From an optimization exercise on the open Yosys and OpenROAD flow, aimed at small area; shortcuts taken in it are not production practice.
The RTL was checked by simulation tests, not by an equivalence proof against the original design.
Not every run is shown, and edits may drop behaviour that the tests do not exercise.
Power is estimated from default activity; no workload was simulated.

==> design/flow/design.v <==
module Oneshot_Universal(clk, rst, btn, btn_trig);
parameter WIDTH = 1;
input clk, rst;
input [WIDTH-1:0] btn;
reg [WIDTH-1:0] btn_reg;
output reg [WIDTH-1:0] btn_trig;
always @(negedge rst or posedge clk) begin
    if(!rst) begin
        btn_reg <= {WIDTH{1'b0}};
        btn_trig <= {WIDTH{1'b0}};
    end
    else begin
        btn_reg <= btn;
        btn_trig <= btn & ~btn_reg;
    end
end
endmodule
`timescale 1ns / 1ps
module Watch(
rst, clk, timescale, add_hour, day_or_night, watch_H_ten,watch_H_one,watch_M_ten,watch_M_one,watch_S_ten,watch_S_one,IT_to_sec_for_TL, dot_five_sec_for_TL 
    );
input rst, clk;
input add_hour;
input [1:0] timescale;
output reg day_or_night;
output reg dot_five_sec_for_TL;
output reg IT_to_sec_for_TL;
output reg [3:0] 
watch_H_ten,
watch_H_one,
watch_M_ten,
watch_M_one,
watch_S_ten,
watch_S_one;
reg  IT_to_sec, dot_five_sec, 
Sec_one_to_Sec_ten, Sec_ten_to_Min_one, 
Min_one_to_Min_ten, Min_ten_to_Hr_one, 
Hr_one_to_Hr_ten, Hr_clear;
wire IT_to_sec_t, dot_five_sec_t,
Sec_one_to_Sec_ten_t, Sec_ten_to_Min_one_t, 
Min_one_to_Min_ten_t, Min_ten_to_Hr_one_t,
Hr_one_to_Hr_ten_t, Hr_clear_t;
reg [16:0] Internal_Time;
parameter 
    one = 2'b00,
    ten = 2'b01,
    hundred = 2'b10,
    twohundred = 2'b11;
Oneshot_Universal #(.WIDTH(8)) OU1(clk, rst, 
{IT_to_sec, dot_five_sec,
Sec_one_to_Sec_ten, Sec_ten_to_Min_one, 
Min_one_to_Min_ten, Min_ten_to_Hr_one, 
Hr_one_to_Hr_ten, Hr_clear}, 
{IT_to_sec_t, dot_five_sec_t,
Sec_one_to_Sec_ten_t, Sec_ten_to_Min_one_t, 
Min_one_to_Min_ten_t, Min_ten_to_Hr_one_t,
Hr_one_to_Hr_ten_t, Hr_clear_t});
always @(negedge rst or posedge clk) begin   
    if(!rst) begin
    Internal_Time = 0;
    IT_to_sec = 0;
    end
    else begin
        case(timescale)
        one:
        if(Internal_Time >= 10000) begin
            IT_to_sec <= 1;
            Internal_Time <= 0;
            dot_five_sec <= 0;
        end 
        else if(Internal_Time >= 5000) begin
            IT_to_sec <= 0;
            dot_five_sec <= 1;
            Internal_Time <= Internal_Time +1;
        end else begin
            Internal_Time <= Internal_Time + 1;
            IT_to_sec <= 0;
        end
        ten:
        if(Internal_Time >= 1000) begin
            IT_to_sec <= 1;
            Internal_Time <= 0;
            dot_five_sec <= 0;
        end 
        else if(Internal_Time >= 500) begin
            IT_to_sec <= 0;
            dot_five_sec <= 1;
            Internal_Time <= Internal_Time +1;
        end else begin
            Internal_Time <= Internal_Time + 1;
            IT_to_sec <= 0;
        end
        hundred:
        if(Internal_Time >= 100) begin
            IT_to_sec <= 1;
            Internal_Time <= 0;
            dot_five_sec <= 0;
        end
        else if(Internal_Time >= 50) begin
            IT_to_sec <= 0;
            dot_five_sec <= 1;
            Internal_Time <= Internal_Time +1;
        end else begin
            Internal_Time <= Internal_Time + 1;
            IT_to_sec <= 0;
        end
        twohundred: 
        if(Internal_Time >= 50) begin
            IT_to_sec <= 1;
            Internal_Time <= 0;
            dot_five_sec <= 0;
        end
        else if(Internal_Time >= 25) begin
            IT_to_sec <= 0;
            dot_five_sec <= 1;
            Internal_Time <= Internal_Time +1;
        end else begin
            Internal_Time <= Internal_Time + 1;
            IT_to_sec <= 0;
        end
        endcase
    end
end
always @(negedge rst or posedge clk) begin
    if(!rst) begin
    IT_to_sec_for_TL = 0;
    dot_five_sec_for_TL = 0;
    end
    else begin
        if(IT_to_sec_t) begin
            IT_to_sec_for_TL <= 1;
        end
            else if (!IT_to_sec_t) begin
                IT_to_sec_for_TL <= 0;
        end
        if(dot_five_sec) begin
            dot_five_sec_for_TL <= 1;
        end
            else if (!dot_five_sec) begin
                dot_five_sec_for_TL <= 0;
            end
        end
    end
always @(negedge rst or posedge clk) begin
    if (!rst) begin
        watch_S_one = 4'b0000;
        Sec_one_to_Sec_ten = 0;
    end
    else begin
        if(IT_to_sec_t) begin
            if(watch_S_one == 4'b1001) begin
                watch_S_one <= 0;
                Sec_one_to_Sec_ten <= 1;
            end
            else begin
                watch_S_one <= watch_S_one + 1;
                Sec_one_to_Sec_ten <= 0;
            end
        end
    end
end
always @(negedge rst or posedge clk) begin
    if (!rst) begin
        watch_S_ten = 4'b0000;
        Sec_ten_to_Min_one = 0;
    end
    else begin
        if(Sec_one_to_Sec_ten_t) begin
            if(watch_S_ten == 4'b0101) begin
                watch_S_ten <= 0;
                Sec_ten_to_Min_one <= 1;
            end
            else begin
                watch_S_ten <= watch_S_ten + 1;
                Sec_ten_to_Min_one <= 0;
            end
        end
    end
end
always @(negedge rst or posedge clk) begin
    if (!rst) begin
        watch_M_one = 4'b0000;
        Min_one_to_Min_ten = 0;
    end
    else begin
        if(Sec_ten_to_Min_one_t) begin
            if(watch_M_one == 4'b1001) begin
                watch_M_one <= 0;
                Min_one_to_Min_ten <= 1;
            end
            else begin
                watch_M_one <= watch_M_one + 1;
                Min_one_to_Min_ten <= 0;
            end
        end
    end
end
always @(negedge rst or posedge clk) begin
    if (!rst) begin
        watch_M_ten = 4'b0000;
        Min_ten_to_Hr_one = 0;
    end
    else begin
        if(Min_one_to_Min_ten_t) begin
            if(watch_M_ten == 4'b0101) begin
                watch_M_ten <= 0;
                Min_ten_to_Hr_one <= 1;
            end
            else begin
                watch_M_ten <= watch_M_ten + 1;
                Min_ten_to_Hr_one <= 0;
            end
        end
    end
end
always @(negedge rst or posedge clk) begin
    if (!rst) begin
        watch_H_one = 4'b0000;
        Hr_one_to_Hr_ten = 0;
        Hr_clear = 0;
    end
    else begin
        if(Min_ten_to_Hr_one_t | add_hour) begin
            if(watch_H_one == 4'b1001) begin
                watch_H_one <= 0;
                Hr_clear <= 0;
                Hr_one_to_Hr_ten <= 1;
            end
            else begin
                if((watch_H_ten == 4'b0010) & (watch_H_one == 4'b0011)) begin
                    watch_H_one <= 0;
                    Hr_clear <= 1;
                    Hr_one_to_Hr_ten <=1;
                end
                else begin
                    watch_H_one <= watch_H_one +1;
                    Hr_clear <= 0;
                    Hr_one_to_Hr_ten <=0;
                end
            end
        end
    end
end
always @(negedge rst or posedge clk) begin
    if (!rst) begin
        watch_H_ten = 4'b0000;
    end
    else begin
        if(Hr_one_to_Hr_ten_t & Hr_clear == 1) begin
                watch_H_ten <= 0;
        end
        else if(Hr_one_to_Hr_ten_t & Hr_clear == 0) begin
                watch_H_ten <= watch_H_ten +1;
            end
        end
    end
always @(negedge rst or posedge clk) begin
    if (!rst) begin
        day_or_night = 1;  
    end
        else begin
            if((watch_H_ten == 0) & (watch_H_one >= 8)) begin
                day_or_night <= 0;
            end
            else if((watch_H_ten == 1) & (watch_H_one >=0)) begin
                day_or_night <= 0;
            end
            else if((watch_H_ten) == 2 & (watch_H_one <=2)) begin
                day_or_night <= 0;
            end
            else begin  
                day_or_night <= 1;
            end
        end
    end
endmodule
`timescale 1ns / 1ps
module LCD(rst, clk, watch_H_ten,
watch_H_one,
watch_M_ten,
watch_M_one,
watch_S_ten,
watch_S_one, day_or_night, t_state, LCD_RS, LCD_RW, LCD_DATA);
input rst, clk, day_or_night;
input [3:0] t_state;  
input [3:0]  
watch_H_ten,
watch_H_one,
watch_M_ten,
watch_M_one,
watch_S_ten,
watch_S_one;
output LCD_RS, LCD_RW;
output reg [7:0] LCD_DATA;
reg LCD_text;
reg LCD_RS, LCD_RW;
reg [3:0] state; 
parameter DELAY = 3'b000,
          FUNCTION_SET = 3'b001,
          ENTRY_MODE = 3'b010,
          DISP_ONOFF = 3'b011,
          LINE1 = 3'b100,
          LINE2 = 3'b101,
          DELAY_T = 3'b110,
          CLEAR_DISP = 3'b111;
integer cnt;
always @(posedge clk or negedge rst)
begin
    if(!rst) begin
        state <= DELAY;
        cnt <= 0;
    end
    else
    begin
        case(state)
            DELAY : begin
                if(cnt >= 70) begin
                    state <= FUNCTION_SET;
                    cnt <= 0;
                end
                else cnt <= cnt + 1;
            end
            FUNCTION_SET : begin
                if(cnt >= 30) begin
                    state <= DISP_ONOFF;
                    cnt <= 0;
                end
                else cnt <= cnt + 1;
            end
            DISP_ONOFF : begin
                if(cnt >= 30) begin
                    state <= ENTRY_MODE;
                    cnt <= 0;
                end
                else cnt <= cnt + 1;
            end
            ENTRY_MODE : begin
                if(cnt >= 30) begin
                    state <= LINE1;
                    cnt <= 0;
                end
                else cnt <= cnt + 1;
            end
            LINE1 : begin
                if(cnt >= 25) begin
                    state <= LINE2;
                    cnt <= 0;
                end
                else cnt <= cnt + 1;
            end
            LINE2 : begin
                if(cnt >= 25) begin
                    state <= DELAY_T;
                    cnt <= 0;
                end
                else cnt <= cnt + 1;
            end
            DELAY_T : begin
                if(cnt >= 800) begin
                    state <= CLEAR_DISP;
                    cnt <= 0;
                end
                else cnt <= cnt + 1;
            end
            CLEAR_DISP : begin
                if(cnt >= 15) begin
                    state <= LINE1;
                    cnt <= 0;
                end
                else cnt <= cnt + 1;
            end
            default : state <= DELAY;
        endcase
    end
end
always @(posedge clk or negedge rst)
begin
    if(!rst) 
        {LCD_RS, LCD_RW, LCD_DATA} <= 10'b1_1_00000000;
    else begin
        case(state)
            FUNCTION_SET :
                {LCD_RS, LCD_RW, LCD_DATA} <= 10'b0_0_0011_1000;
            DISP_ONOFF :
                {LCD_RS, LCD_RW, LCD_DATA} <= 10'b0_0_0000_1100;
            ENTRY_MODE :
                {LCD_RS, LCD_RW, LCD_DATA} <= 10'b0_0_0000_0110;
            LINE1 :
                begin
                    case(cnt)
                    00 : {LCD_RS, LCD_RW, LCD_DATA} <= 10'b0_0_1000_0000; 
                    01 : {LCD_RS, LCD_RW, LCD_DATA} <= 10'b1_0_0101_0100;  
                    02 : {LCD_RS, LCD_RW, LCD_DATA} <= 10'b1_0_0110_1001;  
                    03 : {LCD_RS, LCD_RW, LCD_DATA} <= 10'b1_0_0110_1101;  
                    04 : {LCD_RS, LCD_RW, LCD_DATA} <= 10'b1_0_0110_0101;  
                    05 : {LCD_RS, LCD_RW, LCD_DATA} <= 10'b1_0_0010_0000; 
                    06 : {LCD_RS, LCD_RW, LCD_DATA} <= 10'b1_0_0011_1010;  
                    07 : {LCD_RS, LCD_RW, LCD_DATA} <= 10'b1_0_0010_0000;
                    08 : case(watch_H_ten) 
                            0 : {LCD_RS, LCD_RW, LCD_DATA} <= 10'b1_0_0011_0000; 
                            1 : {LCD_RS, LCD_RW, LCD_DATA} <= 10'b1_0_0011_0001; 
                            2 : {LCD_RS, LCD_RW, LCD_DATA} <= 10'b1_0_0011_0010;
                            3 : {LCD_RS, LCD_RW, LCD_DATA} <= 10'b1_0_0011_0011;
                            4 : {LCD_RS, LCD_RW, LCD_DATA} <= 10'b1_0_0011_0100;
                            5 : {LCD_RS, LCD_RW, LCD_DATA} <= 10'b1_0_0011_0101;
                            6 : {LCD_RS, LCD_RW, LCD_DATA} <= 10'b1_0_0011_0110;
                            7 : {LCD_RS, LCD_RW, LCD_DATA} <= 10'b1_0_0011_0111;
                            8 : {LCD_RS, LCD_RW, LCD_DATA} <= 10'b1_0_0011_1000;
                            9 : {LCD_RS, LCD_RW, LCD_DATA} <= 10'b1_0_0011_1001;
                        endcase
                    09 : case(watch_H_one) 
                            0 : {LCD_RS, LCD_RW, LCD_DATA} <= 10'b1_0_0011_0000;
                            1 : {LCD_RS, LCD_RW, LCD_DATA} <= 10'b1_0_0011_0001;
                            2 : {LCD_RS, LCD_RW, LCD_DATA} <= 10'b1_0_0011_0010;
                            3 : {LCD_RS, LCD_RW, LCD_DATA} <= 10'b1_0_0011_0011;
                            4 : {LCD_RS, LCD_RW, LCD_DATA} <= 10'b1_0_0011_0100;
                            5 : {LCD_RS, LCD_RW, LCD_DATA} <= 10'b1_0_0011_0101;
                            6 : {LCD_RS, LCD_RW, LCD_DATA} <= 10'b1_0_0011_0110;
                            7 : {LCD_RS, LCD_RW, LCD_DATA} <= 10'b1_0_0011_0111;
                            8 : {LCD_RS, LCD_RW, LCD_DATA} <= 10'b1_0_0011_1000;
                            9 : {LCD_RS, LCD_RW, LCD_DATA} <= 10'b1_0_0011_1001;
                        endcase
                    10 : {LCD_RS, LCD_RW, LCD_DATA} <= 10'b1_0_0011_1010;  
                    11 : case(watch_M_ten) 
                            0 : {LCD_RS, LCD_RW, LCD_DATA} <= 10'b1_0_0011_0000;
                            1 : {LCD_RS, LCD_RW, LCD_DATA} <= 10'b1_0_0011_0001;
                            2 : {LCD_RS, LCD_RW, LCD_DATA} <= 10'b1_0_0011_0010;
                            3 : {LCD_RS, LCD_RW, LCD_DATA} <= 10'b1_0_0011_0011;
                            4 : {LCD_RS, LCD_RW, LCD_DATA} <= 10'b1_0_0011_0100;
                            5 : {LCD_RS, LCD_RW, LCD_DATA} <= 10'b1_0_0011_0101;
                            6 : {LCD_RS, LCD_RW, LCD_DATA} <= 10'b1_0_0011_0110;
                            7 : {LCD_RS, LCD_RW, LCD_DATA} <= 10'b1_0_0011_0111;
                            8 : {LCD_RS, LCD_RW, LCD_DATA} <= 10'b1_0_0011_1000;
                            9 : {LCD_RS, LCD_RW, LCD_DATA} <= 10'b1_0_0011_1001;
                        endcase
                    12 : case(watch_M_one) 
                            0 : {LCD_RS, LCD_RW, LCD_DATA} <= 10'b1_0_0011_0000;
                            1 : {LCD_RS, LCD_RW, LCD_DATA} <= 10'b1_0_0011_0001;
                            2 : {LCD_RS, LCD_RW, LCD_DATA} <= 10'b1_0_0011_0010;
                            3 : {LCD_RS, LCD_RW, LCD_DATA} <= 10'b1_0_0011_0011;
                            4 : {LCD_RS, LCD_RW, LCD_DATA} <= 10'b1_0_0011_0100;
                            5 : {LCD_RS, LCD_RW, LCD_DATA} <= 10'b1_0_0011_0101;
                            6 : {LCD_RS, LCD_RW, LCD_DATA} <= 10'b1_0_0011_0110;
                            7 : {LCD_RS, LCD_RW, LCD_DATA} <= 10'b1_0_0011_0111;
                            8 : {LCD_RS, LCD_RW, LCD_DATA} <= 10'b1_0_0011_1000;
                            9 : {LCD_RS, LCD_RW, LCD_DATA} <= 10'b1_0_0011_1001;
                         endcase
                     13 : {LCD_RS, LCD_RW, LCD_DATA} <= 10'b1_0_0011_1010;  
                     14 : case(watch_S_ten) 
                            0 : {LCD_RS, LCD_RW, LCD_DATA} <= 10'b1_0_0011_0000;
                            1 : {LCD_RS, LCD_RW, LCD_DATA} <= 10'b1_0_0011_0001;
                            2 : {LCD_RS, LCD_RW, LCD_DATA} <= 10'b1_0_0011_0010;
                            3 : {LCD_RS, LCD_RW, LCD_DATA} <= 10'b1_0_0011_0011;
                            4 : {LCD_RS, LCD_RW, LCD_DATA} <= 10'b1_0_0011_0100;
                            5 : {LCD_RS, LCD_RW, LCD_DATA} <= 10'b1_0_0011_0101;
                            6 : {LCD_RS, LCD_RW, LCD_DATA} <= 10'b1_0_0011_0110;
                            7 : {LCD_RS, LCD_RW, LCD_DATA} <= 10'b1_0_0011_0111;
                            8 : {LCD_RS, LCD_RW, LCD_DATA} <= 10'b1_0_0011_1000;
                            9 : {LCD_RS, LCD_RW, LCD_DATA} <= 10'b1_0_0011_1001;
                            10 : {LCD_RS, LCD_RW, LCD_DATA} <= 10'b1_0_0001_0110;
                        endcase
                    15 : case(watch_S_one) 
                            0 : {LCD_RS, LCD_RW, LCD_DATA} <= 10'b1_0_0011_0000;
                            1 : {LCD_RS, LCD_RW, LCD_DATA} <= 10'b1_0_0011_0001;
                            2 : {LCD_RS, LCD_RW, LCD_DATA} <= 10'b1_0_0011_0010;
                            3 : {LCD_RS, LCD_RW, LCD_DATA} <= 10'b1_0_0011_0011;
                            4 : {LCD_RS, LCD_RW, LCD_DATA} <= 10'b1_0_0011_0100;
                            5 : {LCD_RS, LCD_RW, LCD_DATA} <= 10'b1_0_0011_0101;
                            6 : {LCD_RS, LCD_RW, LCD_DATA} <= 10'b1_0_0011_0110;
                            7 : {LCD_RS, LCD_RW, LCD_DATA} <= 10'b1_0_0011_0111;
                            8 : {LCD_RS, LCD_RW, LCD_DATA} <= 10'b1_0_0011_1000;
                            9 : {LCD_RS, LCD_RW, LCD_DATA} <= 10'b1_0_0011_1001;
                        endcase
                    default : {LCD_RS, LCD_RW, LCD_DATA} <= 10'b1_0_0010_0000; 
                endcase
           end
           LINE2 :
                begin
                    case(cnt)
                    00 : {LCD_RS, LCD_RW, LCD_DATA} <= 10'b0_0_1100_0000; 
                    01 : {LCD_RS, LCD_RW, LCD_DATA} <= 10'b1_0_0101_0011;  
                    02 : {LCD_RS, LCD_RW, LCD_DATA} <= 10'b1_0_0111_0100;  
                    03 : {LCD_RS, LCD_RW, LCD_DATA} <= 10'b1_0_0110_0001;  
                    04 : {LCD_RS, LCD_RW, LCD_DATA} <= 10'b1_0_0111_0100;  
                    05 : {LCD_RS, LCD_RW, LCD_DATA} <= 10'b1_0_0110_0101;  
                    06 : {LCD_RS, LCD_RW, LCD_DATA} <= 10'b1_0_0010_0000; 
                    07 : {LCD_RS, LCD_RW, LCD_DATA} <= 10'b1_0_0011_1010;  
                    08 : {LCD_RS, LCD_RW, LCD_DATA} <= 10'b1_0_0010_0000; 
                    09 : case(t_state)
                            0 : {LCD_RS, LCD_RW, LCD_DATA} <= 10'b1_0_0100_0001;  
                            1 : {LCD_RS, LCD_RW, LCD_DATA} <= 10'b1_0_0100_0010;  
                            2 : {LCD_RS, LCD_RW, LCD_DATA} <= 10'b1_0_0100_0011;  
                            3 : {LCD_RS, LCD_RW, LCD_DATA} <= 10'b1_0_0100_0100;  
                            4 : {LCD_RS, LCD_RW, LCD_DATA} <= 10'b1_0_0100_0101;  
                            5 : {LCD_RS, LCD_RW, LCD_DATA} <= 10'b1_0_0100_0110;  
                            6 : {LCD_RS, LCD_RW, LCD_DATA} <= 10'b1_0_0100_0111;  
                            7 : {LCD_RS, LCD_RW, LCD_DATA} <= 10'b1_0_0100_1000;  
                            8 : {LCD_RS, LCD_RW, LCD_DATA} <= 10'b1_0_0100_0001;  
                        endcase
                    10 : {LCD_RS, LCD_RW, LCD_DATA} <= 10'b1_0_0010_1000;  
                    11 : {LCD_RS, LCD_RW, LCD_DATA} <= day_or_night? 10'b1_0_0100_1110 : 10'b1_0_0100_0100; 
                    12 : {LCD_RS, LCD_RW, LCD_DATA} <= day_or_night? 10'b1_0_0110_1001 : 10'b1_0_0110_0001; 
                    13 : {LCD_RS, LCD_RW, LCD_DATA} <= day_or_night? 10'b1_0_0110_0111 : 10'b1_0_0111_1001; 
                    14 : {LCD_RS, LCD_RW, LCD_DATA} <= day_or_night? 10'b1_0_0110_1000 : 10'b1_0_0010_1001; 
                    15 : {LCD_RS, LCD_RW, LCD_DATA} <= day_or_night? 10'b1_0_0111_0100 : 10'b1_0_0010_0000; 
                    16 : {LCD_RS, LCD_RW, LCD_DATA} <= day_or_night? 10'b1_0_0010_1001 : 10'b1_0_0010_0000; 
                    default : {LCD_RS, LCD_RW, LCD_DATA} <= 10'b1_0_0010_0000; 
                endcase
           end
            DELAY_T : 
                {LCD_RS, LCD_RW, LCD_DATA} <= 10'b0_0_0000_0010;
            CLEAR_DISP :
                {LCD_RS, LCD_RW, LCD_DATA} <= 10'b0_0_0000_0001;
            default :
                {LCD_RS, LCD_RW, LCD_DATA} <= 10'b1_1_0010_0000;
         endcase
     end
end
endmodule
module TrafficLight(
rst, clk, timescale, add_hour, emergency, LCD_RS, LCD_RW, LCD_DATA, pedestrian, E_T, W_T, S_T, N_T
    );
input rst, clk;  
input add_hour, emergency;  
input [1:0] timescale; 
output LCD_RS, LCD_RW;
output wire [7:0] LCD_DATA;
output reg [3:0] E_T, W_T, S_T, N_T;  
output reg [7:0] pedestrian;  
wire day_or_night;  
wire add_hour_t, emergency_t;  
wire [3:0] watch_H_one,watch_H_ten,watch_M_one,watch_M_ten,watch_S_one,watch_S_ten; 
reg [3:0] t_state;  
reg [2:0] t_state_for_saving_previous;  
reg [6:0] time_cnt;  
reg emergency_active;  
integer emergency_cnt;  
wire emergency_trigger, IT_to_sec_for_TL, dot_five_sec_for_TL;
parameter 
A = 4'b0000,
B = 4'b0001,
C = 4'b0010,
D = 4'b0011,
E = 4'b0100,
F = 4'b0101,
G = 4'b0110,
H = 4'b0111,
emergency_A = 4'b1000,
TL_A     = 24'b01_10_01_10_1000_0001_1000_0001,
TL_A_F   = 24'b01_00_01_00_1000_0001_1000_0001,
TL_A_Y   = 24'b01_10_01_10_1010_0011_1010_0011,
TL_A_Y_F = 24'b01_00_01_00_1010_0011_1010_0011,
TL_B     = 24'b01_10_01_01_1100_0001_0001_0001,
TL_B_F   = 24'b01_00_01_01_1100_0001_0001_0001,
TL_B_Y   = 24'b01_10_01_01_1110_0011_0011_0011,
TL_B_Y_F = 24'b01_00_01_01_1110_0011_0011_0011,
TL_C     = 24'b01_01_01_10_0001_0001_1100_0001,
TL_C_F   = 24'b01_01_01_00_0001_0001_1100_0001,
TL_C_Y   = 24'b01_01_01_10_0011_0011_1110_0011,
TL_C_Y_F = 24'b01_01_01_00_0011_0011_1110_0011,
TL_D     = 24'b01_01_01_01_0100_0001_0100_0001,
TL_D_Y   = 24'b01_01_01_01_0110_0011_0110_0011,
TL_E     = 24'b10_01_10_01_0001_1000_0001_1000,
TL_E_F   = 24'b00_01_00_01_0001_1000_0001_1000,
TL_E_Y   = 24'b10_01_10_01_0011_1010_0011_1010,
TL_E_Y_F = 24'b00_01_00_01_0011_1010_0011_1010,
TL_F     = 24'b10_01_01_01_0001_1100_0001_0001,
TL_F_F   = 24'b00_01_01_01_0001_1100_0001_0001,
TL_F_Y   = 24'b10_01_01_01_0011_1110_0011_0011,
TL_F_Y_F = 24'b00_01_01_01_0011_1110_0011_0011,
TL_G     = 24'b01_01_10_01_0001_1100_0001_0001,
TL_G_F   = 24'b01_01_00_01_0001_1100_0001_0001,
TL_G_Y   = 24'b01_01_10_01_0011_1110_0011_0011,
TL_G_Y_F = 24'b01_01_00_01_0011_1110_0011_0011,
TL_H     = 24'b01_01_01_01_0001_0100_0001_0100,
TL_H_Y   = 24'b01_01_01_01_0011_0110_0011_0110;
Oneshot_Universal #(.WIDTH(2)) OU2(clk,rst,{add_hour,emergency}, {add_hour_t, emergency_trigger});
Watch C1(rst, clk, timescale, add_hour_t, day_or_night, watch_H_ten,watch_H_one,watch_M_ten,watch_M_one,watch_S_ten,watch_S_one,IT_to_sec_for_TL, dot_five_sec_for_TL);
LCD l1(rst, clk,watch_H_ten,watch_H_one,watch_M_ten,watch_M_one,watch_S_ten,watch_S_one, day_or_night, t_state, LCD_RS,LCD_RW,LCD_DATA);
always @(posedge clk or negedge rst) begin  
    if(!rst) begin
        t_state = B;
        time_cnt = 0;
        emergency_cnt = 0;
        emergency_active = 0;
    end else begin
        if ( day_or_night & emergency_active ==0 ) begin
        if(time_cnt >= 0 & time_cnt < 10) begin
            t_state <= B;
        end
        if(time_cnt >= 10 & time_cnt < 20) begin
            t_state <= A;
        end
        if(time_cnt >= 20 & time_cnt < 30) begin
            t_state <= C;
        end
        if(time_cnt >= 30 & time_cnt < 40) begin
            t_state <= A;
        end
        if(time_cnt >= 40 & time_cnt < 50) begin
            t_state <= E;
        end
        if(time_cnt >= 50 & time_cnt < 60) begin
            t_state <= H;
        end
        if(time_cnt == 60) begin
            t_state <= B;
            time_cnt <= 0;
        end
        end
        if ( !day_or_night & emergency_active ==0 ) begin
        if(time_cnt >= 0 & time_cnt < 5) begin
            t_state <= A;
        end
        if(time_cnt >= 5 & time_cnt < 10) begin
            t_state <= D;
        end
        if(time_cnt >= 10 & time_cnt < 15) begin
            t_state <= F;
        end
        if(time_cnt >= 15 & time_cnt < 20) begin
            t_state <= E;
        end
        if(time_cnt >= 20 & time_cnt < 25) begin
            t_state <= G;
        end
        if(time_cnt >= 25 & time_cnt < 30) begin
            t_state <= E;
        end
        if(time_cnt == 30) begin
            t_state <= A;
            time_cnt <= 0;
        end
        end
        if(IT_to_sec_for_TL & emergency_active == 0) begin
        time_cnt <= time_cnt +1;
        end
        if( ({watch_H_ten,watch_H_one,watch_M_ten,watch_M_one,watch_S_ten,watch_S_one} == 24'b0000_1000_0000_0000_0000_0000) |
    {watch_H_ten,watch_H_one,watch_M_ten,watch_M_one,watch_S_ten,watch_S_one} == 24'b0010_0011_0000_0000_0000_0000) begin
        time_cnt <= 0;  
    end
        if((watch_H_ten == 4'b0000 & watch_H_one == 4'b0111) | watch_H_ten == 4'b0010 & watch_H_one == 4'b0010  ) begin
        if(add_hour_t) begin
            time_cnt <=0;  
        end
    end
    if (emergency_trigger == 1 && !emergency_active) begin
            emergency_active <= 1;  
            t_state_for_saving_previous <= t_state;  
            t_state <= emergency_A;  
        end
        if (emergency_active == 1) begin
            if(IT_to_sec_for_TL) begin
                if (emergency_cnt < 15) begin
                    emergency_cnt <= emergency_cnt + 1;
                end else begin
                    emergency_active <= 0;  
                    emergency_cnt <= 0;  
                    t_state <= t_state_for_saving_previous;
                end
            end
        end 
end
end
always @(posedge clk or negedge rst)
begin
    if(!rst) begin
        {pedestrian, E_T, W_T, S_T, N_T} <= 24'b10_00_00_00_1000_0000_0000_0000;
    end else begin
            if(day_or_night & !emergency_active ) begin  
                if((time_cnt <=5))  {pedestrian, E_T, W_T, S_T, N_T} <= TL_B;
                else if((time_cnt ==5 & dot_five_sec_for_TL == 1))  {pedestrian, E_T, W_T, S_T, N_T} <= TL_B_F;
                else if((time_cnt ==6 & dot_five_sec_for_TL == 0))  {pedestrian, E_T, W_T, S_T, N_T} <= TL_B;
                else if((time_cnt ==6 & dot_five_sec_for_TL == 1))  {pedestrian, E_T, W_T, S_T, N_T} <= TL_B_F;
                else if((time_cnt ==7 & dot_five_sec_for_TL == 0))  {pedestrian, E_T, W_T, S_T, N_T} <= TL_B;
                else if((time_cnt ==7 & dot_five_sec_for_TL == 1))  {pedestrian, E_T, W_T, S_T, N_T} <= TL_B_F;
                else if((time_cnt ==8 & dot_five_sec_for_TL == 0))  {pedestrian, E_T, W_T, S_T, N_T} <= TL_B;
                else if((time_cnt ==8 & dot_five_sec_for_TL == 1))  {pedestrian, E_T, W_T, S_T, N_T} <= TL_B_F;
                else if((time_cnt ==9 & dot_five_sec_for_TL == 0))  {pedestrian, E_T, W_T, S_T, N_T} <= TL_B_Y;
                else if((time_cnt ==9 & dot_five_sec_for_TL == 1))  {pedestrian, E_T, W_T, S_T, N_T} <= TL_B_Y_F;
                else if((time_cnt <=15 & time_cnt >= 10))  {pedestrian, E_T, W_T, S_T, N_T} <= TL_A;
                else if((time_cnt ==15 & dot_five_sec_for_TL == 1))  {pedestrian, E_T, W_T, S_T, N_T} <= TL_A_F;
                else if((time_cnt ==16 & dot_five_sec_for_TL == 0))  {pedestrian, E_T, W_T, S_T, N_T} <= TL_A;
                else if((time_cnt ==16 & dot_five_sec_for_TL == 1))  {pedestrian, E_T, W_T, S_T, N_T} <= TL_A_F;
                else if((time_cnt ==17 & dot_five_sec_for_TL == 0))  {pedestrian, E_T, W_T, S_T, N_T} <= TL_A;
                else if((time_cnt ==17 & dot_five_sec_for_TL == 1))  {pedestrian, E_T, W_T, S_T, N_T} <= TL_A_F;
                else if((time_cnt ==18 & dot_five_sec_for_TL == 0))  {pedestrian, E_T, W_T, S_T, N_T} <= TL_A;
                else if((time_cnt ==18 & dot_five_sec_for_TL == 1))  {pedestrian, E_T, W_T, S_T, N_T} <= TL_A_F;
                else if((time_cnt ==19 & dot_five_sec_for_TL == 0))  {pedestrian, E_T, W_T, S_T, N_T} <= TL_A_Y;
                else if((time_cnt ==19 & dot_five_sec_for_TL == 1))  {pedestrian, E_T, W_T, S_T, N_T} <= TL_A_Y_F;
                else if((time_cnt <=25 & time_cnt >= 20))  {pedestrian, E_T, W_T, S_T, N_T} <= TL_C;
                else if((time_cnt ==25 & dot_five_sec_for_TL == 1))  {pedestrian, E_T, W_T, S_T, N_T} <= TL_C_F;
                else if((time_cnt ==26 & dot_five_sec_for_TL == 0))  {pedestrian, E_T, W_T, S_T, N_T} <= TL_C;
                else if((time_cnt ==26 & dot_five_sec_for_TL == 1))  {pedestrian, E_T, W_T, S_T, N_T} <= TL_C_F;
                else if((time_cnt ==27 & dot_five_sec_for_TL == 0))  {pedestrian, E_T, W_T, S_T, N_T} <= TL_C;
                else if((time_cnt ==27 & dot_five_sec_for_TL == 1))  {pedestrian, E_T, W_T, S_T, N_T} <= TL_C_F;
                else if((time_cnt ==28 & dot_five_sec_for_TL == 0))  {pedestrian, E_T, W_T, S_T, N_T} <= TL_C;
                else if((time_cnt ==28 & dot_five_sec_for_TL == 1))  {pedestrian, E_T, W_T, S_T, N_T} <= TL_C_F;
                else if((time_cnt ==29 & dot_five_sec_for_TL == 0))  {pedestrian, E_T, W_T, S_T, N_T} <= TL_C_Y;
                else if((time_cnt ==29 & dot_five_sec_for_TL == 1))  {pedestrian, E_T, W_T, S_T, N_T} <= TL_C_Y_F;
                else if((time_cnt <=35 & time_cnt >= 30))  {pedestrian, E_T, W_T, S_T, N_T} <= TL_A;
                else if((time_cnt ==35 & dot_five_sec_for_TL == 1))  {pedestrian, E_T, W_T, S_T, N_T} <= TL_A_F;
                else if((time_cnt ==36 & dot_five_sec_for_TL == 0))  {pedestrian, E_T, W_T, S_T, N_T} <= TL_A;
                else if((time_cnt ==36 & dot_five_sec_for_TL == 1))  {pedestrian, E_T, W_T, S_T, N_T} <= TL_A_F;
                else if((time_cnt ==37 & dot_five_sec_for_TL == 0))  {pedestrian, E_T, W_T, S_T, N_T} <= TL_A;
                else if((time_cnt ==37 & dot_five_sec_for_TL == 1))  {pedestrian, E_T, W_T, S_T, N_T} <= TL_A_F;
                else if((time_cnt ==38 & dot_five_sec_for_TL == 0))  {pedestrian, E_T, W_T, S_T, N_T} <= TL_A;
                else if((time_cnt ==38 & dot_five_sec_for_TL == 1))  {pedestrian, E_T, W_T, S_T, N_T} <= TL_A_F;
                else if((time_cnt ==39 & dot_five_sec_for_TL == 0))  {pedestrian, E_T, W_T, S_T, N_T} <= TL_A_Y;
                else if((time_cnt ==39 & dot_five_sec_for_TL == 1))  {pedestrian, E_T, W_T, S_T, N_T} <= TL_A_Y_F;
                else if((time_cnt <=45 & time_cnt >= 40))  {pedestrian, E_T, W_T, S_T, N_T} <= TL_E;
                else if((time_cnt ==45 & dot_five_sec_for_TL == 1))  {pedestrian, E_T, W_T, S_T, N_T} <= TL_E_F;
                else if((time_cnt ==46 & dot_five_sec_for_TL == 0))  {pedestrian, E_T, W_T, S_T, N_T} <= TL_E;
                else if((time_cnt ==46 & dot_five_sec_for_TL == 1))  {pedestrian, E_T, W_T, S_T, N_T} <= TL_E_F;
                else if((time_cnt ==47 & dot_five_sec_for_TL == 0))  {pedestrian, E_T, W_T, S_T, N_T} <= TL_E;
                else if((time_cnt ==47 & dot_five_sec_for_TL == 1))  {pedestrian, E_T, W_T, S_T, N_T} <= TL_E_F;
                else if((time_cnt ==48 & dot_five_sec_for_TL == 0))  {pedestrian, E_T, W_T, S_T, N_T} <= TL_E;
                else if((time_cnt ==48 & dot_five_sec_for_TL == 1))  {pedestrian, E_T, W_T, S_T, N_T} <= TL_E_F;
                else if((time_cnt ==49 & dot_five_sec_for_TL == 0))  {pedestrian, E_T, W_T, S_T, N_T} <= TL_E_Y;
                else if((time_cnt ==49 & dot_five_sec_for_TL == 1))  {pedestrian, E_T, W_T, S_T, N_T} <= TL_E_Y_F;
                else if((time_cnt <=55 & time_cnt >= 50))  {pedestrian, E_T, W_T, S_T, N_T} <= TL_H;
                else if((time_cnt ==55 & dot_five_sec_for_TL == 1))  {pedestrian, E_T, W_T, S_T, N_T} <= TL_H;
                else if((time_cnt ==56 & dot_five_sec_for_TL == 0))  {pedestrian, E_T, W_T, S_T, N_T} <= TL_H;
                else if((time_cnt ==56 & dot_five_sec_for_TL == 1))  {pedestrian, E_T, W_T, S_T, N_T} <= TL_H;
                else if((time_cnt ==57 & dot_five_sec_for_TL == 0))  {pedestrian, E_T, W_T, S_T, N_T} <= TL_H;
                else if((time_cnt ==57 & dot_five_sec_for_TL == 1))  {pedestrian, E_T, W_T, S_T, N_T} <= TL_H;
                else if((time_cnt ==58 & dot_five_sec_for_TL == 0))  {pedestrian, E_T, W_T, S_T, N_T} <= TL_H;
                else if((time_cnt ==58 & dot_five_sec_for_TL == 1))  {pedestrian, E_T, W_T, S_T, N_T} <= TL_H;
                else if((time_cnt ==59 & dot_five_sec_for_TL == 0))  {pedestrian, E_T, W_T, S_T, N_T} <= TL_H_Y;
                else if((time_cnt ==59 & dot_five_sec_for_TL == 1))  {pedestrian, E_T, W_T, S_T, N_T} <= TL_H_Y;
                end
            if (!day_or_night & !emergency_active) begin  
                if((time_cnt <=2)) {pedestrian, E_T, W_T, S_T, N_T} <= TL_A;
                else if((time_cnt ==2) & dot_five_sec_for_TL == 1) {pedestrian, E_T, W_T, S_T, N_T} <= TL_A_F;
                else if((time_cnt ==3) & dot_five_sec_for_TL == 0) {pedestrian, E_T, W_T, S_T, N_T} <= TL_A;
                else if((time_cnt ==3) & dot_five_sec_for_TL == 1) {pedestrian, E_T, W_T, S_T, N_T} <= TL_A_F;
                else if((time_cnt ==4) & dot_five_sec_for_TL == 0) {pedestrian, E_T, W_T, S_T, N_T} <= TL_A_Y;
                else if((time_cnt ==4) & dot_five_sec_for_TL == 1) {pedestrian, E_T, W_T, S_T, N_T} <= TL_A_Y_F;
                else if((time_cnt <=7 & time_cnt >= 5)) {pedestrian, E_T, W_T, S_T, N_T} <= TL_D;
                else if((time_cnt ==7) & dot_five_sec_for_TL == 1) {pedestrian, E_T, W_T, S_T, N_T} <= TL_D;
                else if((time_cnt ==8) & dot_five_sec_for_TL == 0) {pedestrian, E_T, W_T, S_T, N_T} <= TL_D;
                else if((time_cnt ==8) & dot_five_sec_for_TL == 1) {pedestrian, E_T, W_T, S_T, N_T} <= TL_D;
                else if((time_cnt ==9) & dot_five_sec_for_TL == 0) {pedestrian, E_T, W_T, S_T, N_T} <= TL_D_Y;
                else if((time_cnt ==9) & dot_five_sec_for_TL == 1) {pedestrian, E_T, W_T, S_T, N_T} <= TL_D_Y;
                else if((time_cnt <=12 & time_cnt >= 10)) {pedestrian, E_T, W_T, S_T, N_T} <= TL_F;
                else if((time_cnt ==12) & dot_five_sec_for_TL == 1) {pedestrian, E_T, W_T, S_T, N_T} <= TL_F_F;
                else if((time_cnt ==13) & dot_five_sec_for_TL == 0) {pedestrian, E_T, W_T, S_T, N_T} <= TL_F;
                else if((time_cnt ==13) & dot_five_sec_for_TL == 1) {pedestrian, E_T, W_T, S_T, N_T} <= TL_F_F;
                else if((time_cnt ==14) & dot_five_sec_for_TL == 0) {pedestrian, E_T, W_T, S_T, N_T} <= TL_F_Y;
                else if((time_cnt ==14) & dot_five_sec_for_TL == 1) {pedestrian, E_T, W_T, S_T, N_T} <= TL_F_Y_F;
                else if((time_cnt <=17 & time_cnt >= 15)) {pedestrian, E_T, W_T, S_T, N_T} <= TL_E;
                else if((time_cnt ==17) & dot_five_sec_for_TL == 1) {pedestrian, E_T, W_T, S_T, N_T} <= TL_E_F;
                else if((time_cnt ==18) & dot_five_sec_for_TL == 0) {pedestrian, E_T, W_T, S_T, N_T} <= TL_E;
                else if((time_cnt ==18) & dot_five_sec_for_TL == 1) {pedestrian, E_T, W_T, S_T, N_T} <= TL_E_F;
                else if((time_cnt ==19) & dot_five_sec_for_TL == 0) {pedestrian, E_T, W_T, S_T, N_T} <= TL_E_Y;
                else if((time_cnt ==19) & dot_five_sec_for_TL == 1) {pedestrian, E_T, W_T, S_T, N_T} <= TL_E_Y_F;
                else if((time_cnt <=22 & time_cnt >= 20)) {pedestrian, E_T, W_T, S_T, N_T} <= TL_G;
                else if((time_cnt ==22) & dot_five_sec_for_TL == 1) {pedestrian, E_T, W_T, S_T, N_T} <= TL_G_F;
                else if((time_cnt ==23) & dot_five_sec_for_TL == 0) {pedestrian, E_T, W_T, S_T, N_T} <= TL_G;
                else if((time_cnt ==23) & dot_five_sec_for_TL == 1) {pedestrian, E_T, W_T, S_T, N_T} <= TL_G_F;
                else if((time_cnt ==24) & dot_five_sec_for_TL == 0) {pedestrian, E_T, W_T, S_T, N_T} <= TL_G_Y;
                else if((time_cnt ==24) & dot_five_sec_for_TL == 1) {pedestrian, E_T, W_T, S_T, N_T} <= TL_G_Y_F;
                else if((time_cnt <=27 & time_cnt >= 25)) {pedestrian, E_T, W_T, S_T, N_T} <= TL_E;
                else if((time_cnt ==27) & dot_five_sec_for_TL == 1) {pedestrian, E_T, W_T, S_T, N_T} <= TL_E_F;
                else if((time_cnt ==28) & dot_five_sec_for_TL == 0) {pedestrian, E_T, W_T, S_T, N_T} <= TL_E;
                else if((time_cnt ==28) & dot_five_sec_for_TL == 1) {pedestrian, E_T, W_T, S_T, N_T} <= TL_E_F;
                else if((time_cnt ==29) & dot_five_sec_for_TL == 0) {pedestrian, E_T, W_T, S_T, N_T} <= TL_E_Y;
                else if((time_cnt ==29) & dot_five_sec_for_TL == 1) {pedestrian, E_T, W_T, S_T, N_T} <= TL_E_Y_F;
        end
        if (emergency_active) begin  
            if(emergency_cnt <= 7) {pedestrian, E_T, W_T, S_T, N_T} <= TL_A;
            else if ((emergency_cnt == 7) & (dot_five_sec_for_TL == 1)) {pedestrian, E_T, W_T, S_T, N_T} <= TL_A;
            else if ((emergency_cnt == 8) & (dot_five_sec_for_TL == 0)) {pedestrian, E_T, W_T, S_T, N_T} <= TL_A;
            else if ((emergency_cnt == 8) & (dot_five_sec_for_TL == 1)) {pedestrian, E_T, W_T, S_T, N_T} <= TL_A_F;
            else if ((emergency_cnt == 9) & (dot_five_sec_for_TL == 0)) {pedestrian, E_T, W_T, S_T, N_T} <= TL_A;
            else if ((emergency_cnt == 9) & (dot_five_sec_for_TL == 1)) {pedestrian, E_T, W_T, S_T, N_T} <= TL_A_F;
            else if ((emergency_cnt == 10) & (dot_five_sec_for_TL == 0)) {pedestrian, E_T, W_T, S_T, N_T} <= TL_A;
            else if ((emergency_cnt == 10) & (dot_five_sec_for_TL == 1)) {pedestrian, E_T, W_T, S_T, N_T} <= TL_A_F;
            else if ((emergency_cnt == 11) & (dot_five_sec_for_TL == 0)) {pedestrian, E_T, W_T, S_T, N_T} <= TL_A;
            else if ((emergency_cnt == 11) & (dot_five_sec_for_TL == 1)) {pedestrian, E_T, W_T, S_T, N_T} <= TL_A_F;
            else if ((emergency_cnt == 12) & (dot_five_sec_for_TL == 0)) {pedestrian, E_T, W_T, S_T, N_T} <= TL_A;
            else if ((emergency_cnt == 12) & (dot_five_sec_for_TL == 1)) {pedestrian, E_T, W_T, S_T, N_T} <= TL_A_F;
            else if ((emergency_cnt == 13) & (dot_five_sec_for_TL == 0)) {pedestrian, E_T, W_T, S_T, N_T} <= TL_A;
            else if ((emergency_cnt == 13) & (dot_five_sec_for_TL == 1)) {pedestrian, E_T, W_T, S_T, N_T} <= TL_A_F;
            else if ((emergency_cnt == 14) & (dot_five_sec_for_TL == 0)) {pedestrian, E_T, W_T, S_T, N_T} <= TL_A_Y;
            else if ((emergency_cnt == 14) & (dot_five_sec_for_TL == 1)) {pedestrian, E_T, W_T, S_T, N_T} <= TL_A_Y_F;
        end
end
end
endmodule
==> design/flow/run.sh <==
#!/bin/bash
# synth_recipe.tcl (not shown) runs the flow's synth.tcl, then flattens the netlist and writes it again
# the make line also repeats each setting of config.mk as NAME=value (left out here)
make -C /OpenROAD-flow-scripts/flow DESIGN_CONFIG=/design/flow/config.mk WORK_HOME=/design/flow/orfs CLKGATE_MAP_FILE= SYNTH_SCRIPT=/design/flow/synth_recipe.tcl finish
==> design/flow/config.mk <==
export PLATFORM = sky130hd
export DESIGN_NAME = TrafficLight
export DESIGN_NICKNAME = TrafficLight
export VERILOG_FILES = /design/flow/design.v
export SDC_FILE = /design/flow/constraint.sdc
export NUM_CORES = 4
export LEC_CHECK = 0
export CAP_MARGIN = 20
export CORE_MARGIN = 2
export CORE_UTILIZATION = 40
export SLEW_MARGIN = 20
==> design/flow/constraint.sdc <==
create_clock -name core_clock -period 10.0 [get_ports {clk}]
set_input_delay 2.0000 -clock core_clock [delete_from_list [all_inputs] [get_ports {clk}]]
set_output_delay 2.0000 -clock core_clock [all_outputs]
set_load 0.01 [all_outputs]
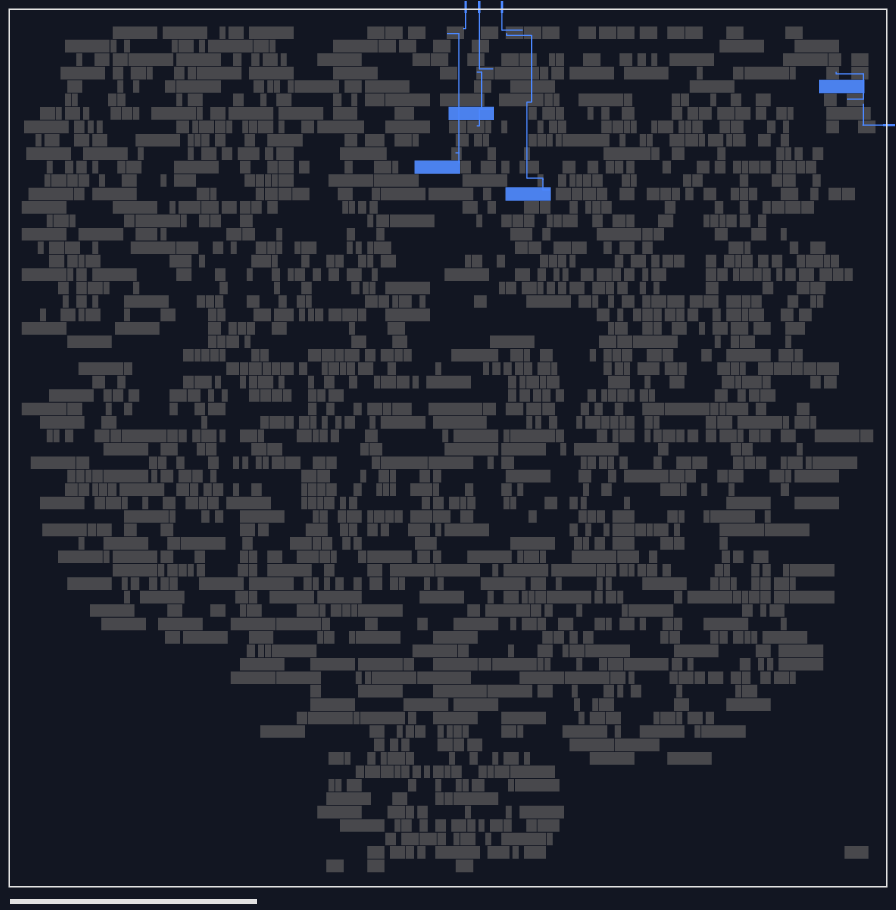
(run_1/port_nets.png)
Scale bar: 50 um.
- W_T: blue (bits 4; direction output; edge 3 north, 1 east; end cells 4; buffers 4; wire 136 um)
Port Buffers: 39
# IOs: 40

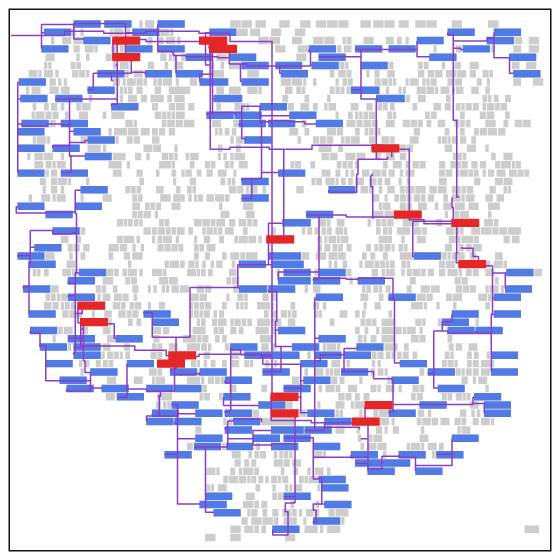
(run_1/clock_map.png)
- flip-flops: blue (count 184)
- clock wires: purple (length 2660 um)
- cells driving clock nets: red (count 17)
- routed clock nets: 18
clock group power: 663 uW
share of total power in the clock network: 31.5%
Worst Skew: 13.86 ps
clock latency of the later-clocked register in the worst-skew pair: 450 ps

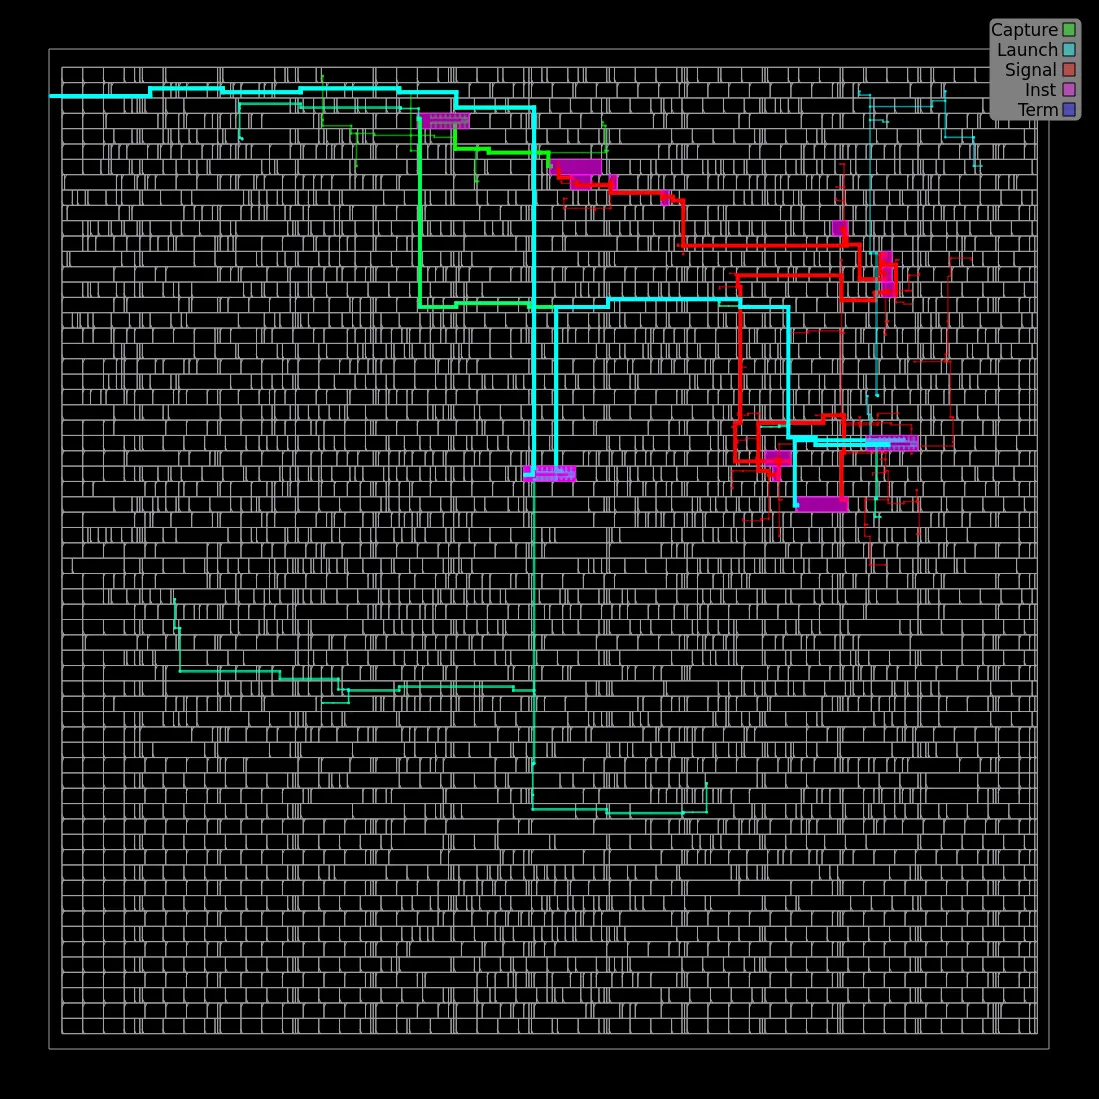
(run_1/final_worst_path.png)
setup slack after layout: 6036 ps
final non-filler cell total: 1836

==> flow_summary.json, run 1 <==
{
  "seq_area_frac_synth_pct": 38.55,
  "outcome": "no timing/DRC/antenna violations",
  "clock_slew_at_the_register_clock_pins_of_the_worst_setup_and_hold_paths_ps": 70,
  "timing.hold.worst_path_depth": 0,
  "timing.critical_path.to_type": "flop",
  "dieArea_um2": 31440,
  "detailedPlacementHpwl_um": 23650,
  "netlist_instances": 1456,
  "yosys.area.top_type_share_pct": 36.23,
  "post-place-cells": 1804,
  "timing.final.setup_violations": 0,
  "layout_common_cells": "dfrtp_1 (174), nor2_1 (165), nand2_1 (129)",
  "dr_total_vias": 11010,
  "ys_ff_latch": 184,
  "cts_repair_resize_count": 0,
  "drtIter0Drc": 1201,
  "final-seq-area_um2": 4632,
  "filler_cells_inserted": 2958,
  "n_antenna_cell": 0,
  "clock_tree_root": "clkbuf_16",
  "grt_pass1_vias": 10400,
  "area_share_clock_buf_inv_pct": 4.238,
  "worst_ep_required_time_ps": 10320,
  "placement.setup.worst_slack_ps": 6047,
  "report.power.total_mw": 2.104,
  "holdWs_ps": 345.8,
  "timing.hold.worst.class": "reg2reg",
  "grt_pass1_wl_um": 55220,
  "routed_wl_um": 33710,
  "critPathLaunch": "time_cnt[1]$_DFF_PN0_",
  "start_util_pct": 40.54,
  "achievable-frequency_mhz": 252.3,
  "cp.arrival_ps": 4290,
  "synthesis.area_um2": 12020,
  "postSynth.topFlopCell": "dfrtp_1",
  "slew_headroom_pct": 33.13,
  "top_signal_layer_used": "met4",
  "final_cell_area_um2": 13170,
  "power.density_cell_area_nw_per_um2": 159.8,
  "die_height_um": 177.3,
  "ys_types": 80,
  "timing.reg2reg.setup_slack_ps": 6040,
  "cp.buffers_inverters": 1,
  "report.final.hold_viol_count": 0
}
-- run 1: where the power goes --
group          switching, mW  internal [mW]  total, mW
clock network          0.304          0.359      0.663
registers              0.143          0.819      0.963
logic                  0.292          0.186      0.478
-- run 1: cell usage after synthesis, types with 16 or more instances --
cell type / n
dfrtp_1: 174
nor2b_1: 24
xnor2_1: 29
inv_1: 46
nor2_1: 165
and3_1: 27
nor3_1: 51
nand4_1: 33
a21o_1: 23
or2_2: 18
nor4_1: 29
o211ai_1: 16
nand3_1: 90
clkbuf_1: 80
nand2_1: 129
a31oi_1: 29
o21ai_0: 93
a21oi_1: 66
xor2_1: 49
ha_1: 24
-- run 1: metal layers --
metal	vias to the layer above	track usage, %
met2	403	34.94
met3	64	4.049
met4	0	7.821
met5	-	0
li1	5228	-
met1	5314	29.54
-- run 1: kinds of logic after synthesis --
family	Yosys count	share of synthesized area, %
muxes	15	1.302
DFF	184	38.55
AOI/OAI and AO/OA	350	19.25
and+or+nand+nor	665	28.11
adders and majority gates	24	2.499
xor gates and xnor gates	78	5.685
buffers and inverters	139	4.571
other	1	0.03121
## Run 2: files that changed since run 1, shown whole
==> design/flow/design.v <==
module Oneshot_Universal(clk, rst, btn, btn_trig);
parameter WIDTH = 1;
input clk, rst;
input [WIDTH-1:0] btn;
reg [WIDTH-1:0] btn_reg;
output reg [WIDTH-1:0] btn_trig;
always @(negedge rst or posedge clk) begin
    if(!rst) begin
        btn_reg <= {WIDTH{1'b0}};
        btn_trig <= {WIDTH{1'b0}};
    end
    else begin
        btn_reg <= btn;
        btn_trig <= btn & ~btn_reg;
    end
end
endmodule
`timescale 1ns / 1ps
module Watch(rst, clk, timescale, add_hour, day_or_night,
             watch_H_ten, watch_H_one, watch_M_ten, watch_M_one, watch_S_ten, watch_S_one,
             sec_tick, half_sec);
input rst, clk;
input add_hour;               
input [1:0] timescale;
output reg day_or_night;      
output reg [3:0] watch_H_ten, watch_H_one, watch_M_one, watch_S_one;
output reg [2:0] watch_M_ten, watch_S_ten;
output sec_tick;
output reg half_sec;
reg [13:0] it;
reg ticked;
reg dot;
reg hc1, hc2;                 
reg tick, half;
always @* begin
    case (timescale)
    2'd0: begin tick = it >= 14'd10000; half = it >= 14'd5000; end
    2'd1: begin tick = it >= 14'd1000;  half = it >= 14'd500;  end
    2'd2: begin tick = it >= 14'd100;   half = it >= 14'd50;   end
    default: begin tick = it >= 14'd50; half = it >= 14'd25;   end
    endcase
end
wire lo = ticked & (it[13:4] == 10'd0);
wire p1 = lo & (it[3:0] == 4'd1);
assign sec_tick = lo & (it[3:0] == 4'd2);
wire s0  = (watch_S_one == 4'd0);
wire s00 = s0 & (watch_S_ten == 3'd0);
wire m0  = (watch_M_one == 4'd0);
wire p3 = lo & (it[3:0] == 4'd3) & s0;
wire p5 = lo & (it[3:0] == 4'd5) & s00;
wire p7 = lo & (it[3:0] == 4'd7) & s00 & m0;
wire p9 = lo & (it[3:0] == 4'd9) & s00 & m0 & (watch_M_ten == 3'd0);
wire hev = p9 | add_hour;
wire h23 = (watch_H_ten == 4'd2) & (watch_H_one == 4'd3);
wire hwrap = (watch_H_one == 4'd9) | h23;
always @(negedge rst or posedge clk) begin
    if (!rst) begin
        it <= 14'd0;
        ticked <= 1'b0;
        watch_S_one <= 4'd0;
        watch_S_ten <= 3'd0;
        watch_M_one <= 4'd0;
        watch_M_ten <= 3'd0;
        watch_H_one <= 4'd0;
        watch_H_ten <= 4'd0;
        hc1 <= 1'b0;
        hc2 <= 1'b0;
        day_or_night <= 1'b1;
    end else begin
        if (tick) begin
            it <= 14'd0;
            ticked <= 1'b1;
        end else
            it <= it + 14'd1;
        if (p1) watch_S_one <= (watch_S_one == 4'd9) ? 4'd0 : watch_S_one + 4'd1;
        if (p3) watch_S_ten <= (watch_S_ten == 3'd5) ? 3'd0 : watch_S_ten + 3'd1;
        if (p5) watch_M_one <= (watch_M_one == 4'd9) ? 4'd0 : watch_M_one + 4'd1;
        if (p7) watch_M_ten <= (watch_M_ten == 3'd5) ? 3'd0 : watch_M_ten + 3'd1;
        if (hev) watch_H_one <= hwrap ? 4'd0 : watch_H_one + 4'd1;
        hc1 <= hev & hwrap;
        hc2 <= hc1;
        if (hc2) watch_H_ten <= ((watch_H_ten == 4'd2) & ~watch_H_one[0]) ? 4'd0 : watch_H_ten + 4'd1;
        day_or_night <= ~(((watch_H_ten == 4'd0) & (watch_H_one >= 4'd8)) |
                          (watch_H_ten == 4'd1) |
                          ((watch_H_ten == 4'd2) & (watch_H_one <= 4'd2)));
    end
end
always @(posedge clk) begin
    if (tick) dot <= 1'b0;
    else if (half) dot <= 1'b1;
    half_sec <= dot;
end
endmodule
`timescale 1ns / 1ps
module LCD(rst, clk, watch_H_ten, watch_H_one, watch_M_ten, watch_M_one, watch_S_ten, watch_S_one,
           day_or_night, t_state, LCD_RS, LCD_RW, LCD_DATA, in_reset);
input rst, clk, day_or_night;
input [2:0] t_state;
input [3:0] watch_H_ten, watch_H_one, watch_M_one, watch_S_one;
input [2:0] watch_M_ten, watch_S_ten;
output reg LCD_RS, LCD_RW;
output reg [7:0] LCD_DATA;
output in_reset;
localparam DELAY = 3'b000,
           FUNCTION_SET = 3'b001,
           ENTRY_MODE = 3'b010,
           DISP_ONOFF = 3'b011,
           LINE1 = 3'b100,
           LINE2 = 3'b101,
           DELAY_T = 3'b110,
           CLEAR_DISP = 3'b111;
reg [2:0] state;
reg [9:0] cnt;
reg [3:0] cap;
wire end71  = cnt[6] & cnt[2] & cnt[1] & cnt[0];
wire end30  = cnt[4] & cnt[3] & cnt[2] & cnt[1];
wire end25  = cnt[4] & cnt[3] & cnt[0];
wire end800 = cnt[9] & cnt[8] & cnt[5];
wire end15  = cnt[3] & cnt[2] & cnt[1] & cnt[0];
reg done;
reg [2:0] next;
always @* begin
    case (state)
    DELAY:        begin done = end71;  next = FUNCTION_SET; end
    FUNCTION_SET: begin done = end30;  next = DISP_ONOFF; end
    DISP_ONOFF:   begin done = end30;  next = ENTRY_MODE; end
    ENTRY_MODE:   begin done = end30;  next = LINE1; end
    LINE1:        begin done = end25;  next = LINE2; end
    LINE2:        begin done = end25;  next = DELAY_T; end
    DELAY_T:      begin done = end800; next = CLEAR_DISP; end
    default:      begin done = end15;  next = LINE1; end
    endcase
end
always @(posedge clk or negedge rst) begin
    if (!rst) begin
        state <= DELAY;
        cnt <= 10'd0;
    end else if (done) begin
        state <= next;
        cnt <= 10'd0;
    end else
        cnt <= cnt + 10'd1;
end
always @(posedge clk) begin
    if (state[0]) begin
        if (cnt[4:0] == 5'd8) cap <= {1'b0, t_state} + 4'd1;
        else cap <= {3'b000, day_or_night};
    end else begin
        case (cnt[4:0])
        5'd7:  cap <= watch_H_ten;
        5'd8:  cap <= watch_H_one;
        5'd10: cap <= {1'b0, watch_M_ten};
        5'd11: cap <= watch_M_one;
        5'd13: cap <= {1'b0, watch_S_ten};
        default: cap <= watch_S_one;
        endcase
    end
end
assign in_reset = (state == DELAY) & (cnt == 10'd0);
wire n = cap[0];
always @* begin
    case (state)
    DELAY:        {LCD_RS, LCD_RW, LCD_DATA} = in_reset ? 10'b1_1_0000_0000 : 10'b1_1_0010_0000;
    FUNCTION_SET: {LCD_RS, LCD_RW, LCD_DATA} = 10'b0_0_0011_1000;
    DISP_ONOFF:   {LCD_RS, LCD_RW, LCD_DATA} = 10'b0_0_0000_1100;
    ENTRY_MODE:   {LCD_RS, LCD_RW, LCD_DATA} = 10'b0_0_0000_0110;
    LINE1:
        case (cnt[4:0])
        5'd0:  {LCD_RS, LCD_RW, LCD_DATA} = 10'b0_0_1000_0000;
        5'd1:  {LCD_RS, LCD_RW, LCD_DATA} = 10'b1_0_0101_0100;  
        5'd2:  {LCD_RS, LCD_RW, LCD_DATA} = 10'b1_0_0110_1001;  
        5'd3:  {LCD_RS, LCD_RW, LCD_DATA} = 10'b1_0_0110_1101;  
        5'd4:  {LCD_RS, LCD_RW, LCD_DATA} = 10'b1_0_0110_0101;  
        5'd6:  {LCD_RS, LCD_RW, LCD_DATA} = 10'b1_0_0011_1010;  
        5'd8:  {LCD_RS, LCD_RW, LCD_DATA} = (cap[3] & (cap[2] | cap[1])) ? 10'b1_0_0010_0000
                                                                         : {6'b1_0_0011, cap};
        5'd9, 5'd11, 5'd12, 5'd14, 5'd15:
               {LCD_RS, LCD_RW, LCD_DATA} = {6'b1_0_0011, cap};
        5'd10, 5'd13:
               {LCD_RS, LCD_RW, LCD_DATA} = 10'b1_0_0011_1010;  
        default: {LCD_RS, LCD_RW, LCD_DATA} = 10'b1_0_0010_0000;
        endcase
    LINE2:
        case (cnt[4:0])
        5'd0:  {LCD_RS, LCD_RW, LCD_DATA} = 10'b0_0_1100_0000;
        5'd1:  {LCD_RS, LCD_RW, LCD_DATA} = 10'b1_0_0101_0011;  
        5'd2:  {LCD_RS, LCD_RW, LCD_DATA} = 10'b1_0_0111_0100;  
        5'd3:  {LCD_RS, LCD_RW, LCD_DATA} = 10'b1_0_0110_0001;  
        5'd4:  {LCD_RS, LCD_RW, LCD_DATA} = 10'b1_0_0111_0100;  
        5'd5:  {LCD_RS, LCD_RW, LCD_DATA} = 10'b1_0_0110_0101;  
        5'd7:  {LCD_RS, LCD_RW, LCD_DATA} = 10'b1_0_0011_1010;  
        5'd9:  {LCD_RS, LCD_RW, LCD_DATA} = {6'b1_0_0100, cap};  
        5'd10: {LCD_RS, LCD_RW, LCD_DATA} = 10'b1_0_0010_1000;  
        5'd11: {LCD_RS, LCD_RW, LCD_DATA} = n ? 10'b1_0_0100_1110 : 10'b1_0_0100_0100;
        5'd12: {LCD_RS, LCD_RW, LCD_DATA} = n ? 10'b1_0_0110_1001 : 10'b1_0_0110_0001;
        5'd13: {LCD_RS, LCD_RW, LCD_DATA} = n ? 10'b1_0_0110_0111 : 10'b1_0_0111_1001;
        5'd14: {LCD_RS, LCD_RW, LCD_DATA} = n ? 10'b1_0_0110_1000 : 10'b1_0_0010_1001;
        5'd15: {LCD_RS, LCD_RW, LCD_DATA} = n ? 10'b1_0_0111_0100 : 10'b1_0_0010_0000;
        5'd16: {LCD_RS, LCD_RW, LCD_DATA} = n ? 10'b1_0_0010_1001 : 10'b1_0_0010_0000;
        default: {LCD_RS, LCD_RW, LCD_DATA} = 10'b1_0_0010_0000;
        endcase
    DELAY_T:      {LCD_RS, LCD_RW, LCD_DATA} = 10'b0_0_0000_0010;
    default:      {LCD_RS, LCD_RW, LCD_DATA} = 10'b0_0_0000_0001;
    endcase
end
endmodule
module TrafficLight(
rst, clk, timescale, add_hour, emergency, LCD_RS, LCD_RW, LCD_DATA, pedestrian, E_T, W_T, S_T, N_T
    );
input rst, clk;
input add_hour, emergency;
input [1:0] timescale;
output LCD_RS, LCD_RW;
output [7:0] LCD_DATA;
output [3:0] E_T, W_T, S_T, N_T;
output [7:0] pedestrian;
localparam A = 3'd0, B = 3'd1, C = 3'd2, D = 3'd3,
           E = 3'd4, F = 3'd5, G = 3'd6, H = 3'd7;
wire day_or_night;                  
wire add_hour_t, emergency_trigger;
wire [3:0] watch_H_ten, watch_H_one, watch_M_one, watch_S_one;
wire [2:0] watch_M_ten, watch_S_ten;
wire sec_tick, half_sec, in_reset;
reg [2:0] t_state;
reg [2:0] t_state_for_saving_previous;
reg [6:0] time_cnt;
reg [3:0] emergency_cnt;
reg emergency_active;
reg [2:0] l_phase;
reg l_yellow, l_flash;
Oneshot_Universal #(.WIDTH(2)) OU2(clk, rst, {add_hour, emergency}, {add_hour_t, emergency_trigger});
Watch C1(rst, clk, timescale, add_hour_t, day_or_night,
         watch_H_ten, watch_H_one, watch_M_ten, watch_M_one, watch_S_ten, watch_S_one,
         sec_tick, half_sec);
LCD l1(rst, clk, watch_H_ten, watch_H_one, watch_M_ten, watch_M_one, watch_S_ten, watch_S_one,
       day_or_night, t_state, LCD_RS, LCD_RW, LCD_DATA, in_reset);
wire at_0800_2300 = ({watch_H_ten, watch_H_one} == 8'h08 | {watch_H_ten, watch_H_one} == 8'h23) &
                    ({watch_M_ten, watch_M_one, watch_S_ten, watch_S_one} == 14'd0);
wire at_07_22 = ({watch_H_ten, watch_H_one} == 8'h07) | ({watch_H_ten, watch_H_one} == 8'h22);
reg [2:0] night_phase, day_phase;
always @* begin
    if (time_cnt < 10) night_phase = B;
    else if (time_cnt < 20) night_phase = A;
    else if (time_cnt < 30) night_phase = C;
    else if (time_cnt < 40) night_phase = A;
    else if (time_cnt < 50) night_phase = E;
    else night_phase = H;
    if (time_cnt < 5) day_phase = A;
    else if (time_cnt < 10) day_phase = D;
    else if (time_cnt < 15) day_phase = F;
    else if (time_cnt < 20) day_phase = E;
    else if (time_cnt < 25) day_phase = G;
    else day_phase = E;
end
always @(posedge clk or negedge rst) begin
    if (!rst) begin
        time_cnt <= 7'd0;
        emergency_cnt <= 4'd0;
        emergency_active <= 1'b0;
    end else begin
        if (day_or_night & !emergency_active & (time_cnt == 7'd60)) time_cnt <= 7'd0;
        if (!day_or_night & !emergency_active & (time_cnt == 7'd30)) time_cnt <= 7'd0;
        if (sec_tick & !emergency_active) time_cnt <= time_cnt + 7'd1;
        if (at_0800_2300) time_cnt <= 7'd0;
        if (at_07_22 & add_hour_t) time_cnt <= 7'd0;
        if (emergency_trigger & !emergency_active) emergency_active <= 1'b1;
        if (emergency_active & sec_tick) begin
            if (emergency_cnt != 4'd15) emergency_cnt <= emergency_cnt + 4'd1;
            else begin
                emergency_active <= 1'b0;
                emergency_cnt <= 4'd0;
            end
        end
    end
end
always @(posedge clk) begin
    if (day_or_night & !emergency_active) begin
        if (time_cnt < 60) t_state <= night_phase;
        if (time_cnt == 60) t_state <= B;
    end
    if (!day_or_night & !emergency_active) begin
        if (time_cnt < 30) t_state <= day_phase;
        if (time_cnt == 30) t_state <= A;
    end
    if (emergency_trigger & !emergency_active) begin
        t_state_for_saving_previous <= t_state;
        t_state <= A;
    end
    if (emergency_active & sec_tick & (emergency_cnt == 4'd15))
        t_state <= t_state_for_saving_previous;
end
reg [3:0] tn;    
reg [2:0] td;    
always @* begin
    tn = time_cnt % 10;
    td = time_cnt % 5;
end
always @(posedge clk) begin
    if (emergency_active) begin
        if (emergency_cnt != 4'd15) begin
            l_phase <= A;
            l_yellow <= emergency_cnt == 4'd14;
            l_flash <= half_sec & (emergency_cnt >= 4'd8);
        end
    end else if (day_or_night) begin
        if (time_cnt < 60) begin
            l_phase <= night_phase;
            l_yellow <= tn == 4'd9;
            l_flash <= half_sec & (tn >= 4'd6);
        end
    end else begin
        if (time_cnt < 30) begin
            l_phase <= day_phase;
            l_yellow <= td == 3'd4;
            l_flash <= half_sec & (td >= 3'd3);
        end
    end
end
wire pA = l_phase == A, pB = l_phase == B, pC = l_phase == C, pD = l_phase == D,
     pE = l_phase == E, pF = l_phase == F, pG = l_phase == G, pH = l_phase == H;
wire r = in_reset, nr = ~in_reset;
wire y = l_yellow & nr;
wire fl = l_flash;
assign E_T = {(pA | pB) | r, (pB | pD) & nr, y, (pC | pE | pF | pG | pH) & nr};
assign W_T = {(pE | pF | pG) & nr, (pF | pG | pH) & nr, y, (pA | pB | pC | pD) & nr};
assign S_T = {(pA | pC) & nr, (pC | pD) & nr, y, (pB | pE | pF | pG | pH) & nr};
assign N_T = {pE & nr, pH & nr, y, (pA | pB | pC | pD | pF | pG) & nr};
assign pedestrian = {((pE | pF) & ~fl) | r, ~(pE | pF) & nr,
                     (pA | pB) & ~fl & nr, ~(pA | pB) & nr,
                     (pE | pG) & ~fl & nr, ~(pE | pG) & nr,
                     (pA | pC) & ~fl & nr, ~(pA | pC) & nr};
endmodule
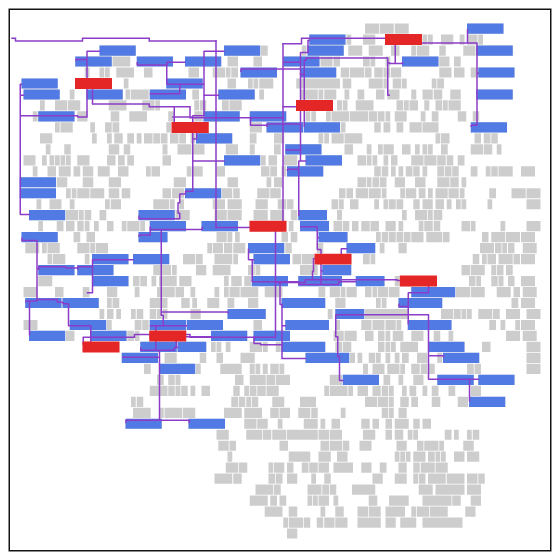
(run_2/clock_map.png)
- cells driving clock nets: red (count 9)
- flip-flops: blue (count 86)
- clock wires: purple (length 1200 um)
- routed clock nets: 10
clock latency of the later-clocked register in the worst-skew pair: 350 ps
share of total power in the clock network: 30.8%

==> run 2 against run 1 <==
Effect of this change: synthesized cell count fell by 43%; still clean; clock power down 46%; register-to-register slack worse by 1600 ps; critical endpoint is now LCD_DATA[3]; largest cell class unchanged; power decreased by 45%; sequential power fell by 44%; global-route usage is 2.9 points lower; cell area down 43%; first-iteration DRC count down 37%; sequential share of layout area shrank 6.5 points.
==> flow_summary.json, run 2 <==
{
  "post-place-cells": 1043,
  "synthesis.area_um2": 6740,
  "area_share_clock_buf_inv_pct": 4.213,
  "dieArea_um2": 17910,
  "power.density_cell_area_nw_per_um2": 154.9,
  "netlist_instances": 835,
  "timing.hold.worst_path_depth": 0,
  "timing.final.setup_violations": 0,
  "finish.cell_count_without_fillers": 1059,
  "ant_nets": 0,
  "dr_total_vias": 6096,
  "clock_tree_root": "clkbuf_16",
  "routed_wl_um": 16580,
  "detailedPlacementHpwl_um": 11830,
  "n_antenna_cell": 0,
  "setup_slack_ps": 4386,
  "yosys-top-cells-count": "nor2_1 (91), nand2_1 (87), dfrtp_1 (68), o21ai_0 (60), a21oi_1 (46)",
  "tritoncts_num_sinks": 86,
  "share_of_cell_area_taken_by_multi_input_logic_gates_pct": 56.07,
  "multiplexer_fraction_of_the_synthesized_cell_area_pct": 2.135,
  "postSynth.topFlopCell": "dfrtp_1",
  "final_cell_area_um2": 7485,
  "achievable-frequency_mhz": 178.1,
  "timing.hold.worst.class": "reg2reg",
  "synth_fa_ha_area_share_pct": 6.052,
  "final-seq-area_um2": 2148,
  "place.port_buffers": 39,
  "grt_pass1_vias": 5524,
  "outcome": "no timing/DRC/antenna violations",
  "synth-compound-area-share_pct": 24.19,
  "drt_pass1_iterations": 5,
  "timing.critical_path.max_delay_family": "compound AO/OA/AOI/OAI gates",
  "ioPinCount": 40,
  "postCtsHoldBufs": 0,
  "cp.buffers_inverters": 2,
  "cts_repair_resize_count": 0,
  "filler_cells_inserted": 1672,
  "post-route-period-util_pct": 56.14,
  "simple_gate_portion_of_the_synthesized_area_pct": 25.28,
  "worst_ep_required_time_ps": 8000,
  "synth.most_common_cell": "nor2_1",
  "layout_common_cells": "nor2_1 (91), nand2_1 (87), dfrtp_1 (68)",
  "yosys.area.top_type_share_pct": 25.25,
  "start_util_pct": 40.79,
  "final.setup_skew_ps": 9.128,
  "nonClkBufAreaFrac_pct": 5.483,
  "synth_top_family_by_area": "simple AND/OR/NAND/NOR gates",
  "top_regs": "C1.it (14), l1.cnt (10), time_cnt (7)",
  "synth_xor_xnor_area_share_pct": 4.548,
  "report.final.hold_viol_count": 0,
  "placement.setup.worst_slack_ps": 4517,
  "drtIter0Drc": 753,
  "report.power.total_mw": 1.159,
  "grt_pass1_wl_um": 27820
}
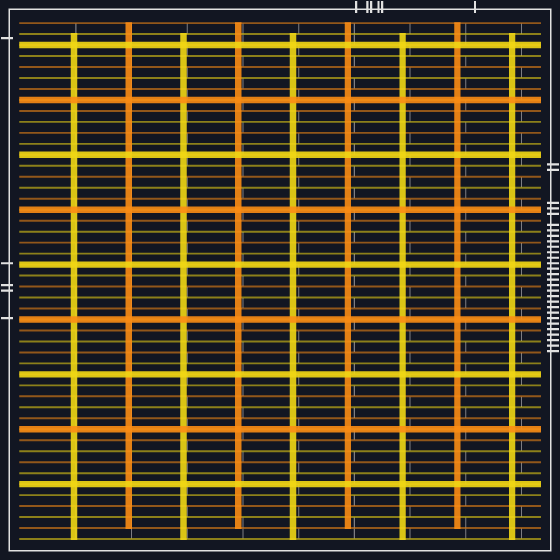
(run_2/pdn.png)
Pins as bars on the die edge. Tap cells in gray.
- VSS: yellow
- VDD: orange
- signal pins: 40
- met5 straps: 9
- met4 straps: 9
- met1 rails: 48
- tap cells: 220
worst vdd ir: 145.7 uV
core box area: 16520 um2
chip width: 133.8 um

-- run 2: power by group --
group | internal (mW) | total [mW] | switching (mW)
registers | 0.424 | 0.541 | 0.117
clock network | 0.218 | 0.357 | 0.139
logic | 0.117 | 0.261 | 0.144
-- run 2: cell families after synthesis --
kind of cell | after synthesis
buf+inv | 91
flops | 86
mux | 13
simple gates | 342
fa+ha+maj | 33
xor+xnor | 35
compound gates | 235
-- run 2: path summary, 6_finish.rpt --
| kind | start | endpoint | slack, ps |
|---|---|---|---|
| setup / recovery | l1.cnt[0]$_DFF_PN0_ | LCD_DATA[3] | 4390 |
| max in group asynchronous | rst | time_cnt[3]$_DFFE_PN0P_ | 7640 |
| hold reg to reg | C1.hc1$_DFF_PN0_ | C1.hc2$_DFF_PN0_ | 350 |
| min in group asynchronous | rst | l1.cnt[8]$_DFF_PN0_ | 1760 |
| setup reg to reg | time_cnt[4]$_DFFE_PN0P_ | l_yellow$_DFFE_PP_ | 4440 |
| hold / removal | C1.hc1$_DFF_PN0_ | C1.hc2$_DFF_PN0_ | 350 |
-- run 2: metal layers --
layer	up-vias	track usage [%]
li1	3016	-
met3	27	4.460
met4	0	5.319
met5	-	0
met1	2832	27.61
met2	221	28.06
==> run 3, diff against run 2 <==
--- a/design/flow/design.v
+++ b/design/flow/design.v
@@ -223,7 +223,8 @@
 wire sec_tick, half_sec, in_reset;
 reg [2:0] t_state;
 reg [2:0] t_state_for_saving_previous;
-reg [6:0] time_cnt;
+reg [3:0] tq;
+reg [2:0] tr;
 reg [3:0] emergency_cnt;
 reg emergency_active;
 reg [2:0] l_phase;
@@ -237,50 +238,66 @@
 wire at_0800_2300 = ({watch_H_ten, watch_H_one} == 8'h08 | {watch_H_ten, watch_H_one} == 8'h23) &
                     ({watch_M_ten, watch_M_one, watch_S_ten, watch_S_one} == 14'd0);
 wire at_07_22 = ({watch_H_ten, watch_H_one} == 8'h07) | ({watch_H_ten, watch_H_one} == 8'h22);
+wire tr0 = ~tr[0] & ~tr[2];         
+wire tr4 = tr[2] & ~tr[1];          
+wire tr_ge1 = tr[0] | tr[2];
+wire tr_ge3 = tr[2];
+wire tc_is60 = tq[3] & tq[2] & tr0;
+wire tc_lt60 = ~(tq[3] & tq[2]);
+wire tc_is30 = tq[2] & tq[1] & ~tq[0] & tr0;
+wire tc_lt30 = ~tq[3] & ~(tq[2] & tq[1]);
 reg [2:0] night_phase, day_phase;
 always @* begin
-    if (time_cnt < 10) night_phase = B;
-    else if (time_cnt < 20) night_phase = A;
-    else if (time_cnt < 30) night_phase = C;
-    else if (time_cnt < 40) night_phase = A;
-    else if (time_cnt < 50) night_phase = E;
-    else night_phase = H;
-    if (time_cnt < 5) day_phase = A;
-    else if (time_cnt < 10) day_phase = D;
-    else if (time_cnt < 15) day_phase = F;
-    else if (time_cnt < 20) day_phase = E;
-    else if (time_cnt < 25) day_phase = G;
-    else day_phase = E;
+    case (tq[3:1])
+    3'd0: night_phase = B;
+    3'd1: night_phase = A;
+    3'd2: night_phase = C;
+    3'd3: night_phase = A;
+    3'd4: night_phase = E;
+    default: night_phase = H;
+    endcase
+    case (tq)
+    4'd0: day_phase = A;
+    4'd1: day_phase = D;
+    4'd2: day_phase = F;
+    4'd3: day_phase = E;
+    4'd4: day_phase = G;
+    default: day_phase = E;
+    endcase
 end
+wire night = day_or_night & !emergency_active;
+wire day = !day_or_night & !emergency_active;
+wire tc_inc = sec_tick & !emergency_active;
+wire tc_clr = (night & tc_is60) | (day & tc_is30) | at_0800_2300 | (at_07_22 & add_hour_t);
 always @(posedge clk or negedge rst) begin
     if (!rst) begin
-        time_cnt <= 7'd0;
+        tq <= 4'd0;
+        tr <= 3'd0;
         emergency_cnt <= 4'd0;
         emergency_active <= 1'b0;
     end else begin
-        if (day_or_night & !emergency_active & (time_cnt == 7'd60)) time_cnt <= 7'd0;
-        if (!day_or_night & !emergency_active & (time_cnt == 7'd30)) time_cnt <= 7'd0;
-        if (sec_tick & !emergency_active) time_cnt <= time_cnt + 7'd1;
-        if (at_0800_2300) time_cnt <= 7'd0;
-        if (at_07_22 & add_hour_t) time_cnt <= 7'd0;
+        if (tc_clr & !(tc_inc & !at_0800_2300 & !(at_07_22 & add_hour_t))) begin
+            tq <= 4'd0;
+            tr <= 3'd0;
+        end else if (tc_inc) begin
+            tr <= {tr[1], tr[0], ~tr[2] & ~tr[1]};
+            if (tr4) tq <= tq + 4'd1;
+        end
         if (emergency_trigger & !emergency_active) emergency_active <= 1'b1;
         if (emergency_active & sec_tick) begin
-            if (emergency_cnt != 4'd15) emergency_cnt <= emergency_cnt + 4'd1;
-            else begin
-                emergency_active <= 1'b0;
-                emergency_cnt <= 4'd0;
-            end
+            emergency_cnt <= emergency_cnt + 4'd1;
+            if (emergency_cnt == 4'd15) emergency_active <= 1'b0;
         end
     end
 end
 always @(posedge clk) begin
-    if (day_or_night & !emergency_active) begin
-        if (time_cnt < 60) t_state <= night_phase;
-        if (time_cnt == 60) t_state <= B;
+    if (night) begin
+        if (tc_lt60) t_state <= night_phase;
+        if (tc_is60) t_state <= B;
     end
-    if (!day_or_night & !emergency_active) begin
-        if (time_cnt < 30) t_state <= day_phase;
-        if (time_cnt == 30) t_state <= A;
+    if (day) begin
+        if (tc_lt30) t_state <= day_phase;
+        if (tc_is30) t_state <= A;
     end
     if (emergency_trigger & !emergency_active) begin
         t_state_for_saving_previous <= t_state;
@@ -289,44 +306,39 @@
     if (emergency_active & sec_tick & (emergency_cnt == 4'd15))
         t_state <= t_state_for_saving_previous;
 end
-reg [3:0] tn;    
-reg [2:0] td;    
-always @* begin
-    tn = time_cnt % 10;
-    td = time_cnt % 5;
-end
 always @(posedge clk) begin
     if (emergency_active) begin
         if (emergency_cnt != 4'd15) begin
             l_phase <= A;
             l_yellow <= emergency_cnt == 4'd14;
-            l_flash <= half_sec & (emergency_cnt >= 4'd8);
+            l_flash <= half_sec & emergency_cnt[3];
         end
     end else if (day_or_night) begin
-        if (time_cnt < 60) begin
+        if (tc_lt60) begin
             l_phase <= night_phase;
-            l_yellow <= tn == 4'd9;
-            l_flash <= half_sec & (tn >= 4'd6);
+            l_yellow <= tq[0] & tr4;
+            l_flash <= half_sec & tq[0] & tr_ge1;
         end
     end else begin
-        if (time_cnt < 30) begin
+        if (tc_lt30) begin
             l_phase <= day_phase;
-            l_yellow <= td == 3'd4;
-            l_flash <= half_sec & (td >= 3'd3);
+            l_yellow <= tr4;
+            l_flash <= half_sec & tr_ge3;
         end
     end
 end
-wire pA = l_phase == A, pB = l_phase == B, pC = l_phase == C, pD = l_phase == D,
-     pE = l_phase == E, pF = l_phase == F, pG = l_phase == G, pH = l_phase == H;
-wire r = in_reset, nr = ~in_reset;
+wire p2 = l_phase[2], p1 = l_phase[1], p0 = l_phase[0];
+wire nr = ~in_reset;
 wire y = l_yellow & nr;
 wire fl = l_flash;
-assign E_T = {(pA | pB) | r, (pB | pD) & nr, y, (pC | pE | pF | pG | pH) & nr};
-assign W_T = {(pE | pF | pG) & nr, (pF | pG | pH) & nr, y, (pA | pB | pC | pD) & nr};
-assign S_T = {(pA | pC) & nr, (pC | pD) & nr, y, (pB | pE | pF | pG | pH) & nr};
-assign N_T = {pE & nr, pH & nr, y, (pA | pB | pC | pD | pF | pG) & nr};
-assign pedestrian = {((pE | pF) & ~fl) | r, ~(pE | pF) & nr,
-                     (pA | pB) & ~fl & nr, ~(pA | pB) & nr,
-                     (pE | pG) & ~fl & nr, ~(pE | pG) & nr,
-                     (pA | pC) & ~fl & nr, ~(pA | pC) & nr};
+wire e_g = ~p2 & ~p1, s_g = ~p2 & ~p0;
+wire ep_w = p2 & ~p1, sp_w = p2 & ~p0;
+assign E_T = {e_g | in_reset, ~p2 & p0 & nr, y, (p2 | (p1 & ~p0)) & nr};
+assign W_T = {p2 & ~(p1 & p0) & nr, p2 & (p1 | p0) & nr, y, ~p2 & nr};
+assign S_T = {s_g & nr, ~p2 & p1 & nr, y, (p2 | (~p1 & p0)) & nr};
+assign N_T = {p2 & ~p1 & ~p0 & nr, p2 & p1 & p0 & nr, y, (~p2 | (p1 ^ p0)) & nr};
+assign pedestrian = {(ep_w & ~fl) | in_reset, ~ep_w & nr,
+                     e_g & ~fl & nr, ~e_g & nr,
+                     sp_w & ~fl & nr, ~sp_w & nr,
+                     s_g & ~fl & nr, ~s_g & nr};
 endmodule
==> design/flow/flow/run.sh (new file) <==
#!/bin/bash
# Own layout flow: the standard flow with three changes that cut cell area.
#  1. Synthesis is the standard flow's (synth_recipe.tcl) with a stronger area-only ABC
#     script (area.abc) for the combinational logic; flip-flops are mapped
#     before ABC runs, so registers, their names and cells are unchanged.
#  2. Port buffers are buf_1 cells.
#  3. Clock tree built from small clock buffers, without dummy loads.
# Each step's full output goes to a log file in the work folder.
set -euo pipefail
W=$PWD
export MY_ABC_SCRIPT=$W/flow/area.abc
export BUFFER_PORTS_ARGS="-buffer_cell sky130_fd_sc_hd__buf_1"
export CTS_ARGS="-sink_clustering_enable -repair_clock_nets -buf_list {sky130_fd_sc_hd__clkbuf_4 sky130_fd_sc_hd__clkbuf_8} -sink_clustering_size 16 -sink_clustering_max_diameter 50 -dont_use_dummy_load"
sed -e "s#SYNTH_SCRIPT=[^ ]*#SYNTH_SCRIPT=$W/flow/my_synth.tcl #" standard.sh > own_synth.sh
bash own_synth.sh synth > synth.log 2>&1
bash standard.sh > layout.log 2>&1
==> design/flow/flow/area.abc (new file) <==
strash
&get -n
&deepsyn -T 60
&put
dch -f
map -a
topo
==> design/flow/flow/my_synth.tcl (new file) <==
proc synth {args} { yosys synth -nofsm -noshare {*}$args }
proc abc {args} {
  set out {}
  set skip 0
  foreach a $args {
    if {$skip} { set skip 0; continue }
    if {$a eq "-script"} { lappend out -script $::env(MY_ABC_SCRIPT); set skip 1; continue }
    lappend out $a
  }
  yosys abc {*}$out
}
source $::env(SCRIPTS_DIR)/synth.tcl
# left out here: clear keep_hierarchy, flatten, clean up, hide names made inside functions, write 1_2_yosys.v
==> design/flow/standard.sh (new file) <==
#!/bin/bash
# synth_recipe.tcl (not shown) runs the flow's synth.tcl, then flattens the netlist and writes it again
# the make line also repeats each setting of config.mk as NAME=value (left out here)
make -C /OpenROAD-flow-scripts/flow DESIGN_CONFIG=/design/flow/config.mk WORK_HOME=/design/flow/orfs CLKGATE_MAP_FILE= SYNTH_SCRIPT=/design/flow/synth_recipe.tcl "${@:-finish}"
--- a/design/flow/config.mk
+++ b/design/flow/config.mk
@@ -5,6 +5,7 @@
 export SDC_FILE = /design/flow/constraint.sdc
 export NUM_CORES = 4
 export LEC_CHECK = 0
+export ABC_AREA = 1
 export CAP_MARGIN = 20
 export CORE_MARGIN = 2
 export CORE_UTILIZATION = 40
removed: design/flow/run.sh
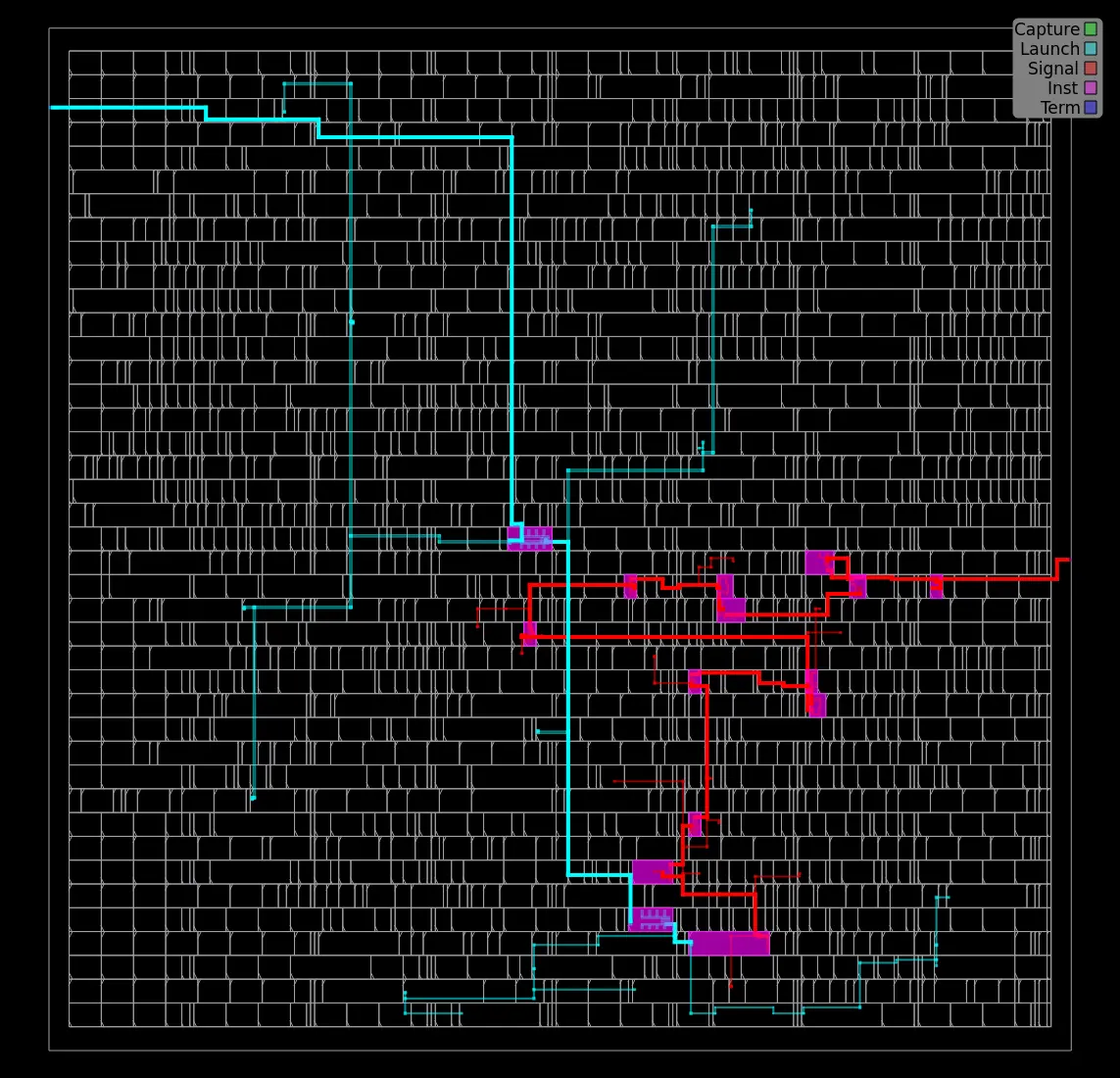
(run_3/final_worst_path.png)
minimum clock period after layout: 5105 ps
setup slack after layout: 4895 ps
final non-filler cell total: 879

==> run 3 against run 2 <==
Effect of this change: sequential power down 28%; cell area fell by 26%; routed wire length is 24% lower; core utilization down 0.89 points; critical path depth is 1 higher; first-iteration DRC count down 65%; non-clock buffer count decreased by 2; combinational power decreased by 72%; sequential share of layout area up 10 points; cell count is 17% lower; global-route usage increased by 0.40 points; clock power decreased by 46%; largest power group unchanged.
==> flow_summary.json, run 3 <==
{
  "slew_headroom_pct": 40.02,
  "timing.final.setup_violations": 0,
  "clock_slew_at_the_register_clock_pins_of_the_worst_setup_and_hold_paths_ps": 80,
  "drtIter0Drc": 263,
  "outcome": "no timing/DRC/antenna violations",
  "timing.hold.worst_path_depth": 0,
  "achievable-frequency_mhz": 195.9,
  "post-route-period-util_pct": 51.05,
  "cp-endpoint": "LCD_DATA[3]",
  "final.setup_skew_ps": 27.56,
  "irDropWorstVdd_uv": 49.71,
  "postCtsHoldBufs": 0,
  "worst_hold_path.endpoint": "C1.hc2$_DFF_PN0_",
  "dieArea_um2": 13650,
  "tritoncts_num_sinks": 86,
  "ys_ff_latch": 86,
  "place.port_buffers": 39,
  "clock_net_power_uw": 194,
  "n_antenna_cell": 0,
  "timing.critical_path.to_type": "output port",
  "cp.buffers_inverters": 4,
  "grt_pass1_vias": 4283,
  "synth.most_common_cell": "clkinv_1",
  "timing.hold.worst.class": "reg2reg",
  "combinational_power_uw": 72.6,
  "layout_common_cells": "clkinv_1 (120), nor2_1 (119), nand2_1 (69)",
  "seq_area_frac_synth_pct": 42.18,
  "start_util_pct": 40.69,
  "combPwrFrac_pct": 11.0,
  "seq_power_share_pct": 59.6,
  "worst_hold_startpoint": "C1.hc1$_DFF_PN0_",
  "netlist_instances": 662,
  "worst_ep_required_time_ps": 8000,
  "p_clk_share_pct": 29.4,
  "worst_r2r_startpoint": "C1.it[11]$_DFF_PN0_",
  "switching_fraction_pct": 27.75,
  "detailedPlacementHpwl_um": 9838,
  "timing.critical_path.max_delay_family": "simple AND/OR/NAND/NOR gates",
  "report.power.total_uw": 658.2
}
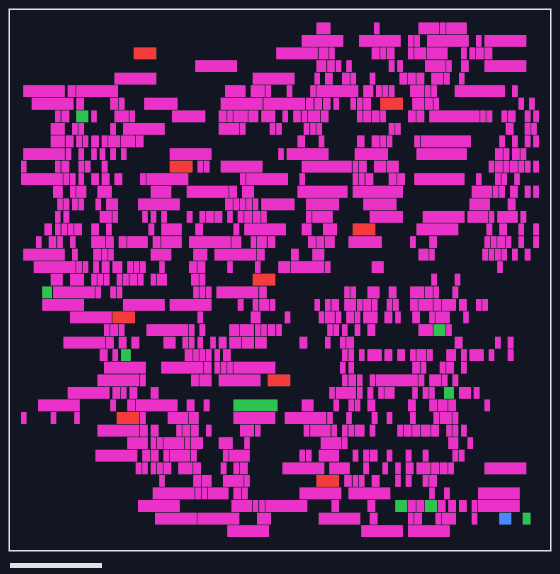
(run_3/drive_strength.png)
Scale bar: 20 um.
- drive 3 to 4: blue (cells 1; share 0.14%)
- drive 6 and up: red (cells 9; share 1.3%)
- drive 1 or less: magenta (cells 688; share 97%)
- drive 2: green (cells 9; share 1.3%)
post-route design area: 5558 um2
P&R area growth vs syn: 9.113%

## run 3: cell count changes in the layout (fill, tap and decap cells not counted), moves of 22 or more
| cell | change |
|---|---|
| inv_1 | -36 |
| nor2_1 | +28 |
| clkinv_1 | +120 |
| buf_1 | +38 |
| clkdlybuf4s50_1 | -38 |
| o21ai_0 | -22 |
## run 3: cell type report
| type | count | area, um2 |
|---|---|---|
| fillers | 1323 | 6959 |
| clock buffers | 9 | 123.9 |
| repair buffers | 40 | 155.1 |
| multi-input cells | 452 | 2465 |
| well taps | 172 | 215.2 |
| inverters | 120 | 450.4 |
| flip-flops and latches | 86 | 2148 |
## run 3: cells by family after synthesis
logic type / count (synthesis) / share of synthesized area (%)
flip-flops: 86 / 42.18
adder cells (fa/ha/maj): 29 / 7.124
AND/OR/NAND/NOR: 264 / 21.96
XOR/XNOR: 11 / 1.892
buffers and inverters: 124 / 9.433
AO/OA/AOI/OAI: 148 / 17.42
## run 3: routing by layer
layer  share of wire, %  vias to the layer above  track usage (%)
met4                3.2                        0            9.412
met5                  0                        -                0
met3                4.9                       29            3.296
met2                 46                      129            31.37
met1                 46                     2127            25.16
li1                   -                     2317                -

## static timing again, ports no longer ideal
How much do the figures lean on ideal ports? The routed layouts below were timed once more, with nothing changed but the port constraints.
Step 1 assumes that a clkbuf_16 drives the clock port and a buf_2 every other input.
Step 2 adds t to the input delays and takes it off the output delays; t is the mean of the earliest and latest rising clock arrival at the registers after step 1. Input paths then give back, and output paths get back, about the clock's delay inside the block.
Three values: no drivers, after step 1, after step 2; two values: the first two.
run | t, ns | setup slack, ns | hold slack, ns | worst setup path after step 2
run 1 | 0.487 | 6.036 / 6.036 / 6.027 | 0.346 / 0.346 / 0.346 | input to register
run 2 | 0.380 | 4.386 / 4.348 / 4.439 | 0.349 / 0.349 / 0.349 | register to register
run 3 | 0.388 | 4.895 / 4.863 / 5.251 | 0.353 / 0.353 / 0.353 | register to output
After both steps every run listed still meets setup and hold. For run 1, which loses most, drivers alone change the setup slack by 0.000 ns; drivers and shift together by -0.009 ns.
